Context: an optimization exercise on an open-source flow, tuned for small area and a short achievable clock period. The choices shown serve that exercise and are no tape-out recipe.
Where RTL was checked, it was by simulation tests only, not by an equivalence proof against the original.
The series may have gaps, and a smaller design here may also do less where the tests do not look.
The RTL of runs 2 to 7 and 9 to 11 was laid out without a check of its function.
Power is estimated from default activity; no workload was simulated.

$ cat design/flow/config.mk
export PLATFORM = sky130hd
export DESIGN_NAME = softplus8_pla
export DESIGN_NICKNAME = softplus8_pla
export VERILOG_FILES = /design/flow/design.v
export SDC_FILE = /design/flow/constraint.sdc
export NUM_CORES = 4
export LEC_CHECK = 0
export CAP_MARGIN = 20
export CORE_MARGIN = 2
export CORE_UTILIZATION = 40
export SLEW_MARGIN = 20
$ cat design/flow/constraint.sdc
create_clock -name core_clock -period 5.5 [get_ports {clk}]
set_input_delay 1.1000 -clock core_clock [delete_from_list [all_inputs] [get_ports {clk}]]
set_output_delay 1.1000 -clock core_clock [all_outputs]
set_load 0.01 [all_outputs]
$ cat design/flow/design.v
module softplus8_pla #(
    parameter WIDTH = 16,
    parameter SLICES = 8,
    parameter FP = 8
) (
    input wire clk,
    input wire rst,
    input wire signed [WIDTH - 1:0] x,
    output wire [WIDTH - 1:0] y
);
    localparam signed [(WIDTH * SLICES - 1):0] SLOPES = {
        16'sd255,
        16'sd250,
        16'sd230,
        16'sd172,
        16'sd84,
        16'sd26,
        16'sd6,
        16'sd1
    };
    localparam signed [(WIDTH * SLICES - 1):0] INTERCEPTS = {
        16'sd9,
        16'sd32,
        16'sd91,
        16'sd177,
        16'sd177,
        16'sd91,
        16'sd32,
        16'sd9
    };
    localparam signed [(WIDTH * (SLICES + 1) - 1):0] BREAKPOINTS = {
        16'sd1536,
        16'sd1152,
        16'sd768,
        16'sd384,
        16'sd0,
        -16'sd384,
        -16'sd768,
        -16'sd1152,
        -16'sd1536
    };
    reg [SLICES:0] sel;  
    reg signed [(2 * WIDTH - 1):0] segmult [SLICES - 1:0];  
    reg [WIDTH - 1:0] segres [SLICES - 1:0];  
    reg [WIDTH - 1:0] mux;  
    integer i;
    always @(*) begin
        for (i = 0; i < SLICES + 1; i = i + 1) begin
            sel[i] = (x_reg > $signed(BREAKPOINTS[WIDTH * i +: WIDTH]));
        end
        for (i = 0; i < SLICES; i = i + 1) begin
            segmult[i] = x_reg * $signed(SLOPES[WIDTH * i +: WIDTH]);
        end
        for (i = 0; i < SLICES; i = i + 1) begin
            segres[i] = (segmult_reg[i] >> FP) + $signed(INTERCEPTS[WIDTH * i +: WIDTH]);
        end
        mux = {WIDTH{1'b0}};
        if (sel_reg2 == {(SLICES+1){1'b0}}) begin
            mux = {WIDTH{1'b0}};
        end else if (sel_reg2 == {(SLICES+1){1'b1}}) begin
            mux = segres_reg[SLICES - 1];
        end else begin
            for (i = 0; i < SLICES; i = i + 1) begin
                if (sel_reg2 == ((1 << (i + 1)) - 1)) begin
                    mux = segres_reg[i];
                end
            end
        end
    end
    reg signed [WIDTH - 1:0] x_reg;
    reg [SLICES:0] sel_reg1;
    reg signed [2 * WIDTH - 1:0] segmult_reg [SLICES - 1:0];
    reg [SLICES:0] sel_reg2;
    reg [WIDTH - 1:0] segres_reg [SLICES - 1:0];
    reg [WIDTH - 1:0] mux_reg;
    always @(posedge clk or posedge rst) begin
        if (rst) begin
            x_reg <= {WIDTH{1'b0}};
            sel_reg1 <= {(SLICES + 1){1'b0}};
            for (i = 0; i < SLICES; i = i + 1) begin
                segmult_reg[i] <= {(WIDTH * 2){1'b0}};
            end
            sel_reg2 <= {(SLICES + 1){1'b0}};
            for (i = 0; i < SLICES; i = i + 1) begin
                segres_reg[i] <= {WIDTH{1'b0}};
            end
            mux_reg <= {WIDTH{1'b0}};
        end else begin
            x_reg <= x;
            sel_reg1 <= sel;
            for (i = 0; i < SLICES; i = i + 1) begin
                segmult_reg[i] <= segmult[i];
            end
            sel_reg2 <= sel_reg1;
            for (i = 0; i < SLICES; i = i + 1) begin
                segres_reg[i] <= segres[i];
            end
            mux_reg <= mux;
        end
    end
    assign y = mux_reg;
endmodule
$ cat design/flow/run.sh
#!/bin/bash
# synth_recipe.tcl (not shown) runs the flow's synth.tcl, then flattens the netlist and writes it again
# the make line also repeats each setting of config.mk as NAME=value (left out here)
make -C /OpenROAD-flow-scripts/flow DESIGN_CONFIG=/design/flow/config.mk WORK_HOME=/design/flow/orfs CLKGATE_MAP_FILE= SYNTH_SCRIPT=/design/flow/synth_recipe.tcl finish
Run 1, nets reached from selected ports:
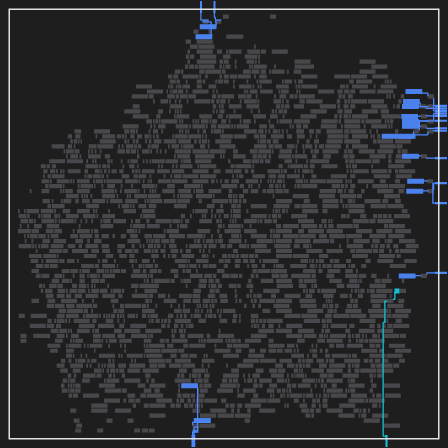
[`rst`] cyan | bits: 1 | direction: input | end cells: 1 | buffers: 1 | wire: 83.4 µm
[`y`] blue | bits: 16 | direction: output | end cells: 16 | buffers: 16 | wire: 221 µm

Run 1, gate-type map:
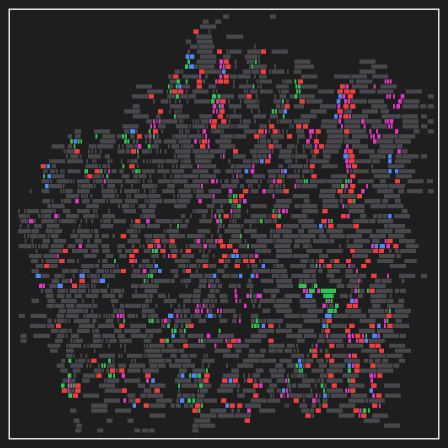
[NOR gates] green | cells: 135
[NAND gates] magenta | cells: 196
[XOR/XNOR gates] red | cells: 201
[AND and OR gates] blue | cells: 62 | where: all over the die
most common cell after layout, fill and taps aside: inv_1
multi-input gate share of total cell area: 51.29%

==> results_dict.tcl, run 1 <==
set metrics [dict create \
    ys_warn_count 5 \
    clockNetworkAreaShare_pct 5.396 \
    seq_area_share_pct 30.70 \
    cp.depth 15 \
    start_util_pct 40.25 \
    worst_setup_path_end_kind "flop" \
    grt_pass1_wl_mm 86.22 \
    required_ps 5970 \
    port_buffers 33 \
    hp-class "flop to flop" \
    dpl-instance-area_mm2 0.02252 \
    fin_area_mm2 0.02381 \
    synth_top_area_cell "dfrtp_1" \
    status "no timing/DRC/antenna violations" \
    cap_violations 0 \
    htreeDepth 2 \
    nMultiInputCombCells 1265 \
    die_y_um 233.5 \
    antenna_found_initial 4 \
    clockRootBuffer "clkbuf_16" \
    dieArea_mm2 0.05452 \
    synthMuxAreaShare_pct 0.1960 \
    setup_viol 0 \
    dpl_worst_slack_ps 360.3 \
    synth.avg_cell_area_um2 10.66 \
    r2r-start "x_reg[7]$_DFF_PP0_" \
    syn_nets 2430 \
    fin_crit_ps 5124 \
    relSlewSlack_pct 28.82 \
    area_delta_synth_final_pct 13.03 \
    drive_gt1_share_pct 6.220 \
    rows 84 \
    slowest_stage "fa_1" \
    grt_pass1_vias 14830 \
    taps 688 \
    regToRegEndpoint "segmult_reg[6][22]$_DFF_PP0_" \
    critPathCapture "segmult_reg[6][22]$_DFF_PP0_" \
    synthCells 1976 \
    path_common_cell "fa_1" \
    synth_compound_area_share_pct 7.846 \
    cp_slowest_stage_delay_ps 550 \
    multi_input_area_mm2 0.01221 \
    wl_met2_mm 26.07 \
    p_per_area_mw_per_mm2 521.9 \
    synthXorXnorAreaFrac_pct 8.357 \
    setup_tns_ps 0 \
    seq_cell_count 292 \
    synth-seq-cells 292 \
    total_leakage_power_uw 0.01177 \
    antenna_cells 0 \
    yosys-top-cells-area "dfrtp_1 (35%), fa_1 (16%), ha_1 (16%)" \
    cts_setup_buffers 0 \
    die_w_um 233.5 \
    regArea_mm2 0.007310 \
]
Run 1, clock nets:
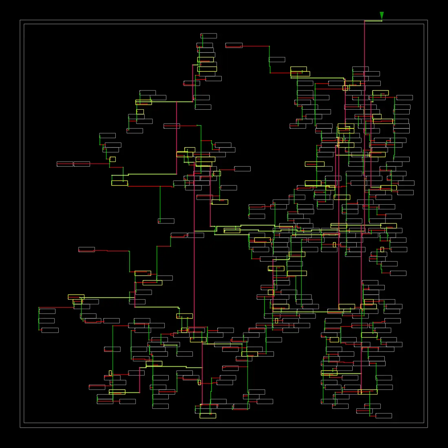
clock distribution power: 2580 µW
# clk buffers: 45
Sink Count: 292
insertion delay to the later sink of the worst-skew pair: 560 ps

Run 1, wire density map:
23 x 23 tiles, from dark blue (low) to red (high), scaled to the fullest tile. Values are wire area over tile area, all layers added.
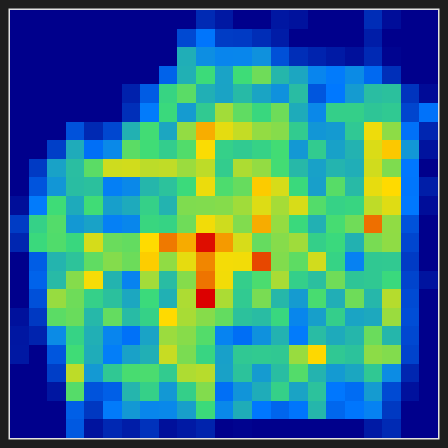
emptiest ninth of the die: top left
tiles over half the peak: 26%
mean over tiles: 0.16
overall routing resource usage: 21.10%
vias: 13.90k
WL per Instance: 19.68 µm
WL final: 54.67 mm

## run 1: through the flow
step	power, µW	hold WS, ps	instances	util, %
floorplan	8074	331.2	1976	-
global placement	9631	334.0	2716	43.01
detailed placement	9790	335.5	2716	43.02
CTS	12460	346.9	2778	45.47
global route	13480	347.6	2778	45.49
finish	12430	344.0	2778	45.49
## run 1: what timing repair did
action / 4_1_cts / 5_1_grt
resized for setup: 0 / 3
hold buffers: 0 / 0
endpoints found under the setup margin: 0 / 2
## run 1: where the power goes
part | internal (µW) | leakage [µW] | switching [µW] | total (µW)
logic | 2690 | 0.00771 | 3620 | 6310
registers | 3030 | 0.00344 | 504 | 3540
clock network | 1610 | 0.000624 | 972 | 2580
## run 1: synth_stat cells, types with 3 or more instances
cell type,n
inv_1,401
dfrtp_1,292
ha_1,263
fa_1,173
xnor2_1,129
nand2_1,111
nor2_1,85
xor2_1,72
a21oi_1,61
nand3_1,35
a222oi_1,31
nand4_1,29
o21ai_0,27
nor3_1,25
o21a_1,23
and3_1,19
nand2b_1,18
nor2b_1,15
a21o_1,14
a31oi_1,13
and4_1,11
clkbuf_1,11
and2_1,10
or2_2,10
a211oi_1,8
a21boi_0,7
nor4_1,7
or3_1,7
a41o_1,5
o21bai_1,5
a311oi_1,3
buf_1,3
buf_2,3
mux2i_1,3
o31ai_1,3
## run 1: worst min path at each step
| stage | from | end | slack [ps] | cells after the start |
|---|---|---|---|---|
| 2_1_floorplan | segmult_reg[1][8]$_DFF_PP0_ | segres_reg[1][0]$_DFF_PP0_ | 330 | 0 |
| 3_3_place_gp | segmult_reg[6][11]$_DFF_PP0_ | segres_reg[6][3]$_DFF_PP0_ | 330 | 0 |
| 3_5_place_dp | segmult_reg[6][8]$_DFF_PP0_ | segres_reg[6][0]$_DFF_PP0_ | 340 | 0 |
| 4_1_cts | sel_reg1[7]$_DFF_PP0_ | sel_reg2[7]$_DFF_PP0_ | 350 | 0 |
| 5_1_grt | sel_reg1[7]$_DFF_PP0_ | sel_reg2[7]$_DFF_PP0_ | 350 | 0 |
| 6_report | sel_reg1[7]$_DFF_PP0_ | sel_reg2[7]$_DFF_PP0_ | 340 | 0 |
## run 1: layer usage
layer	vias up	global-route usage (%)
li1	6589	-
met5	-	0
met2	274	35.41
met3	71	2.100
met4	0	7.852
met1	6968	28.30
Run 1, wiring by layer:
Two of the layers only.
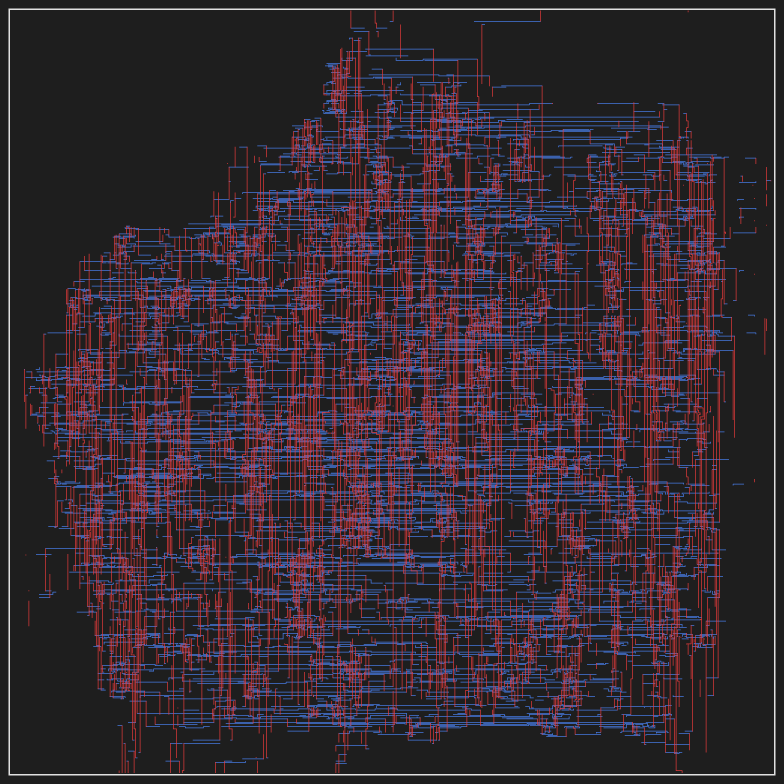

## Run 2: what changed since run 1
==> design/flow/design.v (replaced) <==
module softplus8_pla (input wire clk, input wire rst, input wire signed [15:0] x, output wire [15:0] y);
  reg [15:0] x1;
  wire neg = x1[15];
  wire pos = ~neg;
  wire [14:0] m = x1[14:0] ^ {15{neg}};
  wire [7:0] a7 = m[14:7];
  wire [6:0] t = m[6:0];
  wire hi = |m[14:11];
  wire [10:0] ml = m[10:0];
  wire j3 = ~hi & (neg ? ml <= 11'd382 : ml <= 11'd384);
  wire j2 = ~hi & (neg ? ml <= 11'd766 : ml <= 11'd768);
  wire j1 = ~hi & (neg ? ml <= 11'd1150 : ml <= 11'd1152);
  wire zero = neg & ~(~hi & (ml <= 11'd1534));
  wire seg7 = pos & ~j1;
  wire jn0 = neg & ~j1;  
  wire [8:0] s = {2'b0, t} + {1'b0, t, 1'b0};
  reg [13:0] X, Y, K;
  reg [10:0] L;
  always @(*) begin
    if (j3) begin X = {s, 5'b0}; Y = {3'b0, s, 2'b0}; K = neg ? 14'd339 : 14'd255; end
    else if (j2) begin X = {2'b0, t, 5'b0}; Y = {4'b0, s, 1'b0}; K = neg ? 14'd281 : 14'd255; end
    else begin X = {4'b0, s, 1'b0}; Y = 14'd0; K = neg ? 14'd261 : 14'd255; end
  end
  wire [13:0] N = X - Y + K;
  wire [5:0] E = N[13:8];
  always @(*) begin
    if (jn0) L = 11'd8 - {7'd0, a7[3:1]};
    else if (j3) L = pos ? 11'd177 + 11'd86 * a7[3:0] : 11'd177 - 11'd42 * a7[3:0];
    else if (j2) L = pos ? 11'd91 + 11'd115 * a7[3:0] : 11'd91 - 11'd13 * a7[3:0];
    else L = pos ? 11'd32 + 11'd125 * a7[3:0] : 11'd32 - 11'd3 * a7[3:0];
  end
  wire [6:0] U = seg7 ? 7'd9 - {6'd0, |x1[7:0]} : (jn0 ? 7'd0 : (pos ? t : 7'd0));
  wire [6:0] V = seg7 ? x1[14:8] : (jn0 ? 7'd0 : {1'b0, E});
  wire [7:0] Q = {1'b0, U} - {1'b0, V};
  wire [14:0] P = seg7 ? x1[14:0] : {4'd0, L};
  wire [14:0] f = zero ? 15'd0 : P + {{7{Q[7]}}, Q};
  reg [14:0] f2, f3, f4;
  always @(posedge clk) begin x1 <= x; f2 <= f; f3 <= f2; end
  always @(posedge clk or posedge rst) if (rst) f4 <= 15'd0; else f4 <= f3;
  assign y = {1'b0, f4};
endmodule
Run 2, wiring by layer:
Two of the layers only.
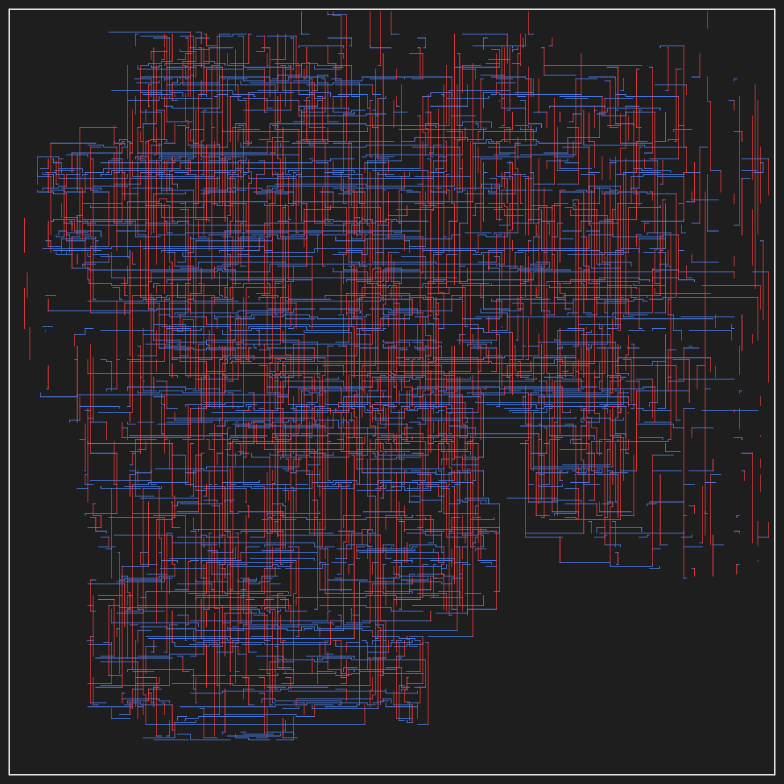
[met1] blue | wire length: 9010 µm
[met2] red | wire length: 9710 µm

Run 2, nets reached from selected ports:
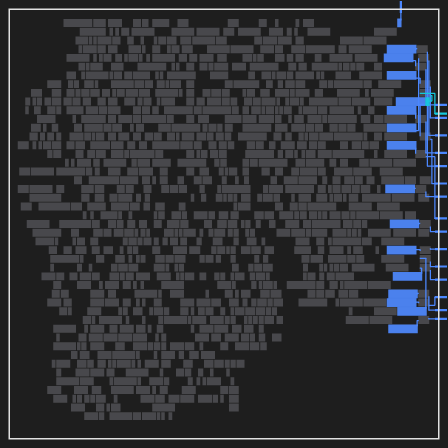
[`rst`] cyan | bits: 1 | direction: input | end cells: 1 | buffers: 1 | wire: 15.3 µm
[`y`] blue | bits: 16 | direction: output | end cells: 16 | buffers: 15 | wire: 251 µm
io pins: 34
PortBufs: 32

==> run 2 against run 1 <==
Against the previous run:
- now fails the layout checks on negative setup slack
- design area decreased by 60%
- wire length shrank 63%
- first-iteration DRC count fell by 61%
- critical endpoint is now f2[14]$_SDFF_PP0_
==> results_dict.tcl, run 2 <==
set metrics [dict create \
    status "complete, but fails checks" \
    so.violations "negative setup slack" \
    clock_latency_ps 340 \
    grt_pass1_vias 6121 \
    slowest_stage "fa_1" \
    timing.final.ws_setup_ps -1245 \
    dieArea_mm2 0.01775 \
    die_w_um 133.2 \
    relSlewSlack_pct 40.41 \
    syn_nets 938 \
    seq_power_share_pct 18.4 \
    start_util_pct 40.57 \
    vias 6298 \
    fin_crit_ps 6745 \
    cp_slowest_stage_delay_ps 530 \
    cts_num_sinks 61 \
    drive_gt1_share_pct 31.99 \
    antenna_found_initial 0 \
    p_comb_share_pct 64.3 \
    setup_viol 14 \
    synth_commonest_cells "ha_1 (105), inv_1 (69), a21oi_1 (64)" \
    hp-class "flop to flop" \
    worst_setup_path_end_kind "flop" \
    fin_cells 1189 \
    grt_usage_pct 22.22 \
]
run 2: cell count changes in the layout (fill, tap and decap cells not counted), sizes merged, moves of 50 or more:
cell,previous run,this run
inv,404,70
fa,173,22
ha,263,105
nand2,111,61
buf,36,165
dfrtp,292,15
xnor2,129,50
run 2: logic make-up (layout without fill, tap and decap cells):
family,count (synthesis),count (layout),share of synthesized area [%]
compound gates,203,203,20.30
xor+xnor,73,73,9.852
fa+ha+maj,127,127,26.26
buf+inv,107,283,6.724
flops,61,61,19.40
mux,11,11,1.686
other cells,1,1,0.05614
simple gates,210,210,15.71
run 2: area by class of cell:
type / count / area (µm²)
Clock buffer: 13 / 281.5
Clock inverter: 3 / 17.52
Fill cell: 1438 / 7059
Inverter: 70 / 262.8
Multi-Input combinational cell: 625 / 5673
Sequential cell: 61 / 1300
Tap cell: 220 / 275.3
Timing Repair Buffer: 197 / 1597
run 2: metal layers:
| layer | track usage [%] | wire, µm | vias up |
|---|---|---|---|
| met5 | 0 | 0 | - |
| met4 | 5.378 | 367 | 0 |
| met3 | 2.854 | 953 | 30 |
| met2 | 37.74 | 9713 | 175 |
| met1 | 30.10 | 9009 | 2977 |
| li1 | - | - | 3116 |
run 2: worst paths after layout:
kind	to	startpoint	slack, ps	cells after the start
max in group asynchronous	f4[7]$_DFF_PP0_	rst	4020	2
min in group asynchronous	f4[6]$_DFF_PP0_	rst	1120	2
max reg2reg	f2[14]$_SDFF_PP0_	x1[15]$_DFF_P_	-1240	34
min reg2reg	f3[9]$_DFF_P_	f2[9]$_SDFF_PP0_	310	0
max	f2[14]$_SDFF_PP0_	x1[15]$_DFF_P_	-1240	34
min	f3[9]$_DFF_P_	f2[9]$_SDFF_PP0_	310	0
run 2: power by group through the flow:
stage / Clock [µW] / Combinational (µW) / Sequential (µW)
2_1_floorplan: 0 / 1240 / 636
3_3_place_gp: 0 / 1860 / 617
3_5_place_dp: 0 / 1880 / 626
4_1_cts: 591 / 1980 / 617
5_1_grt: 612 / 2370 / 629
6_report: 577 / 2150 / 614
run 2: worst reg2reg max path: cells and delay by family (launching register included):
family                   cells  cell delay, ps
AND/OR/NAND/NOR              6            1070
flip-flops                   1             340
XOR/XNOR                     2             270
AO/OA/AOI/OAI               16            2860
buffers and inverters        5             480
adder cells (fa/ha/maj)      5            1650
Run 2, gate-type map:
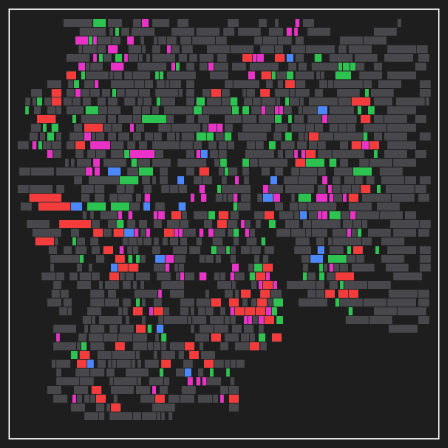

## Run 3: what changed since run 2
==> design/flow/design.v (replaced) <==
module softplus8_pla (
    input  wire clk,
    input  wire rst,
    input  wire signed [15:0] x,
    output wire [15:0] y
);
  wire neg0 = x[15];
  wire tz0 = ~|x[6:0];
  wire [3:0] am0 = x[10:7] ^ {4{neg0}};
  wire big0 = neg0 ? ~&x[14:11] : |x[14:11];
  wire pos0 = ~neg0;                                         
  wire ge9 = am0[3] & (am0[2] | am0[1] | am0[0]);
  wire seg70 = ~neg0 & (big0 | ge9);                         
  wire zero0 = neg0 & (big0 | (am0[3] & am0[2]) | (am0 == 4'd11 & tz0));   
  wire [2:0] jh0 = (big0 | ge9) ? 3'd0 :
                   {am0 <= 4'd2, am0 >= 4'd3 & am0 <= 4'd5, am0 >= 4'd6};    
  wire inc0 = tz0 & ~big0 & (neg0 ? (am0 == 4'd2 | am0 == 4'd5) : am0 == 4'd9);
  wire dec0 = tz0 & ~big0 & (neg0 ? am0 == 4'd8 : (am0 == 4'd3 | am0 == 4'd6));
  wire [7:0] u0 = pos0 ? 8'd128 - {1'b0, x[6:0]} : {1'b0, x[6:0]};
  wire [7:0] K0;
  assign K0[0] = (~am0[0] & am0[1]) | (~am0[2] & ~am0[3]) | (am0[1] & am0[3]) | (~am0[0] & ~am0[2]) | (am0[0] & ~am0[1] & am0[2]);
  assign K0[1] = (~am0[0] & ~am0[3]) | (am0[1] & ~am0[2]);
  assign K0[2] = (~am0[1] & ~am0[2]) | (am0[0] & ~am0[2] & ~am0[3]) | (am0[0] & ~am0[1]);
  assign K0[3] = (am0[0] & ~am0[1] & ~am0[3]) | (am0[2]);
  assign K0[4] = (am0[0] & ~am0[1] & ~am0[2] & ~am0[3]) | (~am0[0] & am0[1] & ~am0[2] & ~am0[3]) | (~am0[0] & ~am0[1] & am0[2]);
  assign K0[5] = (am0[1] & ~am0[2] & ~am0[3]);
  assign K0[6] = (am0[0] & ~am0[1] & ~am0[2] & ~am0[3]);
  assign K0[7] = (~am0[0] & ~am0[1] & ~am0[2] & ~am0[3]);
  wire [7:0] Ke0 = zero0 ? 8'd0 : seg70 ? 8'd9 : K0;
  reg [14:7] xh1;
  reg [7:0] u1, Ke1;
  reg [2:0] jh1;
  reg pos1, seg71, ci1, dec1;
  wire [12:0] w = {5'd0, u1};
  wire [12:0] rA = jh1[2] ? w << 5 : jh1[1] ? w << 3 : jh1[0] ? w << 1 : 13'd0;
  wire [12:0] rB = jh1[2] ? w << 3 : jh1[1] ? w << 2 : jh1[0] ? w : 13'd0;
  wire [12:0] rC = jh1[2] ? w << 1 : jh1[1] ? w : 13'd0;
  wire [12:0] s1 = rA ^ rB ^ rC;
  wire [12:0] c1 = ((rA & rB) | (rA & rC) | (rB & rC)) << 1;
  wire [7:0] lo = {1'b0, s1[6:0]} + {1'b0, c1[6:0]};
  wire [5:0] hi = s1[12:7] + c1[12:7];    
  wire usep = pos1 | seg71;
  wire [9:0] Pl = usep ? {2'b0, xh1[7], ~u1[6:0] & {7{~u1[7]}}} : 10'd0;
  wire [9:0] An = seg71 ? {3'b111, ~xh1[14:8]} : {10{dec1}};
  wire [9:0] PK = Pl + {2'b0, Ke1} + An + {9'd0, ci1};
  reg [6:0] ph2;
  reg [9:0] PK2;
  reg [5:0] H2;
  reg c72;
  wire [9:0] sl = PK2 + {4'd0, H2} + {9'd0, c72};
  reg [7:0] fl3;
  reg [6:0] ph3;
  reg [1:0] d3;
  wire [6:0] fh = ph3 + {{5{d3[1]}}, d3};
  reg [14:0] f4;
  always @(posedge clk) begin
    xh1 <= x[14:7]; u1 <= u0; jh1 <= jh0; Ke1 <= Ke0;
    pos1 <= pos0; seg71 <= seg70; dec1 <= dec0;
    ci1 <= tz0 ? ((seg70 & ~x[7]) | inc0) : pos0;
    ph2 <= usep ? xh1[14:8] : 7'd0; PK2 <= PK; H2 <= hi; c72 <= lo[7];
    fl3 <= sl[7:0]; ph3 <= ph2; d3 <= sl[9:8];
  end
  always @(posedge clk or posedge rst)
    if (rst) f4 <= 15'd0;
    else f4 <= {fh, fl3};
  assign y = {1'b0, f4};
endmodule
--- a/design/flow/config.mk
+++ b/design/flow/config.mk
@@ -7,5 +7,6 @@
 export LEC_CHECK = 0
 export CAP_MARGIN = 20
 export CORE_MARGIN = 2
-export CORE_UTILIZATION = 40
+export CORE_UTILIZATION = 70
+export SETUP_SLACK_MARGIN = 2.9
 export SLEW_MARGIN = 20
Run 3, gate-type map:
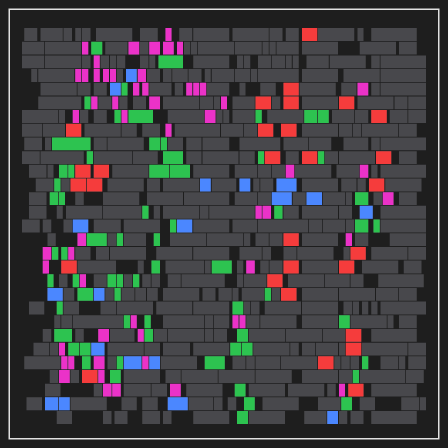
[AND and OR gates] blue | cells: 19
[NAND gates] magenta | cells: 55
[NOR gates] green | cells: 66
[XOR/XNOR gates] red | cells: 29

Run 3, wiring by layer:
Two of the layers only.
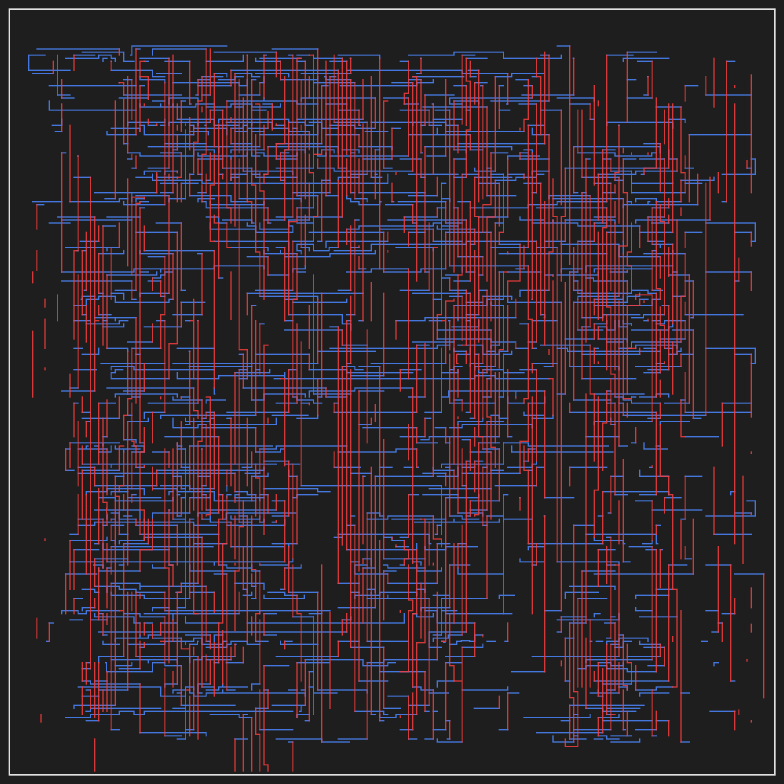
overall routing resource usage: 27.47%
WL per Instance: 17.20 µm
vias: 3669
WL final: 10.51 mm

==> run 3 against run 2 <==
Against the previous run:
- the run now finishes clean
- die area decreased by 59%
- critical path depth decreased by 25
- area after synthesis decreased by 31%
- register-to-register slack improved by 4000 ps
- critical endpoint is now PK2[9]$_DFF_P_
- highest routed layer unchanged
==> results_dict.tcl, run 3 <==
set metrics [dict create \
    holdPathStages 0 \
    ios 34 \
    cts_hold_buf 0 \
    final_common_cell "dfxtp_1" \
    synth_compound_area_share_pct 15.30 \
    clock_latency_ps 360 \
    cp_slowest_stage_delay_ps 570 \
    antenna_found_initial 0 \
    port_buffers 32 \
    synth_top_family_by_area "adder cells" \
    dieArea_mm2 0.007243 \
    die_w_um 85.11 \
    worstMarginPinSlew_ps 756.0 \
    slowest_stage "fa_1" \
    maxSlewViolCount 0 \
    yosys.area_share.simple_pct 15.38 \
    setup_viol 0 \
    synth_top_area_cell "dfxtp_1" \
    synth-adder-area-share_pct 18.10 \
    fin_crit_sh_pct 49.97 \
    reg2regPathDepth 9 \
    min-delay-start "ph2[1]$_SDFF_PP0_" \
    r2r_slack_ps 2750 \
    hp-class "flop to flop" \
    hold_viol 0 \
    syn_nets 553 \
    fillers 328 \
    required_ps 5740 \
    synthXorXnorAreaFrac_pct 5.516 \
    drive_gt1_share_pct 16.48 \
    clkTransAtPathRegs_ps 90 \
    grt_pass1_vias 3457 \
    synth_top_area_share_pct 31.30 \
    start_util_pct 72.51 \
    synthFlopType "dfxtp_1" \
    fin_crit_ps 2748 \
    fin_cells 611 \
    largest_register_ff_count 15 \
    drc_errors 0 \
    r2r-start "u1[7]$_SDFF_PP0_" \
    worst_setup_path_end_kind "flop" \
    status "no timing/DRC/antenna violations" \
    synth_commonest_cells "dfxtp_1 (72), inv_1 (43), a21oi_1 (39)" \
    regToRegEndpoint "PK2[9]$_DFF_P_" \
    relSlewSlack_pct 49.60 \
    whs_endpoint "ph3[1]$_DFF_P_" \
    cts_num_sinks 87 \
    synthMuxAreaShare_pct 0.7880 \
]
==> run 3: cell count changes in the layout (fill, tap and decap cells not counted), sizes merged, moves of 25 or more <==
cell / before / now
ha: 105 / 33
xnor2: 50 / 17
inv: 70 / 45
a21oi: 65 / 39
buf: 165 / 22
dfxtp: 46 / 72
nand2: 61 / 36
==> run 3: cell type report <==
class / count / area [µm²] / area share (%)
multi-input cells: 333 / 2741 / 49.89
flip-flops and latches: 87 / 1832 / 33.33
repair buffers: 55 / 491.7 / 8.948
clock buffers: 10 / 127.6 / 2.322
clock inverters: 6 / 45.04 / 0.8197
well taps: 77 / 96.34 / 1.753
inverters: 43 / 161.4 / 2.937
==> run 3: worst max path at each step <==
stage	from	endpoint	slack (ps)	cells past startpoint
CTS	seg71$_DFF_P_	PK2[7]$_DFF_P_	2830	10
global route	u1[7]$_SDFF_PP0_	PK2[9]$_DFF_P_	2630	9
finish	u1[7]$_SDFF_PP0_	PK2[9]$_DFF_P_	2750	9
global placement	x[10]	Ke1[0]$_SDFF_PP0_	2410	6
detailed placement	x[10]	Ke1[0]$_SDFF_PP0_	2360	6
floorplan	seg71$_DFF_P_	PK2[7]$_DFF_P_	2750	12
==> run 3: power breakdown <==
part | total, µW | internal [µW] | switching (µW)
registers | 828 | 765 | 63.1
clock network | 401 | 167 | 234
logic | 537 | 273 | 264
==> run 3: logic make-up after synthesis <==
kind of cell	count (synthesis)
AND/OR/NAND/NOR	140
AO/OA/AOI/OAI	106
flip-flops	87
buffers and inverters	61
adder cells (fa/ha/maj)	54
XOR/XNOR	29
multiplexers	3
other	1
==> run 3: per-stage QoR <==
stage	worst slack [ps]	util (%)	hold slack, ps	total power (µW)
after detailed placement	2365	79.07	312.1	1316
after global placement	2412	79.07	310.5	1293
after global routing	2631	86.54	335.3	1842
final	2752	86.54	325.3	1765
after floorplan	2748	-	309.6	1132
after CTS	2829	84.71	325.5	1727
==> run 3: per-layer routing <==
metal  up-vias  track usage, %  routed length (µm)
li1       1730               -                   -
met4         0           12.27                 466
met5         -               0                   0
met1      1720           31.02                4047
met3        39           7.101                 602
met2       180           48.65                5394
==> run 3: timing repair <==
action	4_1_cts	5_1_grt
setup buffers	11	11
pin swaps	21	19
resized for setup	41	15
setup endpoints to repair	19	15
Run 3, nets reached from selected ports:
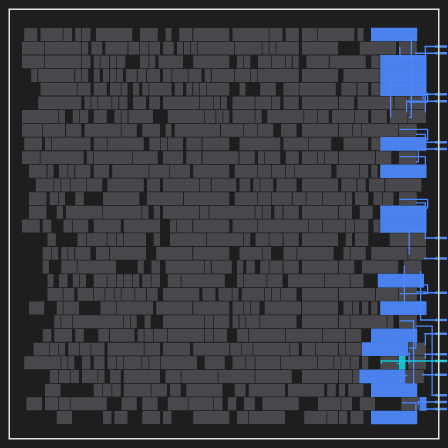

## Run 4: what changed since run 3
--- a/design/flow/design.v
+++ b/design/flow/design.v
@@ -26,9 +26,11 @@
   assign K0[5] = (am0[1] & ~am0[2] & ~am0[3]);
   assign K0[6] = (am0[0] & ~am0[1] & ~am0[2] & ~am0[3]);
   assign K0[7] = (~am0[0] & ~am0[1] & ~am0[2] & ~am0[3]);
-  wire [7:0] Ke0 = zero0 ? 8'd0 : seg70 ? 8'd9 : K0;
+  wire [8:0] q70 = {2'b11, ~x[14:8]} + 9'd9 + {8'd0, tz0 & ~x[7]};
+  wire [8:0] Ke0 = zero0 ? 9'd0 : seg70 ? q70 : {1'b0, K0};
   reg [14:7] xh1;
-  reg [7:0] u1, Ke1;
+  reg [7:0] u1;
+  reg [8:0] Ke1;
   reg [2:0] jh1;
   reg pos1, seg71, ci1, dec1;
   wire [12:0] w = {5'd0, u1};
@@ -40,9 +42,9 @@
   wire [7:0] lo = {1'b0, s1[6:0]} + {1'b0, c1[6:0]};
   wire [5:0] hi = s1[12:7] + c1[12:7];    
   wire usep = pos1 | seg71;
-  wire [9:0] Pl = usep ? {2'b0, xh1[7], ~u1[6:0] & {7{~u1[7]}}} : 10'd0;
-  wire [9:0] An = seg71 ? {3'b111, ~xh1[14:8]} : {10{dec1}};
-  wire [9:0] PK = Pl + {2'b0, Ke1} + An + {9'd0, ci1};
+  wire [9:0] Pl = dec1 ? {{3{~(usep & xh1[7])}}, 7'h7f} :
+                  usep ? {2'b0, xh1[7], ~u1[6:0] & {7{~u1[7]}}} : 10'd0;
+  wire [9:0] PK = Pl + {Ke1[8], Ke1} + {9'd0, ci1};
   reg [6:0] ph2;
   reg [9:0] PK2;
   reg [5:0] H2;
@@ -56,7 +58,7 @@
   always @(posedge clk) begin
     xh1 <= x[14:7]; u1 <= u0; jh1 <= jh0; Ke1 <= Ke0;
     pos1 <= pos0; seg71 <= seg70; dec1 <= dec0;
-    ci1 <= tz0 ? ((seg70 & ~x[7]) | inc0) : pos0;
+    ci1 <= tz0 ? inc0 : pos0;
     ph2 <= usep ? xh1[14:8] : 7'd0; PK2 <= PK; H2 <= hi; c72 <= lo[7];
     fl3 <= sl[7:0]; ph3 <= ph2; d3 <= sl[9:8];
   end
--- a/design/flow/config.mk
+++ b/design/flow/config.mk
@@ -8,5 +8,5 @@
 export CAP_MARGIN = 20
 export CORE_MARGIN = 2
 export CORE_UTILIZATION = 70
-export SETUP_SLACK_MARGIN = 2.9
+export SETUP_SLACK_MARGIN = 3.1
 export SLEW_MARGIN = 20
Run 4, nets reached from selected ports:
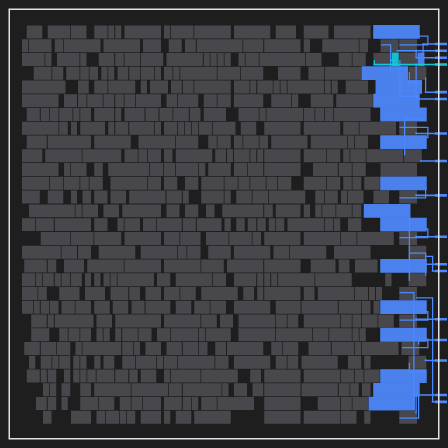
[`y`] blue | bits: 16 | direction: output | end cells: 16 | buffers: 15 | wire: 240 µm
[`rst`] cyan | bits: 1 | direction: input | end cells: 1 | buffers: 1 | wire: 13.7 µm

Run 4, wiring by layer:
Two of the layers only.
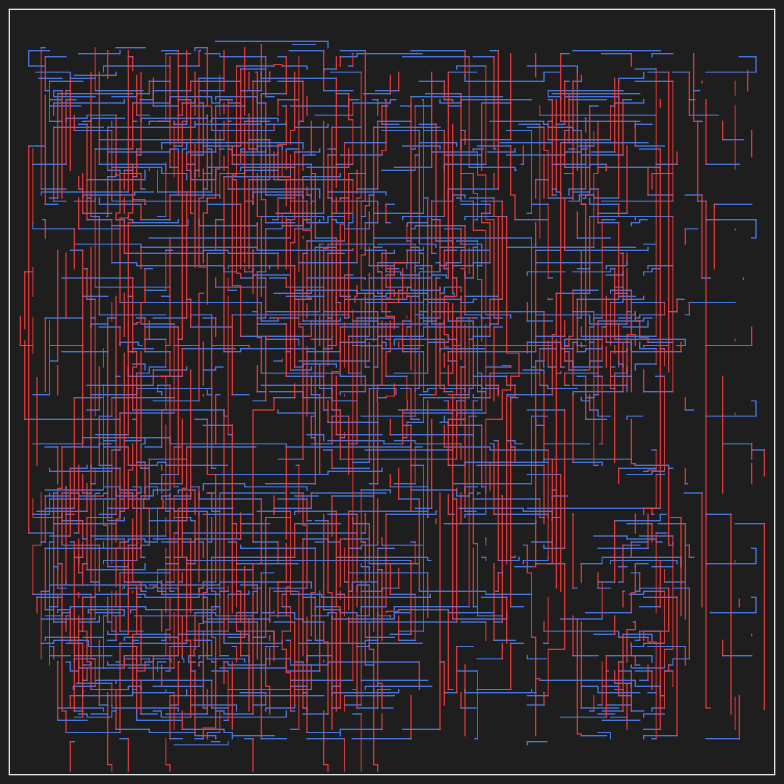
WL final: 11.16 mm
WL per Instance: 18.24 µm
overall routing resource usage: 26.56%

==> run 4 against run 3 <==
Against the previous run:
- die area down 1.3%
- area after synthesis down 1.3%
- wire length up 6.2%
- synthesized cell count down 2.3%
- clock skew down 2.2 ps
- critical path type is now input pin to flop
- via count up 2.9%
- highest routed layer unchanged
- critical path depth up 5
- core utilization up 1.6 points
==> results_dict.tcl, run 4 <==
set metrics [dict create \
    synth-seq-cells 88 \
    setup_tns_ps 0 \
    hp-class "flop to flop" \
    dieArea_mm2 0.007152 \
    antenna_found_initial 0 \
    antenna_cells 0 \
    critPathLaunchType "input pin" \
    worstMarginPinSlew_ps 519.8 \
    setup_viol 0 \
    clock_latency_ps 360 \
    cts_inserted_buffers 9 \
    synthFlopType "dfxtp_1" \
    ys_warn_count 1 \
    ios 34 \
    cts_hold_buf 0 \
    slowest_stage "or3b_4" \
    hold_viol 0 \
    cp.depth 14 \
    r2r_slack_ps 2930 \
    fin_crit_sh_pct 53.00 \
    timing.final.ws_setup_ps 2585 \
    cts_num_sinks 88 \
    drc_errors 0 \
    crit_buf_inv 4 \
    syn_nets 537 \
    start_util_pct 71.98 \
    status "no timing/DRC/antenna violations" \
    holdPathStages 0 \
    cp_slowest_stage_delay_ps 400 \
    reg2regPathDepth 11 \
    final_common_cell "dfxtp_1" \
    yosysMostFrequentCell "dfxtp_1" \
    port_buffers 32 \
    required_ps 5760 \
    vias 3774 \
    critPathTopFamily "simple AND/OR/NAND/NOR gates" \
    worst_hold_slack_ps 320.9 \
    synth_top_area_cell "dfxtp_1" \
    drive_gt1_share_pct 20.56 \
    fin_crit_ps 2915 \
    yosysSeqAreaShare_pct 40.42 \
    largest_register_ff_count 15 \
    relSlewSlack_pct 65.31 \
    worst_setup_path_end_kind "flop" \
    synth_top_area_share_pct 32.16 \
    synthCells 470 \
    netlist_area_mm2 0.004544 \
    die_w_um 84.57 \
    post-route-util_pct 88.13 \
    maxSlewViolCount 0 \
    clkTransAtPathRegs_ps 100 \
    dpl_worst_slack_ps 1691 \
    synth_commonest_cells "dfxtp_1 (73), inv_1 (38), nor2_1 (37)" \
    grt_pass1_vias 3426 \
]
[run 4: cells by family after synthesis]
group                    share of synthesized area, %
AND/OR/NAND/NOR                                 15.86
AO/OA/AOI/OAI                                   16.63
flip-flops                                      40.42
buffers and inverters                           4.901
adder cells (fa/ha/maj)                         15.64
XOR/XNOR                                        5.975
multiplexers                                   0.4956
other                                         0.08252
[run 4: path summary, 6_finish.rpt]
check,from,end
worst max-delay path,x[0],Ke1[6]$_SDFF_PP0_
worst min-delay path,fl3[3]$_DFF_P_,f4[3]$_DFF_PP0_
worst min register to register,fl3[3]$_DFF_P_,f4[3]$_DFF_PP0_
worst max register to register,jh1[1]$_SDFF_PN0_,H2[4]$_DFF_P_
max in group asynchronous,rst,f4[7]$_DFF_PP0_
min in group asynchronous,rst,f4[0]$_DFF_PP0_
[run 4: power by group]
part	switching, µW	internal (µW)
Clock	241	179
Combinational	210	204
Sequential	55.2	751
[run 4: repair_timing]
item	4_1_cts	5_1_grt
setup endpoints to repair	27	20
buffers inserted	20	14
gates resized for setup	60	36
pin swaps	25	25
[run 4: routing by layer]
layer  track usage, %  wire length, µm  up-vias
met5                0                0        -
met4            8.802              301        0
met3            5.015              715       34
met2            48.39             5834      208
met1            31.31             4312     1790
li1                 -                -     1742
[run 4: area by class of cell]
| cell class | count | area [µm²] |
|---|---|---|
| clock inverter | 5 | 40.04 |
| sequential | 88 | 1848 |
| tap | 77 | 96.34 |
| timing repair buffer | 66 | 609.3 |
| fill | 304 | 749.5 |
| inverter | 38 | 163.9 |
| multi-input combinational | 327 | 2665 |
| clock buffer | 11 | 141.4 |
[run 4: metrics by stage]
| stage | instance area [µm²] | instances | power (µW) |
|---|---|---|---|
| after floorplan | 4612 | 470 | 1038 |
| after CTS | 5370 | 598 | 1601 |
| final | 5564 | 612 | 1641 |
| after global routing | 5564 | 612 | 1707 |
| after detailed placement | 4942 | 562 | 1195 |
| after global placement | 4942 | 562 | 1173 |
Run 4, gate-type map:
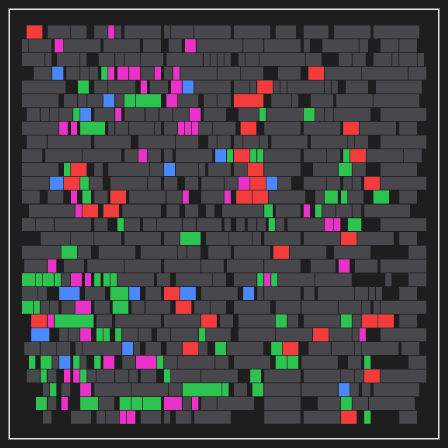

## Run 5: what changed since run 4
--- a/design/flow/design.v
+++ b/design/flow/design.v
@@ -26,30 +26,29 @@
   assign K0[5] = (am0[1] & ~am0[2] & ~am0[3]);
   assign K0[6] = (am0[0] & ~am0[1] & ~am0[2] & ~am0[3]);
   assign K0[7] = (~am0[0] & ~am0[1] & ~am0[2] & ~am0[3]);
-  wire [8:0] q70 = {2'b11, ~x[14:8]} + 9'd9 + {8'd0, tz0 & ~x[7]};
-  wire [8:0] Ke0 = zero0 ? 9'd0 : seg70 ? q70 : {1'b0, K0};
+  wire nz0 = ~tz0 | x[7];
+  wire [8:0] Ke0 = zero0 ? 9'd0 : seg70 ? (nz0 ? -9'sd119 : -9'sd118) : {1'b0, K0};
   reg [14:7] xh1;
   reg [7:0] u1;
   reg [8:0] Ke1;
   reg [2:0] jh1;
   reg pos1, seg71, ci1, dec1;
-  wire [12:0] w = {5'd0, u1};
-  wire [12:0] rA = jh1[2] ? w << 5 : jh1[1] ? w << 3 : jh1[0] ? w << 1 : 13'd0;
-  wire [12:0] rB = jh1[2] ? w << 3 : jh1[1] ? w << 2 : jh1[0] ? w : 13'd0;
-  wire [12:0] rC = jh1[2] ? w << 1 : jh1[1] ? w : 13'd0;
-  wire [12:0] s1 = rA ^ rB ^ rC;
-  wire [12:0] c1 = ((rA & rB) | (rA & rC) | (rB & rC)) << 1;
+  wire [13:0] w = {6'd0, u1};
+  wire [13:0] rA = jh1[2] ? w << 5 : jh1[1] ? w << 3 : jh1[0] ? w << 1 : seg71 ? {~xh1[14:8], 7'd0} : 14'd0;
+  wire [13:0] rB = jh1[2] ? w << 3 : jh1[1] ? w << 2 : jh1[0] ? w : 14'd0;
+  wire [13:0] rC = jh1[2] ? w << 1 : jh1[1] ? w : 14'd0;
+  wire [13:0] s1 = rA ^ rB ^ rC;
+  wire [13:0] c1 = ((rA & rB) | (rA & rC) | (rB & rC)) << 1;
   wire [7:0] lo = {1'b0, s1[6:0]} + {1'b0, c1[6:0]};
-  wire [5:0] hi = s1[12:7] + c1[12:7];    
   wire usep = pos1 | seg71;
   wire [9:0] Pl = dec1 ? {{3{~(usep & xh1[7])}}, 7'h7f} :
                   usep ? {2'b0, xh1[7], ~u1[6:0] & {7{~u1[7]}}} : 10'd0;
   wire [9:0] PK = Pl + {Ke1[8], Ke1} + {9'd0, ci1};
   reg [6:0] ph2;
   reg [9:0] PK2;
-  reg [5:0] H2;
+  reg [6:0] S2, C2;
   reg c72;
-  wire [9:0] sl = PK2 + {4'd0, H2} + {9'd0, c72};
+  wire [9:0] sl = PK2 + {3'd0, S2} + {3'd0, C2} + {9'd0, c72};
   reg [7:0] fl3;
   reg [6:0] ph3;
   reg [1:0] d3;
@@ -59,7 +58,7 @@
     xh1 <= x[14:7]; u1 <= u0; jh1 <= jh0; Ke1 <= Ke0;
     pos1 <= pos0; seg71 <= seg70; dec1 <= dec0;
     ci1 <= tz0 ? inc0 : pos0;
-    ph2 <= usep ? xh1[14:8] : 7'd0; PK2 <= PK; H2 <= hi; c72 <= lo[7];
+    ph2 <= usep ? xh1[14:8] : 7'd0; PK2 <= PK; S2 <= s1[13:7]; C2 <= c1[13:7]; c72 <= lo[7];
     fl3 <= sl[7:0]; ph3 <= ph2; d3 <= sl[9:8];
   end
   always @(posedge clk or posedge rst)
--- a/design/flow/config.mk
+++ b/design/flow/config.mk
@@ -8,5 +8,5 @@
 export CAP_MARGIN = 20
 export CORE_MARGIN = 2
 export CORE_UTILIZATION = 70
-export SETUP_SLACK_MARGIN = 3.1
+export SETUP_SLACK_MARGIN = 2.9
 export SLEW_MARGIN = 20
Run 5, gate-type map:
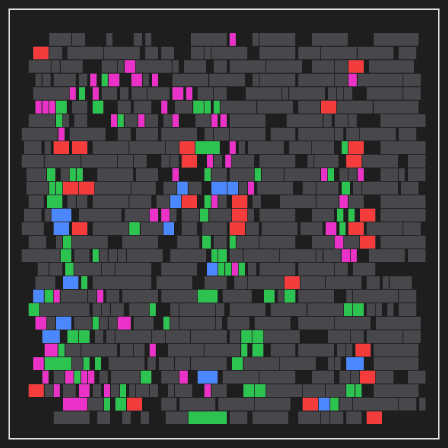
[AND and OR gates] blue | cells: 15
[NAND gates] magenta | cells: 54 | where: all over the die
[NOR gates] green | cells: 71 | where: all over the die
[XOR/XNOR gates] red | cells: 26 | where: all over the die

==> run 5 against run 4 <==
Against the previous run:
- global-route usage rose by 1.1 points
- total power up 2.7%
- core utilization shrank 4.8 points
- synthesized cell count rose by 1.9%
- clock skew decreased by 0.67 ps
- non-clock buffer count down 28
- area after synthesis up 4.0%
- sequential share of layout area grew 3.5 points
- clock power is 5.9% lower
- die area grew 3.8%
- critical path depth fell by 9
==> results_dict.tcl, run 5 <==
set metrics [dict create \
    status "no timing/DRC/antenna violations" \
    grt_usage_pct 27.62 \
    largest_register_ff_count 15 \
    die_w_um 86.18 \
    fin_crit_sh_pct 48.19 \
    antenna_found_initial 0 \
    r2r-start "seg71$_DFF_P_" \
    synth_top_area_cell "dfxtp_1" \
    yosysMostFrequentCell "dfxtp_1" \
    worst_setup_path_end_kind "flop" \
    synthCells 479 \
    synth_commonest_cells "dfxtp_1 (79), nor2_1 (37), nand2_1 (35)" \
    vias 3616 \
    ios 34 \
    setup_viol 0 \
    syn_nets 547 \
    port_buffers 32 \
    grt_pass1_vias 3570 \
    worstMarginPinSlew_ps 675.6 \
    slowest_stage "clkdlybuf4s50_1" \
    critPathTopFamily "compound AO/OA/AOI/OAI gates" \
    min-delay-start "fl3[4]$_DFF_P_" \
    final_common_cell "dfxtp_1" \
    relSlewSlack_pct 54.96 \
    netlist_area_mm2 0.004727 \
    worst_hold_slack_ps 319.8 \
    synth_top_area_share_pct 33.46 \
    wl_per_cell_um 16.48 \
    reg2regPathDepth 9 \
    setup_tns_ps 0 \
    routed_wirelength_mm 9.738 \
    drc_errors 0 \
    dieArea_mm2 0.007426 \
    cts_inserted_buffers 9 \
    r2r_slack_ps 2970 \
    timing.final.ws_setup_ps 2849 \
    start_util_pct 73.60 \
    clkTransAtPathRegs_ps 90 \
    holdPathStages 0 \
    regToRegEndpoint "PK2[8]$_DFF_P_" \
    hp-class "flop to flop" \
    antenna_cells 0 \
    synthFlopType "dfxtp_1" \
    cp_slowest_stage_delay_ps 490 \
    synth-seq-cells 94 \
    required_ps 5740 \
    dpl_worst_slack_ps 2121 \
]
Run 5, nets reached from selected ports:
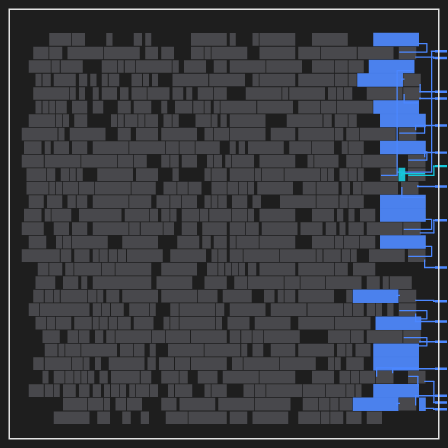
[`y`] blue | bits: 16 | direction: output | end cells: 16 | buffers: 15 | wire: 218 µm
[`rst`] cyan | bits: 1 | direction: input | end cells: 1 | buffers: 1 | wire: 12.7 µm

## run 5: cell count changes after synthesis, sizes merged, moves of 6 or more
cell	change
clkbuf	+8
inv	-8
nand2	+8
buf	-6
dfxtp	+6
## run 5: worst max path at each step
stage | slack, ps | endpoint | from | cells after the start
after global routing | 2830 | Ke1[3]$_SDFF_PP0_ | x[12] | 5
after global placement | 2170 | Ke1[3]$_SDFF_PP0_ | x[7] | 5
final | 2850 | Ke1[3]$_SDFF_PP0_ | x[12] | 5
after detailed placement | 2120 | Ke1[3]$_SDFF_PP0_ | x[7] | 5
after floorplan | 2920 | c72$_DFF_P_ | jh1[2]$_SDFF_PN0_ | 10
after CTS | 2910 | Ke1[2]$_SDFF_PP0_ | x[3] | 5
## run 5: timing repair
item                       CTS  global route
setup buffers                0             4
pin swaps                    2             5
gates cloned                 1             0
gates resized for setup     21            19
setup endpoints to repair   12            14
## run 5: metal layers
layer  up-vias  share of wire, %  track usage, %  wire [µm]
li1       1736                 -               -          -
met1      1673                40           31.89       3860
met2       159                50           49.12       4830
met3        48               5.7           4.952        553
met4         0               5.1           13.92        493
met5         -                 0               0          0
## run 5: cells by family after synthesis
kind of cell | count (synthesis) | share of synthesized area, %
xor+xnor | 26 | 4.817
flops | 94 | 41.40
fa+ha+maj | 50 | 15.78
compound gates | 118 | 17.23
mux | 1 | 0.2382
buf+inv | 49 | 5.214
other cells | 1 | 0.07933
simple gates | 140 | 15.25
## run 5: power breakdown
part | switching, µW | internal (µW)
logic | 219 | 223
clock network | 230 | 166
registers | 49.2 | 799
## run 5: final cells by class
| class | instances | area (µm²) |
|---|---|---|
| clock inverters | 5 | 38.79 |
| multi-input cells | 336 | 2615 |
| well taps | 77 | 96.34 |
| flip-flops and latches | 94 | 1962 |
| repair buffers | 38 | 394.1 |
| fillers | 391 | 1072 |
| inverters | 30 | 112.6 |
| clock buffers | 11 | 131.4 |
## run 5: metrics by stage
stage               instance area [µm²]  instances  util (%)  total power (µW)
floorplan                          4730        479         -              1115
global placement                   5020        570     78.16              1263
detailed placement                 5020        570     78.16              1286
CTS                                5280        587     82.21              1681
global route                       5350        591     83.30              1772
finish                             5350        591     83.30              1685
## Run 6: what changed since run 5
--- a/design/flow/config.mk
+++ b/design/flow/config.mk
@@ -8,5 +8,7 @@
 export CAP_MARGIN = 20
 export CORE_MARGIN = 2
 export CORE_UTILIZATION = 70
+export CTS_CLUSTER_DIAMETER = 100
+export CTS_CLUSTER_SIZE = 40
 export SETUP_SLACK_MARGIN = 2.9
 export SLEW_MARGIN = 20
Run 6, clock nets:
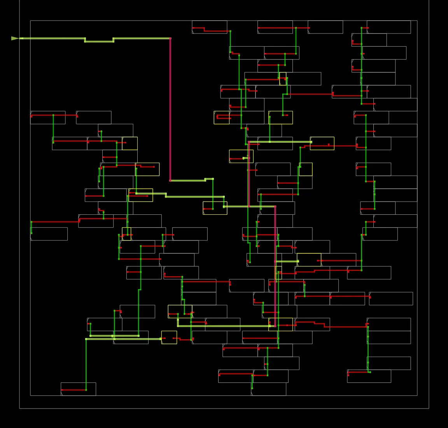
insertion delay to the later sink of the worst-skew pair: 350 ps
clock distribution power: 396 µW

==> run 6 against run 5 <==
Against the previous run:
- sequential share of layout area unchanged
- via count unchanged
- global-route usage unchanged
- still clean
- final cell count is the same
- non-clock buffer count is the same
- clock skew stayed put
- worst hold slack is the same
==> results_dict.tcl, run 6 <==
set metrics [dict create \
    status "no timing/DRC/antenna violations" \
    synth-seq-cells 94 \
    worst_setup_path_end_kind "flop" \
    wl_met2_mm 4.830 \
    fin_crit_sh_pct 48.19 \
    syn_nets 547 \
    final_common_cell "dfxtp_1" \
    port_buffers 32 \
    min-delay-start "fl3[4]$_DFF_P_" \
    multi_input_area_mm2 0.002615 \
    dp.cells 570 \
    synth_commonest_cells "dfxtp_1 (79), nor2_1 (37), nand2_1 (35)" \
    synth_top_area_cell "dfxtp_1" \
    wl_per_cell_um 16.48 \
    timing.final.ws_setup_ps 2849 \
    dpl-instance-area_mm2 0.005020 \
    dpl_worst_slack_ps 2121 \
    fillers 391 \
    r2r-start "seg71$_DFF_P_" \
    yosysMostFrequentCell "dfxtp_1" \
    fin_cells 591 \
    netlist_area_mm2 0.004727 \
    dr.max_layer_used "met4" \
    cp-startpoint "x[12]" \
    met1_length_mm 3.860 \
    grt_pass1_vias 3570 \
    dieArea_mm2 0.007426 \
    wl_met3_um 553 \
    setup_viol 0 \
    reg2regPathDepth 9 \
    regArea_mm2 0.001962 \
    holdPathStages 0 \
    relSlewSlack_pct 54.96 \
    synthFlopType "dfxtp_1" \
    post-route-util_pct 83.30 \
    start_util_pct 73.60 \
    hp-class "flop to flop" \
    setup_tns_ps 0 \
    required_ps 5740 \
    synthCells 479 \
    synth_top_area_share_pct 33.46 \
    cts_inserted_buffers 9 \
    vias 3616 \
    ios 34 \
    worstMarginPinSlew_ps 675.6 \
    largest_register_ff_count 15 \
    antenna_found_initial 0 \
]
Run 6, wiring by layer:
Two of the layers only.
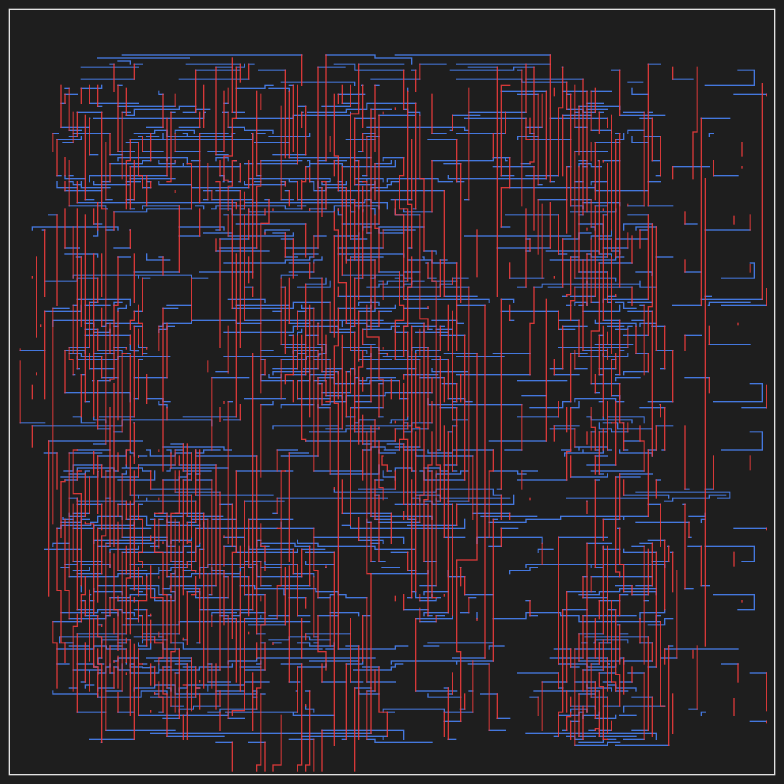
[met2] red | wire length: 4830 µm
[met1] blue | wire length: 3860 µm

==> run 6: power by group <==
group | internal (µW) | total, µW | switching [µW]
combinational | 223 | 442 | 219
clock | 166 | 396 | 230
sequential | 799 | 848 | 49.2
total | 1190 | 1690 | 498
==> run 6: cells by family (layout without fill, tap and decap cells) <==
logic type,after synthesis,in the layout,share of synthesized area [%]
fa+ha+maj,50,50,15.78
other cells,1,1,0.07933
simple gates,140,140,15.25
mux,1,1,0.2382
flops,94,94,41.40
compound gates,118,118,17.23
xor+xnor,26,26,4.817
buf+inv,49,84,5.214
==> run 6: timing repair <==
action,CTS,global route
pin swaps,2,5
gates resized for setup,21,19
buffers inserted,0,4
endpoints found under the setup margin,12,14
gates cloned,1,0
==> run 6: metrics by stage <==
stage               hold slack [ps]  total power, µW
floorplan                     309.6             1115
global placement              309.6             1263
detailed placement            312.1             1286
CTS                           320.5             1681
global route                  332.4             1772
finish                        319.8             1685
==> run 6: critical path, stage by stage <==
cell             delay [ps]
clkdlybuf4s50_1         490
nor4_4                  370
a2bb2oi_1               220
o31a_2                  430
a311oi_1                280
==> run 6: final timing paths <==
kind | endpoint | slack, ps
worst min register to register | f4[4]$_DFF_PP0_ | 320
worst max-delay path | Ke1[3]$_SDFF_PP0_ | 2850
max in group asynchronous | f4[7]$_DFF_PP0_ | 4060
worst max register to register | PK2[8]$_DFF_P_ | 2970
min in group asynchronous | f4[4]$_DFF_PP0_ | 1090
worst min-delay path | f4[4]$_DFF_PP0_ | 320
==> run 6: layout make-up <==
cell class | instances | share of cell area [%]
inverters | 30 | 2.105
multi-input cells | 336 | 48.88
well taps | 77 | 1.801
flip-flops and latches | 94 | 36.67
repair buffers | 38 | 7.367
clock inverters | 5 | 0.7250
clock buffers | 11 | 2.456
==> run 6: per-layer routing <==
layer | track usage (%) | vias to the layer above
met5 | 0 | -
met4 | 13.92 | 0
met3 | 4.952 | 48
met2 | 49.12 | 159
met1 | 31.89 | 1673
li1 | - | 1736
Run 6, wire density map:
17 x 17 tiles, from dark blue (low) to red (high), scaled to the fullest tile. Values are wire area over tile area, all layers added.
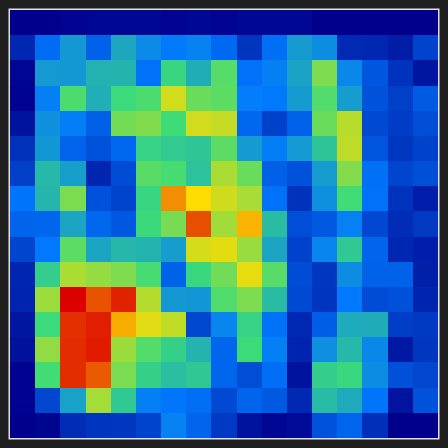

## Run 7: what changed since run 6
--- a/design/flow/config.mk
+++ b/design/flow/config.mk
@@ -8,7 +8,5 @@
 export CAP_MARGIN = 20
 export CORE_MARGIN = 2
 export CORE_UTILIZATION = 70
-export CTS_CLUSTER_DIAMETER = 100
-export CTS_CLUSTER_SIZE = 40
-export SETUP_SLACK_MARGIN = 2.9
+export SETUP_SLACK_MARGIN = 2.7
 export SLEW_MARGIN = 20
Run 7, wire density map:
17 x 17 tiles, from dark blue (low) to red (high), scaled to the fullest tile. Values are wire area over tile area, all layers added.
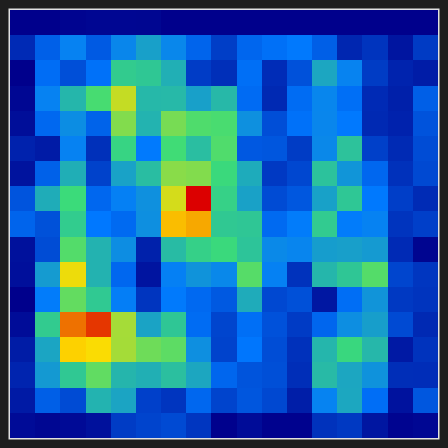
fullest tile: 0.80
nearly empty tiles: 9.3%
densest ninth of the die: middle
tiles over half the peak: 9.7%
emptiest ninth of the die: top right
mean over tiles: 0.20
vias: 3553
WL per Instance: 15.56 µm

==> run 7 against run 6 <==
Against the previous run:
- still clean
- register-to-register slack worse by 150 ps
- sequential power about the same
- design area is 1.4% lower
- worst hold slack gained 9.2 ps
- synthesized cell count stayed put
- non-clock buffer count decreased by 3
- via count decreased by 1.7%
- flip-flop and latch count unchanged
- combinational power is 2% lower
==> results_dict.tcl, run 7 <==
set metrics [dict create \
    worst_setup_path_end_kind "flop" \
    final_common_cell "dfxtp_1" \
    largest_register_ff_count 15 \
    dpl_worst_slack_ps 2042 \
    port_buffers 32 \
    synthFlopType "dfxtp_1" \
    synth-seq-cells 94 \
    yosys.area_share.simple_pct 15.25 \
    fin_cells 588 \
    grt_pass1_vias 3486 \
    netlist_area_mm2 0.004727 \
    synth_top_area_share_pct 33.46 \
    setup_tns_ps 0 \
    synth_top_family_by_area "compound AO/OA/AOI/OAI gates" \
    status "no timing/DRC/antenna violations" \
    power_frac_clock_pct 26.0 \
    timing.final.ws_setup_ps 2759 \
    cts_inserted_buffers 9 \
    synth-adder-area-share_pct 15.78 \
    seq_power_share_pct 48.9 \
    cp_slowest_stage_delay_ps 500 \
    syn_nets 547 \
    synthXorXnorAreaFrac_pct 4.817 \
    swShare_pct 30.40 \
    crit_chain "clkdlybuf4s50_1 > buf_12 > or3b_2 > a2111oi_2 > o31a_2 > a311oi_1" \
    p_int_uw 1208 \
    synthCells 479 \
    yosysMostFrequentCell "dfxtp_1" \
    dp.cells 570 \
    critPathTopFamily "buffers and inverters" \
]
Run 7, wiring by layer:
Two of the layers only.
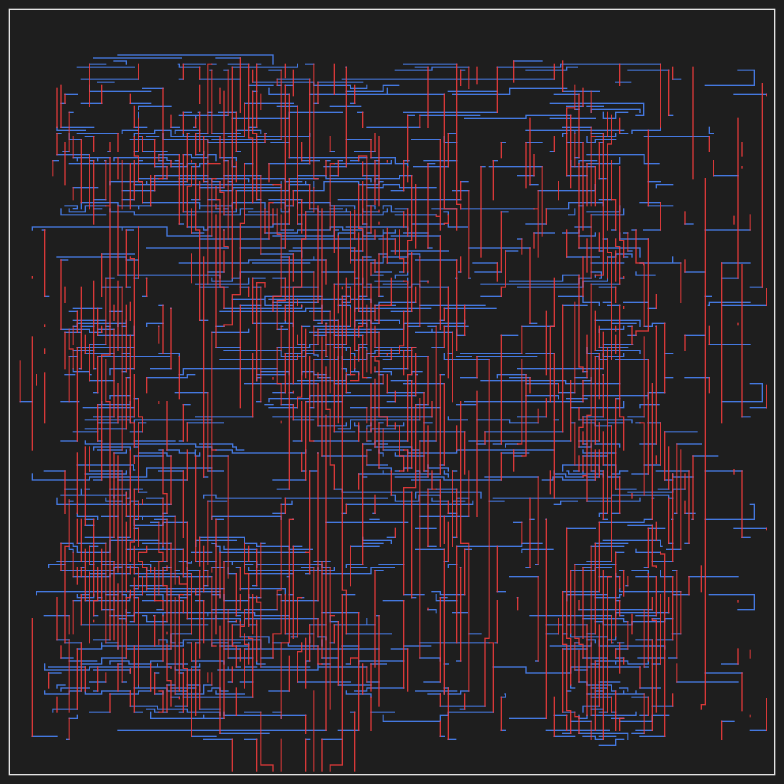
[met2] red | wire length: 4520 µm
[met1] blue | wire length: 3790 µm
overall routing resource usage: 26.70%
WL final: 9.149 mm

==> run 7: cell counts after synthesis <==
Identical to the previous run, type by type.
==> run 7: what timing repair did <==
item | in CTS | in global routing
pin swaps | 0 | 2
resized for setup | 8 | 8
setup buffers | 0 | 2
endpoints found under the setup margin | 6 | 11
gates cloned | 0 | 0
==> run 7: final cells by class <==
| type | count | area (µm²) | area share [%] |
|---|---|---|---|
| clock buffer | 10 | 137.6 | 2.610 |
| clock inverter | 6 | 57.56 | 1.092 |
| inverter | 30 | 112.6 | 2.136 |
| multi-input combinational | 336 | 2554 | 48.43 |
| sequential | 94 | 1959 | 37.16 |
| tap | 77 | 96.34 | 1.827 |
| timing repair buffer | 35 | 355.3 | 6.739 |
==> run 7: path summary, 6_finish.rpt <==
path | start | to | slack (ps) | cells after the start
setup / recovery | x[15] | Ke1[3]$_SDFF_PP0_ | 2760 | 6
hold / removal | fl3[4]$_DFF_P_ | f4[4]$_DFF_PP0_ | 330 | 0
setup reg to reg | jh1[1]$_SDFF_PN0_ | c72$_DFF_P_ | 2820 | 10
hold reg to reg | fl3[4]$_DFF_P_ | f4[4]$_DFF_PP0_ | 330 | 0
max in group asynchronous | rst | f4[8]$_DFF_PP0_ | 4100 | 2
min in group asynchronous | rst | f4[10]$_DFF_PP0_ | 1060 | 2
==> run 7: cell families after synthesis <==
kind of cell	Yosys count
buffers and inverters	49
AO/OA/AOI/OAI	118
AND/OR/NAND/NOR	140
adder cells (fa/ha/maj)	50
flip-flops	94
multiplexers	1
other	1
XOR/XNOR	26
==> run 7: power groups by stage <==
stage	logic [µW]	registers, µW	clock network [µW]
floorplan	237	877	0
detailed placement	424	866	0
global placement	403	860	0
finish	435	849	451
global route	482	861	481
CTS	429	850	459
==> run 7: stage by stage <==
stage | util (%) | hold slack [ps] | total power, µW
detailed placement | 78.12 | 313.2 | 1290
floorplan | - | 309.6 | 1115
finish | 82.10 | 329.0 | 1735
global route | 82.10 | 337.4 | 1824
CTS | 81.41 | 327.2 | 1738
global placement | 78.12 | 309.6 | 1263
==> run 7: routing by layer <==
layer	up-vias	GRT usage, %	routed length, µm
met5	-	0	0
met4	0	15.63	409
met3	38	4.857	435
met2	130	45.81	4517
met1	1655	31.34	3787
li1	1730	-	-
Run 7, gate-type map:
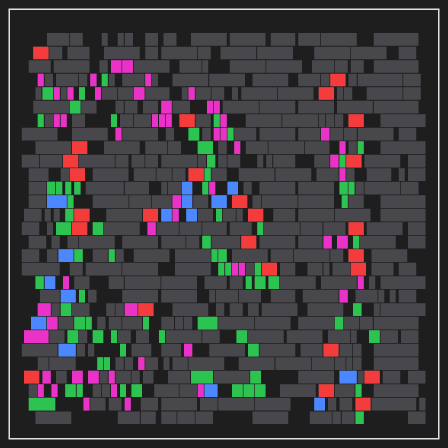

## Run 8: what changed since run 7
--- a/design/flow/design.v
+++ b/design/flow/design.v
@@ -27,12 +27,11 @@
   assign K0[6] = (am0[0] & ~am0[1] & ~am0[2] & ~am0[3]);
   assign K0[7] = (~am0[0] & ~am0[1] & ~am0[2] & ~am0[3]);
   wire nz0 = ~tz0 | x[7];
-  wire [8:0] Ke0 = zero0 ? 9'd0 : seg70 ? (nz0 ? -9'sd119 : -9'sd118) : {1'b0, K0};
   reg [14:7] xh1;
   reg [7:0] u1;
-  reg [8:0] Ke1;
+  reg [7:0] K1;
   reg [2:0] jh1;
-  reg pos1, seg71, ci1, dec1;
+  reg pos1, seg71, zero1, nz1, ci1, dec1;
   wire [13:0] w = {6'd0, u1};
   wire [13:0] rA = jh1[2] ? w << 5 : jh1[1] ? w << 3 : jh1[0] ? w << 1 : seg71 ? {~xh1[14:8], 7'd0} : 14'd0;
   wire [13:0] rB = jh1[2] ? w << 3 : jh1[1] ? w << 2 : jh1[0] ? w : 14'd0;
@@ -43,7 +42,8 @@
   wire usep = pos1 | seg71;
   wire [9:0] Pl = dec1 ? {{3{~(usep & xh1[7])}}, 7'h7f} :
                   usep ? {2'b0, xh1[7], ~u1[6:0] & {7{~u1[7]}}} : 10'd0;
-  wire [9:0] PK = Pl + {Ke1[8], Ke1} + {9'd0, ci1};
+  wire [9:0] Ke = zero1 ? 10'd0 : seg71 ? (nz1 ? -10'sd119 : -10'sd118) : {2'b0, K1};
+  wire [9:0] PK = Pl + Ke + {9'd0, ci1};
   reg [6:0] ph2;
   reg [9:0] PK2;
   reg [6:0] S2, C2;
@@ -55,8 +55,8 @@
   wire [6:0] fh = ph3 + {{5{d3[1]}}, d3};
   reg [14:0] f4;
   always @(posedge clk) begin
-    xh1 <= x[14:7]; u1 <= u0; jh1 <= jh0; Ke1 <= Ke0;
-    pos1 <= pos0; seg71 <= seg70; dec1 <= dec0;
+    xh1 <= x[14:7]; u1 <= u0; jh1 <= jh0; K1 <= K0;
+    pos1 <= pos0; seg71 <= seg70; zero1 <= zero0; nz1 <= nz0; dec1 <= dec0;
     ci1 <= tz0 ? inc0 : pos0;
     ph2 <= usep ? xh1[14:8] : 7'd0; PK2 <= PK; S2 <= s1[13:7]; C2 <= c1[13:7]; c72 <= lo[7];
     fl3 <= sl[7:0]; ph3 <= ph2; d3 <= sl[9:8];
--- a/design/flow/config.mk
+++ b/design/flow/config.mk
@@ -8,5 +8,5 @@
 export CAP_MARGIN = 20
 export CORE_MARGIN = 2
 export CORE_UTILIZATION = 70
-export SETUP_SLACK_MARGIN = 2.7
+export SETUP_SLACK_MARGIN = 2.9
 export SLEW_MARGIN = 20
Run 8, gate-type map:
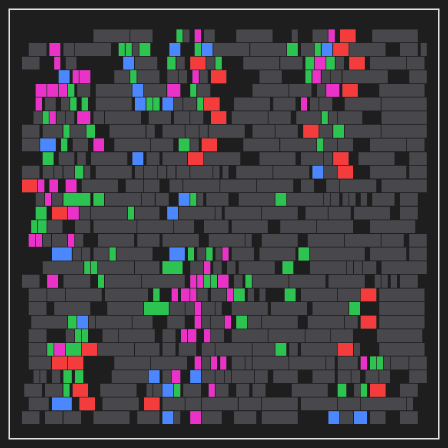
[XOR/XNOR gates] red | cells: 25 | where: all over the die
[NOR gates] green | cells: 70 | where: all over the die
[NAND gates] magenta | cells: 51
[AND and OR gates] blue | cells: 23 | where: all over the die

==> run 8 against run 7 <==
Against the previous run:
- still clean
- combinational power rose by 2%
- sequential power rose by 2%
- core utilization rose by 0.47 points
- critical path depth fell by 1
- first-iteration DRC count fell by 23%
- non-clock buffer count rose by 2
- critical path type unchanged
- largest cell class unchanged
==> results_dict.tcl, run 8 <==
set metrics [dict create \
    synthCells 477 \
    worst_hold_slack_ps 332.3 \
    finClkSkew_ps 6.860 \
    synthFlopType "dfxtp_1" \
    synth-adder-area-share_pct 16.08 \
    grt_pass1_vias 3374 \
    syn_nets 545 \
    setup_tns_ps 0 \
    critPathLaunchType "input pin" \
    peakVddDrop_mv 0.3789 \
    synth_top_area_share_pct 34.53 \
    r2r_slack_ps 2980 \
    async_flop_share_pct 15.79 \
    synth.distinct_cells 61 \
    yosysMostFrequentCell "dfxtp_1" \
    first_iter_violations 142 \
    clkTransAtPathRegs_ps 90 \
    netlist_area_mm2 0.004638 \
    antenna_cells 0 \
    grt_usage_pct 24.89 \
    fillers 375 \
    yosys.area_share.simple_pct 15.73 \
    wl_per_cell_um 14.36 \
    cts_inserted_buffers 9 \
    synth-seq-cells 95 \
    post-route-util_pct 82.56 \
    crit_chain "clkdlybuf4s50_1 > buf_6 > or4_4 > mux2_4 > a22o_1" \
    slowest_stage "or4_4" \
    hpwl_mm 6.513 \
    yosys-top-cells-area "dfxtp_1 (35%), ha_1 (9.2%), dfrtp_1 (8.1%)" \
    clockRootBuffer "clkbuf_8" \
    critPathTopFamily "buffers and inverters" \
    die_y_um 85.40 \
    largest_register_ff_count 15 \
    worst_setup_path_end_kind "flop" \
    synth-edff-count 0 \
    synthXorXnorAreaFrac_pct 4.721 \
    dieArea_mm2 0.007293 \
    worstMarginPinSlew_ps 649.5 \
    synthMuxAreaShare_pct 1.322 \
    area_delta_synth_final_pct 13.68 \
    core_area_mm2 0.006386 \
    start_util_pct 72.63 \
    synth.avg_cell_area_um2 9.724 \
    synth_top_family_by_area "adder cells" \
    layout_common_cells "dfxtp_1 (77), nor2_1 (41), ha_1 (34)" \
    final_common_cell "dfxtp_1" \
    total_leakage_power_uw 0.002377 \
    vias 3441 \
    routed_wirelength_mm 8.471 \
    status "no timing/DRC/antenna violations" \
    cts_hold_buf 0 \
    max_freq_ghz 0.3926 \
    cp_slowest_stage_delay_ps 570 \
    port_buffers 32 \
    clockBufferDepth 2 \
]
Run 8, wire density map:
17 x 17 tiles, from dark blue (low) to red (high), scaled to the fullest tile. Values are wire area over tile area, all layers added.
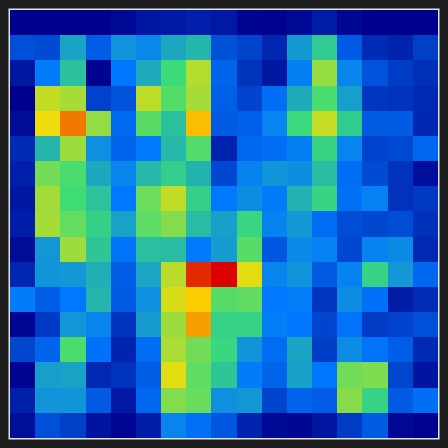
fullest tile: 0.65
emptiest ninth of the die: bottom left
tiles over half the peak: 17%
densest ninth of the die: middle

[run 8: metal layers]
metal / vias to the layer above / part of all wire [%] / global-route usage [%]
met5: - / 0 / 0
met4: 0 / 2.7 / 12.70
met3: 23 / 4.7 / 3.988
met2: 101 / 51 / 45.17
met1: 1613 / 41 / 28.02
li1: 1704 / - / -
[run 8: final timing paths]
kind / start / end / cells past startpoint
worst min-delay path: fl3[7]$_DFF_P_ / f4[7]$_DFF_PP0_ / 0
min in group asynchronous: rst / f4[14]$_DFF_PP0_ / 2
max in group asynchronous: rst / f4[10]$_DFF_PP0_ / 2
worst max-delay path: x[15] / zero1$_DFF_P_ / 5
worst max register to register: jh1[1]$_SDFF_PN0_ / c72$_DFF_P_ / 9
worst min register to register: fl3[7]$_DFF_P_ / f4[7]$_DFF_PP0_ / 0
[run 8: layout make-up]
| cell class | instances | area, µm² | share of cell area (%) |
|---|---|---|---|
| Multi-Input combinational cell | 332 | 2495 | 47.32 |
| Sequential cell | 95 | 1988 | 37.71 |
| Timing Repair Buffer | 37 | 361.6 | 6.858 |
| Inverter | 33 | 127.6 | 2.420 |
| Clock buffer | 9 | 123.9 | 2.349 |
| Tap cell | 77 | 96.34 | 1.827 |
| Clock inverter | 7 | 80.08 | 1.519 |
[run 8: stage by stage]
step / setup WS, ps / cells / power [µW] / area, µm²
2_1_floorplan: 2983 / 477 / 1137 / 4638
3_3_place_gp: 2586 / 570 / 1293 / 4990
3_5_place_dp: 2567 / 570 / 1319 / 4990
4_1_cts: 2812 / 586 / 1771 / 5200
5_1_grt: 2894 / 590 / 1857 / 5273
6_report: 2953 / 590 / 1766 / 5273
[run 8: repair_timing]
item	in CTS	in global routing
pin swaps	0	1
gates resized for setup	4	11
setup buffers	0	4
setup endpoints to repair	7	9
[run 8: report_power, final]
group	switching [µW]	internal [µW]
clock network	244	215
logic	215	228
registers	52.6	810
[run 8: cell families (layout without fill, tap and decap cells)]
| kind of cell | after synthesis | count (layout) |
|---|---|---|
| XOR/XNOR | 25 | 25 |
| multiplexers | 5 | 5 |
| other | 1 | 1 |
| flip-flops | 95 | 95 |
| AO/OA/AOI/OAI | 107 | 107 |
| AND/OR/NAND/NOR | 144 | 144 |
| buffers and inverters | 50 | 86 |
| adder cells (fa/ha/maj) | 50 | 50 |
Run 8, wiring by layer:
Two of the layers only.
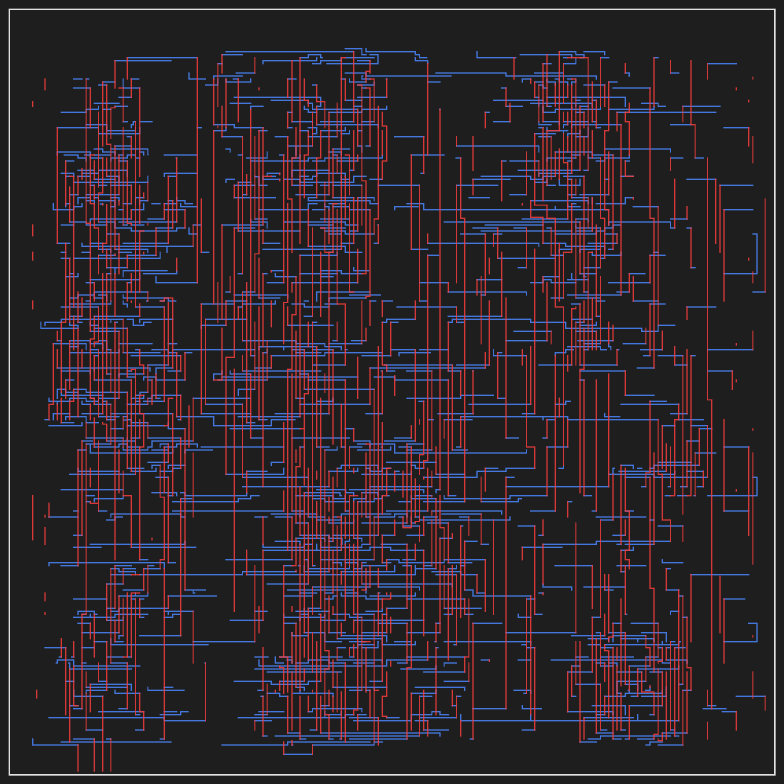

## Run 9: what changed since run 8
==> design/flow/design.v (replaced) <==
module softplus8_pla (
    input  wire clk,
    input  wire rst,
    input  wire signed [15:0] x,
    output wire [15:0] y
);
  wire neg0 = x[15];
  wire tz0 = ~|x[6:0];
  wire [3:0] am0 = x[10:7] ^ {4{neg0}};
  wire big0 = neg0 ? ~&x[14:11] : |x[14:11];
  wire pos0 = ~neg0;                                         
  wire ge9 = am0[3] & (am0[2] | am0[1] | am0[0]);
  wire seg70 = ~neg0 & (big0 | ge9);                         
  wire zero0 = neg0 & (big0 | (am0[3] & am0[2]) | (am0 == 4'd11 & tz0));   
  wire [2:0] jh0 = (big0 | ge9) ? 3'd0 :
                   {am0 <= 4'd2, am0 >= 4'd3 & am0 <= 4'd5, am0 >= 4'd6};    
  wire inc0 = tz0 & ~big0 & (neg0 ? (am0 == 4'd2 | am0 == 4'd5) : am0 == 4'd9);
  wire dec0 = tz0 & ~big0 & (neg0 ? am0 == 4'd8 : (am0 == 4'd3 | am0 == 4'd6));
  wire [7:0] u0 = pos0 ? 8'd128 - {1'b0, x[6:0]} : {1'b0, x[6:0]};
  reg [15:7] xh1;
  reg [7:0] u1;
  reg [2:0] jh1;
  reg pos1, seg71, zero1, ci1, dec1;
  wire [12:0] w = {5'd0, u1};
  wire [12:0] rA = jh1[2] ? w << 5 : jh1[1] ? w << 3 : jh1[0] ? w << 1 : 13'd0;
  wire [12:0] rB = jh1[2] ? w << 3 : jh1[1] ? w << 2 : jh1[0] ? w : 13'd0;
  wire [12:0] rC = jh1[2] ? w << 1 : jh1[1] ? w : 13'd0;
  wire [12:0] s1 = rA ^ rB ^ rC;
  wire [12:0] c1 = ((rA & rB) | (rA & rC) | (rB & rC)) << 1;
  wire [7:0] lo = {1'b0, s1[6:0]} + {1'b0, c1[6:0]};
  wire [5:0] hi = s1[12:7] + c1[12:7];    
  wire [3:0] am1 = xh1[10:7] ^ {4{xh1[15]}};
  wire [7:0] K1;
  assign K1[0] = (~am1[0] & am1[1]) | (~am1[2] & ~am1[3]) | (am1[1] & am1[3]) | (~am1[0] & ~am1[2]) | (am1[0] & ~am1[1] & am1[2]);
  assign K1[1] = (~am1[0] & ~am1[3]) | (am1[1] & ~am1[2]);
  assign K1[2] = (~am1[1] & ~am1[2]) | (am1[0] & ~am1[2] & ~am1[3]) | (am1[0] & ~am1[1]);
  assign K1[3] = (am1[0] & ~am1[1] & ~am1[3]) | (am1[2]);
  assign K1[4] = (am1[0] & ~am1[1] & ~am1[2] & ~am1[3]) | (~am1[0] & am1[1] & ~am1[2] & ~am1[3]) | (~am1[0] & ~am1[1] & am1[2]);
  assign K1[5] = (am1[1] & ~am1[2] & ~am1[3]);
  assign K1[6] = (am1[0] & ~am1[1] & ~am1[2] & ~am1[3]);
  assign K1[7] = (~am1[0] & ~am1[1] & ~am1[2] & ~am1[3]);
  wire usep = pos1 | seg71;
  wire [9:0] Pl = usep ? {2'b0, xh1[7], ~u1[6:0] & {7{~u1[7]}}} : 10'd0;
  wire [7:0] Ke = zero1 ? 8'd0 : seg71 ? 8'd9 : K1;
  wire [9:0] An = seg71 ? {3'b111, ~xh1[14:8]} : {10{dec1}};
  wire [9:0] PK = Pl + {2'b0, Ke} + An + {9'd0, ci1};
  reg [6:0] ph2;
  reg [9:0] PK2;
  reg [5:0] H2;
  reg c72;
  wire [9:0] sl = PK2 + {4'd0, H2} + {9'd0, c72};
  reg [7:0] fl3;
  reg [6:0] ph3;
  reg [1:0] d3;
  wire [6:0] fh = ph3 + {{5{d3[1]}}, d3};
  reg [14:0] f4;
  always @(posedge clk) begin
    xh1 <= x[15:7]; u1 <= u0; jh1 <= jh0;
    pos1 <= pos0; seg71 <= seg70; zero1 <= zero0; dec1 <= dec0;
    ci1 <= tz0 ? ((seg70 & ~x[7]) | inc0) : pos0;
    ph2 <= usep ? xh1[14:8] : 7'd0; PK2 <= PK; H2 <= hi; c72 <= lo[7];
    fl3 <= sl[7:0]; ph3 <= ph2; d3 <= sl[9:8];
  end
  always @(posedge clk or posedge rst)
    if (rst) f4 <= 15'd0;
    else f4 <= {fh, fl3};
  assign y = {1'b0, f4};
endmodule
Run 9, wiring by layer:
Two of the layers only.
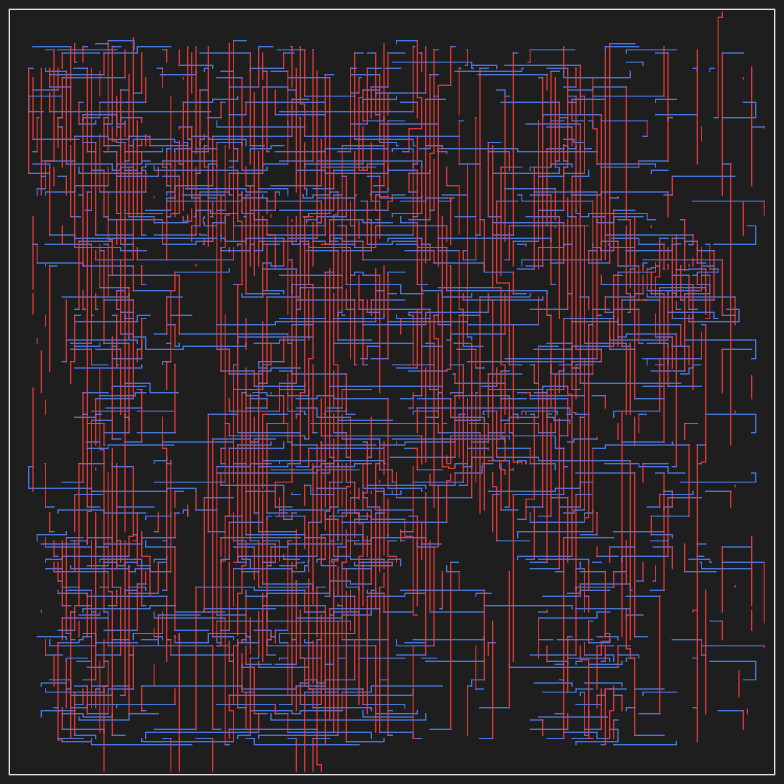
[met2] red | wire length: 5450 µm
[met1] blue | wire length: 4070 µm

Run 9, nets reached from selected ports:
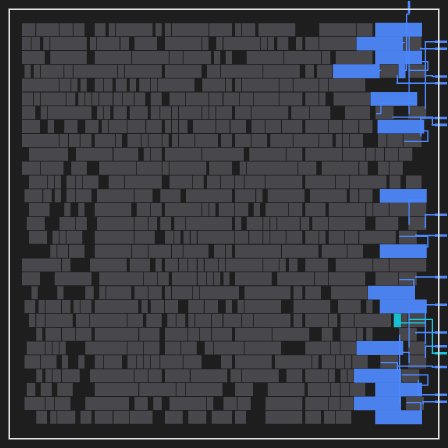
[`rst`] cyan | bits: 1 | direction: input | end cells: 1 | buffers: 1 | wire: 18.2 µm
[`y`] blue | bits: 16 | direction: output | end cells: 16 | buffers: 15 | wire: 217 µm

==> run 9 against run 8 <==
Against the previous run:
- synthesized cell count fell by 0.42%
- register-to-register slack got worse by 540 ps
- sequential power fell by 8.5%
- critical path depth rose by 6
- worst setup slack got worse by 520 ps
- count of clock-buffer cells in the layout rose by 1
- wire length rose by 22%
- clock power fell by 12%
- clock skew rose by 4.3 ps
- non-clock buffer count rose by 22
- flip-flop and latch count fell by 14
- global-route usage rose by 1.0 points
==> results_dict.tcl, run 9 <==
set metrics [dict create \
    finClkSkew_ps 11.17 \
    cts_inserted_buffers 9 \
    start_util_pct 71.58 \
    synth-seq-cells 81 \
    core_area_mm2 0.006277 \
    p_int_uw 1205 \
    p_per_area_mw_per_mm2 320.8 \
    crit_chain "or3_4 > buf_4 > nor3_1 > a41oi_1 > nor3_1 > fa_1 > ha_1 > a21oi_1 > o21ai_2 > a21oi_2 > xnor2_1" \
    status "no timing/DRC/antenna violations" \
    synthXorXnorAreaFrac_pct 5.653 \
    synth.distinct_cells 61 \
    slowest_stage "fa_1" \
    syn_nets 547 \
    layout_common_cells "dfxtp_1 (55), inv_1 (47), nand2_1 (36)" \
    synth.avg_cell_area_um2 9.459 \
    clkTransAtPathRegs_ps 90 \
    cts_hold_buf 0 \
    area_delta_synth_final_pct 22.28 \
    hpwl_mm 6.178 \
    seq_power_share_pct 44.8 \
    dieArea_mm2 0.007075 \
    async_flop_share_pct 18.52 \
    yosys.area_share.simple_pct 15.23 \
    p_comb_share_pct 32.2 \
    synth_top_area_share_pct 29.41 \
    yosys-top-cells-area "dfxtp_1 (29%), fa_1 (9.4%), ha_1 (9.2%)" \
    antenna_found_initial 0 \
    synthCells 475 \
    power_frac_clock_pct 23.0 \
    netlist_area_mm2 0.004493 \
    clockRootBuffer "clkbuf_8" \
    clockBufferDepth 2 \
    critPathLaunchType "flop" \
    p_sw_uw 557.8 \
    vias 3626 \
    synthMuxAreaShare_pct 1.782 \
    synth-edff-count 0 \
    final_common_cell "dfxtp_1" \
    worst_setup_path_end_kind "flop" \
    first_iter_violations 226 \
    synthFlopType "dfxtp_1" \
    setup_tns_ps 0 \
    grt_usage_pct 25.90 \
    grt_pass1_vias 3269 \
    synth_top_family_by_area "adder cells" \
    die_y_um 84.12 \
    port_buffers 32 \
    yosysMostFrequentCell "dfxtp_1" \
    synth-adder-area-share_pct 18.55 \
    worstMarginPinSlew_ps 740.6 \
    routed_wirelength_mm 10.37 \
    largest_register_ff_count 15 \
    worst_hold_slack_ps 322.1 \
    rows 29 \
    wl_per_cell_um 17.06 \
    synth_compound_area_share_pct 14.81 \
    total_leakage_power_uw 0.002525 \
]
==> run 9: timing repair <==
| action | CTS | global route |
|---|---|---|
| setup endpoints to repair | 13 | 9 |
| buffers inserted | 11 | 16 |
| gates resized for setup | 25 | 42 |
| pin swaps | 5 | 33 |
==> run 9: per-layer routing <==
metal,global-route usage (%),vias up,wire length [µm]
met2,46.90,162,5451
met1,30.32,1719,4065
met3,4.649,35,549
met4,10.12,0,308
li1,-,1710,-
met5,0,-,0
==> run 9: worst max-delay path, delay by kind of cell (launching register included) <==
kind,cells,cell delay [ps]
flip-flops,1,360
XOR/XNOR,1,150
AO/OA/AOI/OAI,4,560
adder cells (fa/ha/maj),2,870
buffers and inverters,1,140
AND/OR/NAND/NOR,3,900
==> run 9: power by group through the flow <==
stage               Combinational, µW  Sequential, µW  Clock (µW)
floorplan                         293             813           0
global placement                  473             798           0
detailed placement                487             806           0
CTS                               507             788         407
global route                      614             802         431
finish                            567             790         405
==> run 9: area by class of cell <==
cell class	instances	area [µm²]
Tap cell	77	96.34
Sequential cell	81	1730
Inverter	53	198.9
Fill cell	292	783.3
Timing Repair Buffer	59	544.3
Clock inverter	6	50.05
Clock buffer	10	137.6
Multi-Input combinational cell	322	2736
==> run 9: final timing paths <==
kind | slack (ps) | cells after the start | from | endpoint
min in group asynchronous | 1070 | 2 | rst | f4[5]$_DFF_PP0_
min reg2reg | 320 | 0 | fl3[5]$_DFF_P_ | f4[5]$_DFF_PP0_
min | 320 | 0 | fl3[5]$_DFF_P_ | f4[5]$_DFF_PP0_
max reg2reg | 2440 | 11 | xh1[15]$_DFF_P_ | PK2[9]$_DFF_P_
max in group asynchronous | 4070 | 2 | rst | f4[7]$_DFF_PP0_
max | 2440 | 11 | xh1[15]$_DFF_P_ | PK2[9]$_DFF_P_
==> run 9: through the flow <==
step | instance area [µm²] | utilization (%) | std cells | total power (µW) | setup slack, ps
after floorplan | 4589 | - | 475 | 1105 | 2702
after global placement | 4897 | 78.01 | 565 | 1270 | 2369
after detailed placement | 4897 | 78.01 | 565 | 1292 | 2275
after CTS | 5224 | 83.22 | 592 | 1703 | 2558
after global routing | 5494 | 87.52 | 608 | 1847 | 2300
final | 5494 | 87.52 | 608 | 1762 | 2437
Run 9, gate-type map:
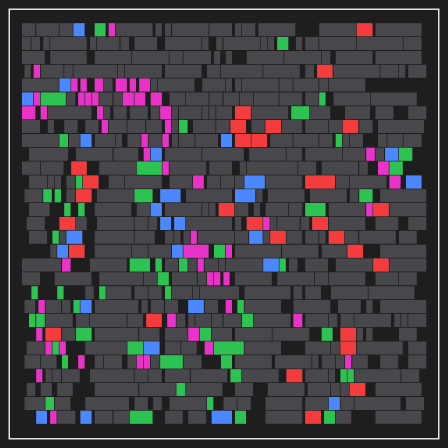

==> run 10: a larger rewrite; changed files in full <==
==> design/flow/design.v <==
module softplus8_pla (input wire clk, input wire rst, input wire signed [15:0] x, output wire [15:0] y);
  wire x0tz = ~|x[6:0];
  wire big0 = x[15] ? ~&x[14:11] : |x[14:11];
  wire [5:0] li0 = {x[15], x[10:7], x0tz};
  wire [4:0] cl0;
  assign cl0[0] = (li0 == 6'd0) | (li0 == 6'd1) | (li0 == 6'd2) | (li0 == 6'd3) | (li0 == 6'd4) | (li0 == 6'd5) | (li0 == 6'd7) | (li0 == 6'd12) | (li0 == 6'd14) | (li0 == 6'd15) | (li0 == 6'd16) | (li0 == 6'd17) | (li0 == 6'd19) | (li0 == 6'd46) | (li0 == 6'd48) | (li0 == 6'd49) | (li0 == 6'd50) | (li0 == 6'd51) | (li0 == 6'd53) | (li0 == 6'd58) | (li0 == 6'd60) | (li0 == 6'd61) | (li0 == 6'd62) | (li0 == 6'd63);
  assign cl0[1] = (li0 == 6'd0) | (li0 == 6'd1) | (li0 == 6'd2) | (li0 == 6'd3) | (li0 == 6'd4) | (li0 == 6'd5) | (li0 == 6'd6) | (li0 == 6'd7) | (li0 == 6'd8) | (li0 == 6'd9) | (li0 == 6'd10) | (li0 == 6'd11) | (li0 == 6'd13) | (li0 == 6'd52) | (li0 == 6'd54) | (li0 == 6'd55) | (li0 == 6'd56) | (li0 == 6'd57) | (li0 == 6'd58) | (li0 == 6'd59) | (li0 == 6'd60) | (li0 == 6'd61) | (li0 == 6'd62) | (li0 == 6'd63);
  assign cl0[2] = (li0 == 6'd0) | (li0 == 6'd2) | (li0 == 6'd3) | (li0 == 6'd4) | (li0 == 6'd5) | (li0 == 6'd6) | (li0 == 6'd7) | (li0 == 6'd8) | (li0 == 6'd9) | (li0 == 6'd10) | (li0 == 6'd11) | (li0 == 6'd12) | (li0 == 6'd13) | (li0 == 6'd14) | (li0 == 6'd15) | (li0 == 6'd16) | (li0 == 6'd17) | (li0 == 6'd18) | (li0 == 6'd19) | (li0 == 6'd20) | (li0 == 6'd21) | (li0 == 6'd22) | (li0 == 6'd23) | (li0 == 6'd24) | (li0 == 6'd25) | (li0 == 6'd26) | (li0 == 6'd27) | (li0 == 6'd28) | (li0 == 6'd29) | (li0 == 6'd30) | (li0 == 6'd31);
  assign cl0[3] = (li0 == 6'd18) | (li0 == 6'd20) | (li0 == 6'd21) | (li0 == 6'd22) | (li0 == 6'd23) | (li0 == 6'd24) | (li0 == 6'd25) | (li0 == 6'd26) | (li0 == 6'd27) | (li0 == 6'd28) | (li0 == 6'd29) | (li0 == 6'd30) | (li0 == 6'd31);
  assign cl0[4] = (li0 == 6'd32) | (li0 == 6'd33) | (li0 == 6'd34) | (li0 == 6'd35) | (li0 == 6'd36) | (li0 == 6'd37) | (li0 == 6'd38) | (li0 == 6'd39) | (li0 == 6'd41);
  wire zero0 = big0 ? x[15] : cl0[4];
  wire seg70 = big0 ? ~x[15] : cl0[3];
  wire pos0 = ~big0 & cl0[2];
  reg [15:0] x1; reg [1:0] j1; reg pos1, zero1, seg71;
  wire [6:0] t = x1[6:0];
  wire [6:0] v = t ^ {7{pos1}};
  wire [11:0] r1 = j1[1] ? {3'd0, v, 2'b0} : 12'd0;
  wire [11:0] r2 = (j1 == 2'd3) ? {1'b0, v, 4'b0} : (j1 == 2'd2) ? {2'b0, v, 3'b0} : (j1 == 2'd1) ? {4'b0, v, 1'b0} : 12'd0;
  wire [11:0] kl = pos1 ? ((j1 == 2'd3) ? 12'd21 : (j1 == 2'd2) ? 12'd13 : 12'd3) : 12'd0;
  wire [11:0] sm = {5'd0, v} + r1 + r2 + kl;
  wire [5:0] E = (j1 == 2'd3) ? sm[11:6] : {1'b0, sm[11:7]};
  wire [7:0] q7 = 8'd9 - ({1'b0, x1[14:8]} + {7'd0, |x1[7:0]});
  wire [7:0] Ew = zero1 ? 8'd0 : seg71 ? q7 : (j1 == 2'd0 ? 8'd0 : {2'd0, E});
  reg [15:0] x2; reg [7:0] E2; reg pos2, seg72, zero2;
  wire [5:0] li2 = {x2[15], x2[10:7], ~|x2[6:0]};
  wire [7:0] K2;
  assign K2[0] = (li2 == 6'd0) | (li2 == 6'd1) | (li2 == 6'd2) | (li2 == 6'd3) | (li2 == 6'd4) | (li2 == 6'd5) | (li2 == 6'd6) | (li2 == 6'd7) | (li2 == 6'd10) | (li2 == 6'd11) | (li2 == 6'd12) | (li2 == 6'd16) | (li2 == 6'd17) | (li2 == 6'd40) | (li2 == 6'd42) | (li2 == 6'd43) | (li2 == 6'd46) | (li2 == 6'd50) | (li2 == 6'd51) | (li2 == 6'd52) | (li2 == 6'd56) | (li2 == 6'd57) | (li2 == 6'd58) | (li2 == 6'd60) | (li2 == 6'd61) | (li2 == 6'd62) | (li2 == 6'd63);
  assign K2[1] = (li2 == 6'd0) | (li2 == 6'd4) | (li2 == 6'd5) | (li2 == 6'd6) | (li2 == 6'd8) | (li2 == 6'd9) | (li2 == 6'd12) | (li2 == 6'd19) | (li2 == 6'd40) | (li2 == 6'd42) | (li2 == 6'd43) | (li2 == 6'd50) | (li2 == 6'd51) | (li2 == 6'd53) | (li2 == 6'd54) | (li2 == 6'd55) | (li2 == 6'd56) | (li2 == 6'd57) | (li2 == 6'd58) | (li2 == 6'd62) | (li2 == 6'd63);
  assign K2[2] = (li2 == 6'd0) | (li2 == 6'd2) | (li2 == 6'd3) | (li2 == 6'd6) | (li2 == 6'd10) | (li2 == 6'd11) | (li2 == 6'd16) | (li2 == 6'd17) | (li2 == 6'd44) | (li2 == 6'd45) | (li2 == 6'd46) | (li2 == 6'd47) | (li2 == 6'd52) | (li2 == 6'd53) | (li2 == 6'd56) | (li2 == 6'd57) | (li2 == 6'd59) | (li2 == 6'd60) | (li2 == 6'd61) | (li2 == 6'd62) | (li2 == 6'd63);
  assign K2[3] = (li2 == 6'd2) | (li2 == 6'd3) | (li2 == 6'd7) | (li2 == 6'd8) | (li2 == 6'd9) | (li2 == 6'd10) | (li2 == 6'd11) | (li2 == 6'd12) | (li2 == 6'd14) | (li2 == 6'd15) | (li2 == 6'd48) | (li2 == 6'd49) | (li2 == 6'd50) | (li2 == 6'd51) | (li2 == 6'd52) | (li2 == 6'd53) | (li2 == 6'd54) | (li2 == 6'd55) | (li2 == 6'd60) | (li2 == 6'd61);
  assign K2[4] = (li2 == 6'd1) | (li2 == 6'd2) | (li2 == 6'd3) | (li2 == 6'd4) | (li2 == 6'd5) | (li2 == 6'd8) | (li2 == 6'd9) | (li2 == 6'd54) | (li2 == 6'd55) | (li2 == 6'd58) | (li2 == 6'd59) | (li2 == 6'd60) | (li2 == 6'd61);
  assign K2[5] = (li2 == 6'd1) | (li2 == 6'd4) | (li2 == 6'd5) | (li2 == 6'd6) | (li2 == 6'd56) | (li2 == 6'd57) | (li2 == 6'd58) | (li2 == 6'd59);
  assign K2[6] = (li2 == 6'd2) | (li2 == 6'd3) | (li2 == 6'd60) | (li2 == 6'd61);
  assign K2[7] = (li2 == 6'd0) | (li2 == 6'd1) | (li2 == 6'd62) | (li2 == 6'd63);
  wire [7:0] Kw = (seg72 | zero2) ? 8'd0 : K2;
  wire [7:0] Pl = (pos2 | seg72) ? x2[7:0] : 8'd0;
  wire [9:0] sl = {2'b0, Pl} + {2'b0, Kw} + {{2{E2[7] & seg72}}, E2};
  reg [7:0] fl3; reg [6:0] ph3; reg [1:0] d3;
  wire [6:0] fh = ph3 + {{5{d3[1]}}, d3};
  reg [14:0] f4;
  always @(posedge clk) begin
    x1 <= x; j1 <= cl0[1:0]; pos1 <= pos0; zero1 <= zero0; seg71 <= seg70;
    x2 <= x1; E2 <= Ew; pos2 <= pos1; seg72 <= seg71; zero2 <= zero1;
    fl3 <= sl[7:0]; ph3 <= (pos2 | seg72) ? x2[14:8] : 7'd0; d3 <= sl[9:8];
  end
  always @(posedge clk or posedge rst) if (rst) f4 <= 15'd0; else f4 <= {fh, fl3};
  assign y = {1'b0, f4};
endmodule
==> design/flow/config.mk <==
export PLATFORM = sky130hd
export DESIGN_NAME = softplus8_pla
export DESIGN_NICKNAME = softplus8_pla
export VERILOG_FILES = /design/flow/design.v
export SDC_FILE = /design/flow/constraint.sdc
export NUM_CORES = 4
export LEC_CHECK = 0
export CAP_MARGIN = 20
export CORE_MARGIN = 2
export CORE_UTILIZATION = 65
export SLEW_MARGIN = 20
Run 10, gate-type map:
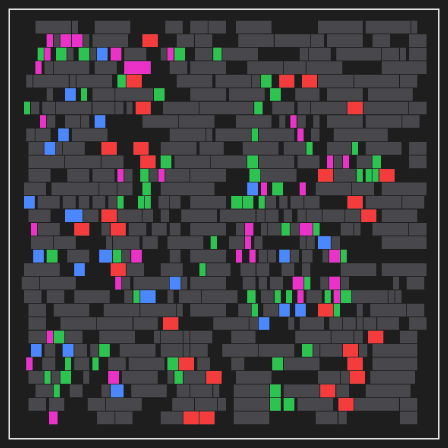
[XOR/XNOR gates] red | cells: 29
[NAND gates] magenta | cells: 34 | where: all over the die
[AND and OR gates] blue | cells: 21
[NOR gates] green | cells: 61 | where: all over the die

Run 10, wire density map:
17 x 17 tiles, from dark blue (low) to red (high), scaled to the fullest tile. Values are wire area over tile area, all layers added.
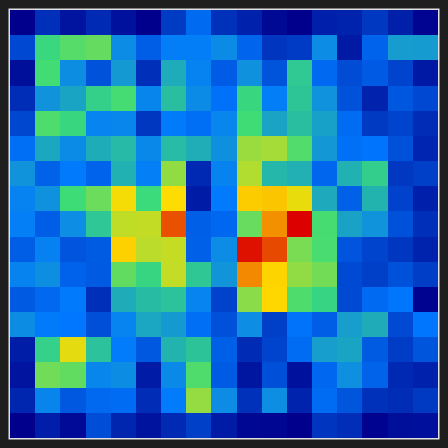
WL final: 7.807 mm
WL per Instance: 14.14 µm
vias: 3096
overall routing resource usage: 22.75%

==> run 10 against run 9 <==
Against the previous run:
- still clean
- worst hold slack better by 1.0 ps
- flip-flop and latch count down 1
- synthesized cell count down 5.9%
- highest routed layer unchanged
==> results_dict.tcl, run 10 <==
set metrics [dict create \
    final_common_cell "dfxtp_1" \
    total_power_uw 1535 \
    cts_hold_buf 0 \
    p_per_area_mw_per_mm2 309.9 \
    synth_top_area_share_pct 29.46 \
    cts_inserted_buffers 9 \
    synthMuxAreaShare_pct 0.9065 \
    synthFlopType "dfxtp_1" \
    layout_common_cells "dfxtp_1 (65), ha_1 (40), inv_1 (35)" \
    clockRootBuffer "clkbuf_8" \
    critPathLaunchType "flop" \
    total_leakage_power_uw 0.002248 \
    yosys.area_share.simple_pct 13.71 \
    worstMarginPinSlew_ps 955.0 \
    synth_compound_area_share_pct 15.55 \
    port_buffers 32 \
    rows 30 \
    hold_viol 0 \
    setup_tns_ps 0 \
    cts_setup_buffers 0 \
    core_area_mm2 0.006681 \
    first_iter_violations 153 \
    dieArea_mm2 0.007470 \
    worst_setup_path_end_kind "flop" \
    yosysMostFrequentCell "dfxtp_1" \
    synth.avg_cell_area_um2 9.881 \
    fin_cells 552 \
    async_flop_share_pct 18.75 \
    post_cts_resized 0 \
    ys_warn_count 1 \
    antenna_found_initial 0 \
    area_delta_synth_final_pct 12.18 \
    clockBufferDepth 2 \
    dp.cells 536 \
    yosys-top-cells-area "dfxtp_1 (29%), ha_1 (11%), fa_1 (8.6%)" \
    synth.distinct_cells 61 \
    status "no timing/DRC/antenna violations" \
    worst_hold_slack_ps 323.1 \
    synth-seq-cells 80 \
    synth-edff-count 0 \
    synth-adder-area-share_pct 20.40 \
    synthXorXnorAreaFrac_pct 5.751 \
    grt_pass1_vias 2987 \
    hpwl_mm 6.202 \
    post-route-util_pct 74.16 \
    die_y_um 86.43 \
]
run 10: cell types whose count changed in the layout (fill, tap and decap cells not counted), moves of 5 or more:
cell	delta
inv_1	-12
ha_1	+12
buf_4	-20
inv_2	-6
buf_6	-6
o21ai_0	-5
dfxtp_1	+10
a21oi_2	-5
dfxtp_4	-8
nor2_1	+7
nor2b_1	+11
nand2_1	-14
and2_1	+6
run 10: through the flow:
step / setup slack [ps] / instance area (µm²)
6_report: 1551 / 4955
5_1_grt: 1244 / 4955
4_1_cts: 1549 / 4955
3_5_place_dp: 1513 / 4720
3_3_place_gp: 1672 / 4720
2_1_floorplan: 1887 / 4417
run 10: area by class of cell:
class	count	area (µm²)
multi-input cells	309	2491
clock buffers	10	127.6
fillers	499	1727
clock inverters	6	107.6
flip-flops and latches	80	1677
well taps	80	100.1
inverters	35	131.4
repair buffers	32	320.3
run 10: worst max-delay path, stage by stage (launching register included):
cell	delay (ps)
dfxtp_1	590
ha_1	330
nand2b_1	190
nor2_1	120
a21oi_1	60
fa_1	500
inv_1	50
fa_1	470
ha_1	200
nor3_1	300
a22oi_4	140
a221oi_4	350
xnor2_1	130
a221oi_2	250
o22ai_1	120
run 10: final timing paths:
check,from,endpoint,slack (ps),depth (start not counted)
max in group asynchronous,rst,f4[7]$_DFF_PP0_,4050,2
worst max register to register,pos1$_DFF_P_,E2[4]$_SDFF_PP0_,1550,14
worst max-delay path,pos1$_DFF_P_,E2[4]$_SDFF_PP0_,1550,14
worst min register to register,fl3[5]$_DFF_P_,f4[5]$_DFF_PP0_,320,0
worst min-delay path,fl3[5]$_DFF_P_,f4[5]$_DFF_PP0_,320,0
min in group asynchronous,rst,f4[4]$_DFF_PP0_,1090,2
run 10: power by group:
part	internal [µW]	switching, µW	leakage (µW)	total (µW)
clock	300	196	0.000116	496
combinational	172	178	0.00140	350
sequential	649	40.2	0.000732	689
total	1120	415	0.00225	1540
run 10: logic make-up after synthesis:
kind of cell / count (synthesis)
and+or+nand+nor: 116
AOI/OAI and AO/OA: 98
DFF: 80
adders and majority gates: 61
buffers and inverters: 58
xor gates and xnor gates: 29
muxes: 4
other: 1
run 10: per-layer routing:
layer,vias to the layer above,track usage (%),routed length (µm)
li1,1574,-,-
met1,1424,27.41,3371
met2,82,39.51,3961
met3,16,5.619,306
met4,0,8.097,168
met5,-,0,0
Run 10, clock nets:
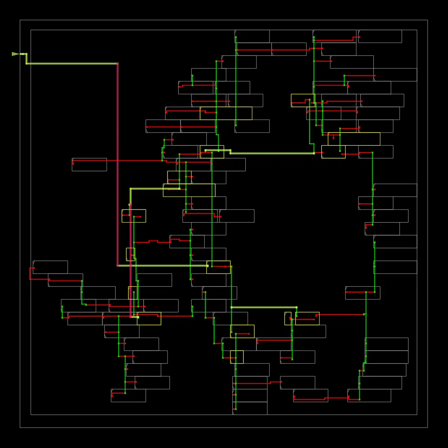

## Run 11: what changed since run 10
--- a/design/flow/config.mk
+++ b/design/flow/config.mk
@@ -8,4 +8,5 @@
 export CAP_MARGIN = 20
 export CORE_MARGIN = 2
 export CORE_UTILIZATION = 65
+export SETUP_SLACK_MARGIN = 3.2
 export SLEW_MARGIN = 20
Run 11, clock nets:
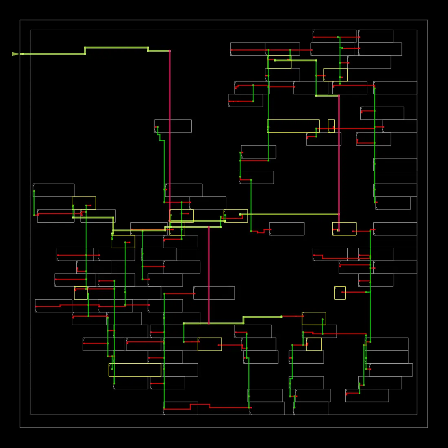
Layout Skew: 7.728 ps
Seq Cell Count: 80
# clk buffers: 10

==> run 11 against run 10 <==
Against the previous run:
- still clean on timing, DRC and antenna
- design area increased by 13%
- via count increased by 10%
- core utilization increased by 9.6 points
- global-route usage increased by 4.5 points
- critical path depth increased by 1
- clock skew decreased by 2.6 ps
- worst setup slack improved by 380 ps
- first-iteration DRC count increased by 65%
- final cell count increased by 5.1%
- total power increased by 4.2%
- non-clock buffer count increased by 28
- clock power decreased by 4.6%
- largest power group unchanged
==> results_dict.tcl, run 11 <==
set metrics [dict create \
    worst_setup_path_end_kind "flop" \
    r2r_slack_ps 1930 \
    synthFlopType "dfxtp_1" \
    critPathLaunchType "flop" \
    status "no timing/DRC/antenna violations" \
    synth-edff-count 0 \
    synth-seq-cells 80 \
    synth.avg_cell_area_um2 9.881 \
    dpl-instance-area_mm2 0.004828 \
    port_buffers 32 \
    hold_viol 0 \
    worst_hold_slack_ps 326.1 \
    grt_usage_pct 27.23 \
    grt_pass1_vias 3374 \
    clockBufferDepth 2 \
    first_iter_violations 252 \
    yosys-top-cells-area "dfxtp_1 (29%), ha_1 (11%), fa_1 (8.6%)" \
    cp-startpoint "pos1$_DFF_P_" \
    ys_warn_count 1 \
    final_common_cell "dfxtp_1" \
    worstMarginPinSlew_ps 888.5 \
    r2r-start "pos1$_DFF_P_" \
    wl_per_cell_um 17.72 \
    timing.final.ws_setup_ps 1933 \
    die_y_um 86.43 \
    total_leakage_power_uw 0.002545 \
    clockRootBuffer "clkbuf_8" \
    core_area_mm2 0.006681 \
    synth_top_area_share_pct 29.46 \
    setup_tns_ps 0 \
    async_flop_share_pct 18.75 \
    hpwl_mm 6.520 \
    post-route-util_pct 83.71 \
    fin_area_mm2 0.005593 \
    rows 30 \
    cts_inserted_buffers 9 \
    vias 3413 \
]
Run 11, nets reached from selected ports:
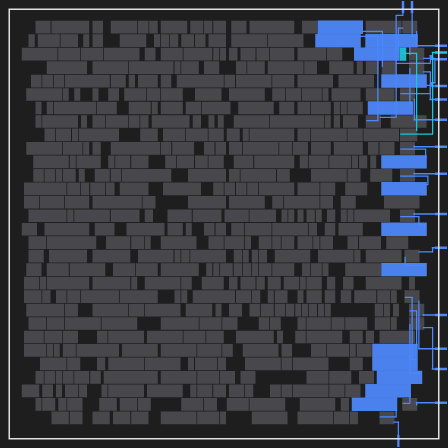

[run 11: metrics by stage]
stage,cells,total power [µW]
6_report,580,1600
5_1_grt,580,1674
4_1_cts,569,1565
3_5_place_dp,536,1078
3_3_place_gp,536,1064
2_1_floorplan,447,959.0
[run 11: cell families (layout without fill, tap and decap cells)]
| logic type | count (synthesis) | after routing | share of synthesized area [%] |
|---|---|---|---|
| compound gates | 98 | 98 | 15.55 |
| xor+xnor | 29 | 29 | 5.751 |
| fa+ha+maj | 61 | 61 | 20.40 |
| buf+inv | 58 | 111 | 5.637 |
| flops | 80 | 80 | 37.96 |
| mux | 4 | 4 | 0.9066 |
| other cells | 1 | 1 | 0.08490 |
| simple gates | 116 | 116 | 13.71 |
[run 11: worst max-delay path, stage by stage, from the launching register on]
cell	delay [ps]
dfxtp_4	410
buf_4	130
xor2_2	260
inv_1	130
a21oi_1	170
a22o_1	160
fa_1	420
ha_2	210
ha_4	280
a21o_1	200
a21o_1	200
a221oi_4	360
buf_4	180
xnor2_2	60
mux2i_1	160
o22ai_1	90
[run 11: path summary, 6_finish.rpt]
| path | end | depth (start not counted) |
|---|---|---|
| setup / recovery | E2[3]$_SDFF_PP0_ | 15 |
| hold / removal | x2[15]$_DFF_P_ | 0 |
| setup reg to reg | E2[3]$_SDFF_PP0_ | 15 |
| hold reg to reg | x2[15]$_DFF_P_ | 0 |
| max in group asynchronous | f4[12]$_DFF_PP0_ | 2 |
| min in group asynchronous | f4[1]$_DFF_PP0_ | 2 |
[run 11: where the power goes]
group          internal, µW  switching (µW)  total [µW]
registers               649            46.7         696
logic                   207             225         431
clock network           258             215         473
total                  1110             486        1600
[run 11: repair_timing]
item,4_1_cts,5_1_grt
pin swaps,30,11
resized for setup,67,38
buffers inserted,17,11
hold buffers,0,0
endpoints found under the setup margin,32,17
[run 11: layout make-up]
class,instances,area (µm²)
clock buffer,10,127.6
inverter,35,131.4
fill,396,1089
timing repair buffer,60,551.8
tap,80,100.1
clock inverter,6,91.34
multi-input combinational,309,2882
sequential,80,1709
[run 11: routing by layer]
metal	part of all wire [%]	routed length [µm]	GRT usage [%]	vias up
met5	0	0	0	-
met4	4.0	407	12.93	0
met3	4.3	438	6.381	37
met2	54	5524	49.30	119
met1	38	3906	29.87	1625
li1	-	-	-	1632
Run 11, wire density map:
17 x 17 tiles, from dark blue (low) to red (high), scaled to the fullest tile. Values are wire area over tile area, all layers added.
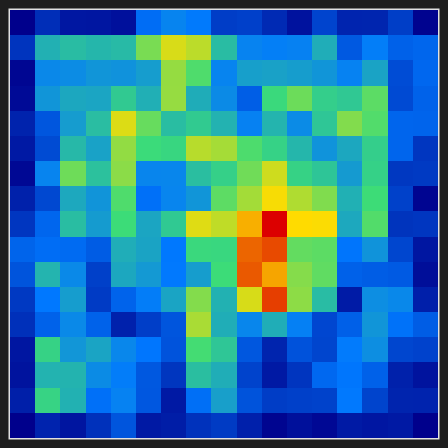

--- run 12 (changed files replaced; the others as in run 11) ---
==> design/flow/design.v <==
module softplus8_pla (input wire clk, input wire rst, input wire signed [15:0] x, output wire [15:0] y);
  wire tz0 = ~|x[6:0];
  wire big0 = x[15] ? ~&x[14:11] : |x[14:11];
  wire [5:0] li0 = {x[15], x[10:7], tz0};
  wire [4:0] cl0;
  assign cl0[0] = (li0 == 6'd12) | (li0 == 6'd14) | (li0 == 6'd15) | (li0 == 6'd16) | (li0 == 6'd17) | (li0 == 6'd19) | (li0 == 6'd46) | (li0 == 6'd48) | (li0 == 6'd49) | (li0 == 6'd50) | (li0 == 6'd51) | (li0 == 6'd53);
  assign cl0[1] = (li0 == 6'd6) | (li0 == 6'd8) | (li0 == 6'd9) | (li0 == 6'd10) | (li0 == 6'd11) | (li0 == 6'd13) | (li0 == 6'd52) | (li0 == 6'd54) | (li0 == 6'd55) | (li0 == 6'd56) | (li0 == 6'd57) | (li0 == 6'd59);
  assign cl0[2] = (li0 == 6'd0) | (li0 == 6'd1) | (li0 == 6'd2) | (li0 == 6'd3) | (li0 == 6'd4) | (li0 == 6'd5) | (li0 == 6'd7) | (li0 == 6'd58) | (li0 == 6'd60) | (li0 == 6'd61) | (li0 == 6'd62) | (li0 == 6'd63);
  assign cl0[3] = (li0 == 6'd18) | (li0 == 6'd20) | (li0 == 6'd21) | (li0 == 6'd22) | (li0 == 6'd23) | (li0 == 6'd24) | (li0 == 6'd25) | (li0 == 6'd26) | (li0 == 6'd27) | (li0 == 6'd28) | (li0 == 6'd29) | (li0 == 6'd30) | (li0 == 6'd31);
  assign cl0[4] = (li0 == 6'd32) | (li0 == 6'd33) | (li0 == 6'd34) | (li0 == 6'd35) | (li0 == 6'd36) | (li0 == 6'd37) | (li0 == 6'd38) | (li0 == 6'd39) | (li0 == 6'd41);
  wire pos0 = ~x[15] & ~(tz0 & ~|x[14:7]);        
  wire zero0 = big0 ? x[15] : cl0[4];
  wire seg70 = big0 ? ~x[15] : cl0[3];
  wire [2:0] jh0 = big0 ? 3'd0 : cl0[2:0];          
  reg [15:7] xh1; reg [6:0] v1; reg [2:0] jh1; reg pos1, zero1, seg71;
  wire [6:0] t1 = v1 ^ {7{pos1}};
  wire [12:0] w = {6'd0, v1};
  wire [12:0] rA = jh1[2] ? w << 5 : jh1[1] ? w << 3 : jh1[0] ? w << 1 : 13'd0;
  wire [12:0] rB = jh1[2] ? w << 3 : jh1[1] ? w << 2 : jh1[0] ? w : 13'd0;
  wire [12:0] rC = jh1[2] ? w << 1 : jh1[1] ? w : 13'd0;
  wire [12:0] kc = pos1 ? (jh1[2] ? 13'd42 : jh1[1] ? 13'd13 : jh1[0] ? 13'd3 : 13'd0) : 13'd0;
  wire [12:0] s1 = rA ^ rB ^ rC;
  wire [12:0] c1 = ((rA & rB) | (rA & rC) | (rB & rC)) << 1;
  wire [12:0] s2 = s1 ^ c1 ^ kc;
  wire [12:0] c2 = ((s1 & c1) | (s1 & kc) | (c1 & kc)) << 1;
  wire [7:0] lo = {1'b0, s2[6:0]} + {1'b0, c2[6:0]};
  wire c7 = lo[7];
  wire [5:0] li1 = {xh1[15], xh1[10:7], ~|t1};
  wire [7:0] K1;
  assign K1[0] = (li1 == 6'd0) | (li1 == 6'd1) | (li1 == 6'd2) | (li1 == 6'd3) | (li1 == 6'd4) | (li1 == 6'd5) | (li1 == 6'd6) | (li1 == 6'd7) | (li1 == 6'd10) | (li1 == 6'd11) | (li1 == 6'd12) | (li1 == 6'd16) | (li1 == 6'd17) | (li1 == 6'd40) | (li1 == 6'd42) | (li1 == 6'd43) | (li1 == 6'd46) | (li1 == 6'd50) | (li1 == 6'd51) | (li1 == 6'd52) | (li1 == 6'd56) | (li1 == 6'd57) | (li1 == 6'd58) | (li1 == 6'd60) | (li1 == 6'd61) | (li1 == 6'd62) | (li1 == 6'd63);
  assign K1[1] = (li1 == 6'd0) | (li1 == 6'd4) | (li1 == 6'd5) | (li1 == 6'd6) | (li1 == 6'd8) | (li1 == 6'd9) | (li1 == 6'd12) | (li1 == 6'd19) | (li1 == 6'd40) | (li1 == 6'd42) | (li1 == 6'd43) | (li1 == 6'd50) | (li1 == 6'd51) | (li1 == 6'd53) | (li1 == 6'd54) | (li1 == 6'd55) | (li1 == 6'd56) | (li1 == 6'd57) | (li1 == 6'd58) | (li1 == 6'd62) | (li1 == 6'd63);
  assign K1[2] = (li1 == 6'd0) | (li1 == 6'd2) | (li1 == 6'd3) | (li1 == 6'd6) | (li1 == 6'd10) | (li1 == 6'd11) | (li1 == 6'd16) | (li1 == 6'd17) | (li1 == 6'd44) | (li1 == 6'd45) | (li1 == 6'd46) | (li1 == 6'd47) | (li1 == 6'd52) | (li1 == 6'd53) | (li1 == 6'd56) | (li1 == 6'd57) | (li1 == 6'd59) | (li1 == 6'd60) | (li1 == 6'd61) | (li1 == 6'd62) | (li1 == 6'd63);
  assign K1[3] = (li1 == 6'd2) | (li1 == 6'd3) | (li1 == 6'd7) | (li1 == 6'd8) | (li1 == 6'd9) | (li1 == 6'd10) | (li1 == 6'd11) | (li1 == 6'd12) | (li1 == 6'd14) | (li1 == 6'd15) | (li1 == 6'd48) | (li1 == 6'd49) | (li1 == 6'd50) | (li1 == 6'd51) | (li1 == 6'd52) | (li1 == 6'd53) | (li1 == 6'd54) | (li1 == 6'd55) | (li1 == 6'd60) | (li1 == 6'd61);
  assign K1[4] = (li1 == 6'd1) | (li1 == 6'd2) | (li1 == 6'd3) | (li1 == 6'd4) | (li1 == 6'd5) | (li1 == 6'd8) | (li1 == 6'd9) | (li1 == 6'd54) | (li1 == 6'd55) | (li1 == 6'd58) | (li1 == 6'd59) | (li1 == 6'd60) | (li1 == 6'd61);
  assign K1[5] = (li1 == 6'd1) | (li1 == 6'd4) | (li1 == 6'd5) | (li1 == 6'd6) | (li1 == 6'd56) | (li1 == 6'd57) | (li1 == 6'd58) | (li1 == 6'd59);
  assign K1[6] = (li1 == 6'd2) | (li1 == 6'd3) | (li1 == 6'd60) | (li1 == 6'd61);
  assign K1[7] = (li1 == 6'd0) | (li1 == 6'd1) | (li1 == 6'd62) | (li1 == 6'd63);
  wire [7:0] q7 = 8'd9 - ({1'b0, xh1[14:8]} + {7'd0, xh1[7] | (|t1)});  
  wire [7:0] Kq = zero1 ? 8'd0 : seg71 ? q7 : K1;
  wire [7:0] Pl1 = (pos1 | seg71) ? {xh1[7], t1} : 8'd0;
  wire [9:0] PK = {2'b0, Pl1} + {{2{Kq[7] & seg71}}, Kq};
  reg [6:0] ph2; reg [9:0] PK2; reg [5:0] S2, C2; reg c72;
  wire [9:0] sl = PK2 + {4'd0, S2} + {4'd0, C2} + {9'd0, c72};
  reg [7:0] fl3; reg [6:0] ph3; reg [1:0] d3;
  wire [6:0] fh = ph3 + {{5{d3[1]}}, d3};
  reg [14:0] f4;
  always @(posedge clk) begin
    xh1 <= x[15:7]; v1 <= x[6:0] ^ {7{pos0}}; jh1 <= jh0; pos1 <= pos0; zero1 <= zero0; seg71 <= seg70;
    ph2 <= (pos1 | seg71) ? xh1[14:8] : 7'd0; PK2 <= PK; S2 <= s2[12:7]; C2 <= c2[12:7]; c72 <= c7;
    fl3 <= sl[7:0]; ph3 <= ph2; d3 <= sl[9:8];
  end
  always @(posedge clk or posedge rst) if (rst) f4 <= 15'd0; else f4 <= {fh, fl3};
  assign y = {1'b0, f4};
endmodule
==> design/flow/config.mk <==
export PLATFORM = sky130hd
export DESIGN_NAME = softplus8_pla
export DESIGN_NICKNAME = softplus8_pla
export VERILOG_FILES = /design/flow/design.v
export SDC_FILE = /design/flow/constraint.sdc
export NUM_CORES = 4
export LEC_CHECK = 0
export CAP_MARGIN = 20
export CORE_MARGIN = 2
export CORE_UTILIZATION = 65
export SLEW_MARGIN = 20
Run 12, wire density map:
18 x 18 tiles, from dark blue (low) to red (high), scaled to the fullest tile. Values are wire area over tile area, all layers added.
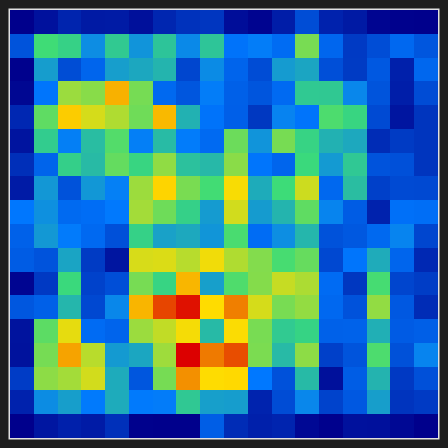
mean over tiles: 0.17
tiles over half the peak: 24%
nearly empty tiles: 4.9%
fullest tile: 0.53

Run 12, clock nets:
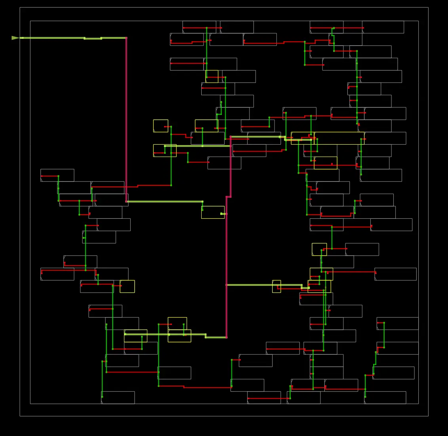
# clk buffers: 9
CTS Buf Count: 9
Sink Count: 82
Seq Cell Count: 82
Layout Skew: 11.64 ps

==> run 12 against run 11 <==
Against the previous run:
- still clean
- global-route usage shrank 3.8 points
- sequential power grew 6.6%
- worst hold slack gained 1.0 ps
- critical path type unchanged
- critical endpoint is now PK2[8]$_DFF_P_
- largest cell class unchanged
- highest routed layer unchanged
==> results_dict.tcl, run 12 <==
set metrics [dict create \
    core_area_mm2 0.007214 \
    grt_usage_pct 23.41 \
    async_flop_share_pct 18.29 \
    worst_setup_path_end_kind "flop" \
    total_leakage_power_uw 0.002428 \
    critPathTopFamily "compound AO/OA/AOI/OAI gates" \
    ys_warn_count 1 \
    dpl-instance-area_mm2 0.005134 \
    hpwl_mm 6.718 \
    setup_tns_ps 0 \
    wl_per_cell_um 13.95 \
    synth-edff-count 0 \
    worst_hold_slack_ps 327.1 \
    crit_buf_inv 2 \
    fin_area_mm2 0.005338 \
    fillers 560 \
    synth_top_area_share_pct 27.89 \
    port_buffers 32 \
    post_cts_resized 0 \
    vias 3592 \
    clockRootBuffer "clkbuf_8" \
    first_iter_violations 127 \
    met1_length_mm 3.934 \
    timing.final.ws_setup_ps 1577 \
    critPathLaunchType "flop" \
    synthFlopType "dfxtp_1" \
    r2r_slack_ps 1580 \
    yosys-top-cells-area "dfxtp_1 (28%), ha_1 (11%), fa_1 (7.9%)" \
    status "no timing/DRC/antenna violations" \
    crit_chain "nor4_1 > mux2i_4 > a21oi_4 > nand2b_1 > ha_1 > inv_1 > ha_1 > inv_1 > ha_1 > a21oi_1 > o31a_1 > ha_1 > a21o_1 > a21oi_1 > o21bai_1 > a21boi_0 > o21bai_1 > xnor2_1" \
    cts_hold_buf 0 \
]
==> run 12: through the flow <==
stage / power (µW) / cells / util, %
2_1_floorplan: 943.2 / 515 / -
3_3_place_gp: 1052 / 622 / 71.16
3_5_place_dp: 1067 / 622 / 71.16
4_1_cts: 1512 / 638 / 73.99
5_1_grt: 1581 / 638 / 73.99
6_report: 1501 / 638 / 73.99
==> run 12: kinds of logic (layout without fill, tap and decap cells) <==
group,after synthesis,after routing,synth area share [%]
AO/OA/AOI/OAI,113,113,15.90
XOR/XNOR,32,32,5.827
adder cells (fa/ha/maj),63,63,19.35
buffers and inverters,73,97,6.322
flip-flops,82,82,35.69
multiplexers,10,10,2.523
other,1,1,0.07797
AND/OR/NAND/NOR,141,141,14.31
==> run 12: layout make-up <==
cell class	count	area share, %
Clock buffer	9	2.321
Timing Repair Buffer	32	6.001
Inverter	49	3.446
Sequential cell	82	32.16
Clock inverter	7	1.500
Multi-Input combinational cell	360	52.25
Tap cell	99	2.321
==> run 12: power breakdown <==
group,internal (µW),leakage (µW),total (µW),switching (µW)
registers,685,0.000739,742,56.9
logic,164,0.00159,312,148
clock network,217,0.000103,447,230
total,1070,0.00243,1500,435
==> run 12: routing by layer <==
layer | vias up | track usage [%]
met2 | 83 | 41.29
met1 | 1700 | 29.39
met4 | 0 | 6.282
met3 | 11 | 4.610
li1 | 1798 | -
met5 | - | 0
==> run 12: final timing paths <==
path                                   start                to  depth (start not counted)
max                             pos1$_DFF_P_    PK2[8]$_DFF_P_                         18
min                        ph2[0]$_SDFF_PP0_    ph3[0]$_DFF_P_                          0
max reg2reg                     pos1$_DFF_P_    PK2[8]$_DFF_P_                         18
min reg2reg                ph2[0]$_SDFF_PP0_    ph3[0]$_DFF_P_                          0
max in group asynchronous                rst  f4[10]$_DFF_PP0_                          2
min in group asynchronous                rst   f4[1]$_DFF_PP0_                          2
==> run 12: worst reg2reg max path, stage by stage (launching register included) <==
cell,delay [ps]
dfxtp_1,470
nor4_1,510
mux2i_4,140
a21oi_4,330
nand2b_1,110
ha_1,190
inv_1,50
ha_1,160
inv_1,50
ha_1,260
a21oi_1,140
o31a_1,160
ha_1,270
a21o_1,200
a21oi_1,230
o21bai_1,120
a21boi_0,200
o21bai_1,100
xnor2_1,120

[afterwards: timing with drivers on the ports]
No port has a modelled driver above. Below, the same layouts with a new extraction and two added sets of constraints.
Step 1 assumes that a clkbuf_16 drives the clock port and a buf_2 every other input.
Step 2 also shifts input and output timing later by t, the mid clock arrival at the registers, as if the neighbouring blocks saw the same clock.
a / b / c = no drivers / after step 1 / after step 2; a / b = the first two.
| run | t (ns) | slack for setup (ns) | worst register clock-pin slew, ns | pins driven straight from the clock port |
|---|---|---|---|---|
| run 1 | 0.607 | 0.376 / 0.376 / 0.376 | 0.07 / 0.07 | 1 |
| run 2 | 0.369 | -1.245 / -1.245 / -1.245 | 0.07 / 0.07 | 1 |
| run 3 | 0.388 | 2.752 / 2.752 / 2.642 | 0.09 / 0.09 | 1 |
| run 4 | 0.391 | 2.585 / 2.572 / 2.181 | 0.10 / 0.10 | 1 |
| run 5 | 0.373 | 2.849 / 2.857 / 2.484 | 0.09 / 0.09 | 1 |
| run 6 | 0.373 | 2.849 / 2.857 / 2.484 | 0.09 / 0.09 | 1 |
| run 7 | 0.397 | 2.759 / 2.764 / 2.367 | 0.10 / 0.10 | 1 |
| run 8 | 0.382 | 2.953 / 2.964 / 2.583 | 0.09 / 0.09 | 1 |
| run 9 | 0.397 | 2.437 / 2.437 / 2.437 | 0.09 / 0.09 | 1 |
| run 10 | 0.368 | 1.551 / 1.551 / 1.551 | 0.08 / 0.08 | 1 |
| run 11 | 0.384 | 1.933 / 1.933 / 1.933 | 0.08 / 0.08 | 1 |
| run 12 | 0.379 | 1.577 / 1.577 / 1.577 | 0.09 / 0.09 | 1 |
For run 4, which loses most, drivers alone change the setup slack by -0.013 ns; drivers and shift together by -0.404 ns.
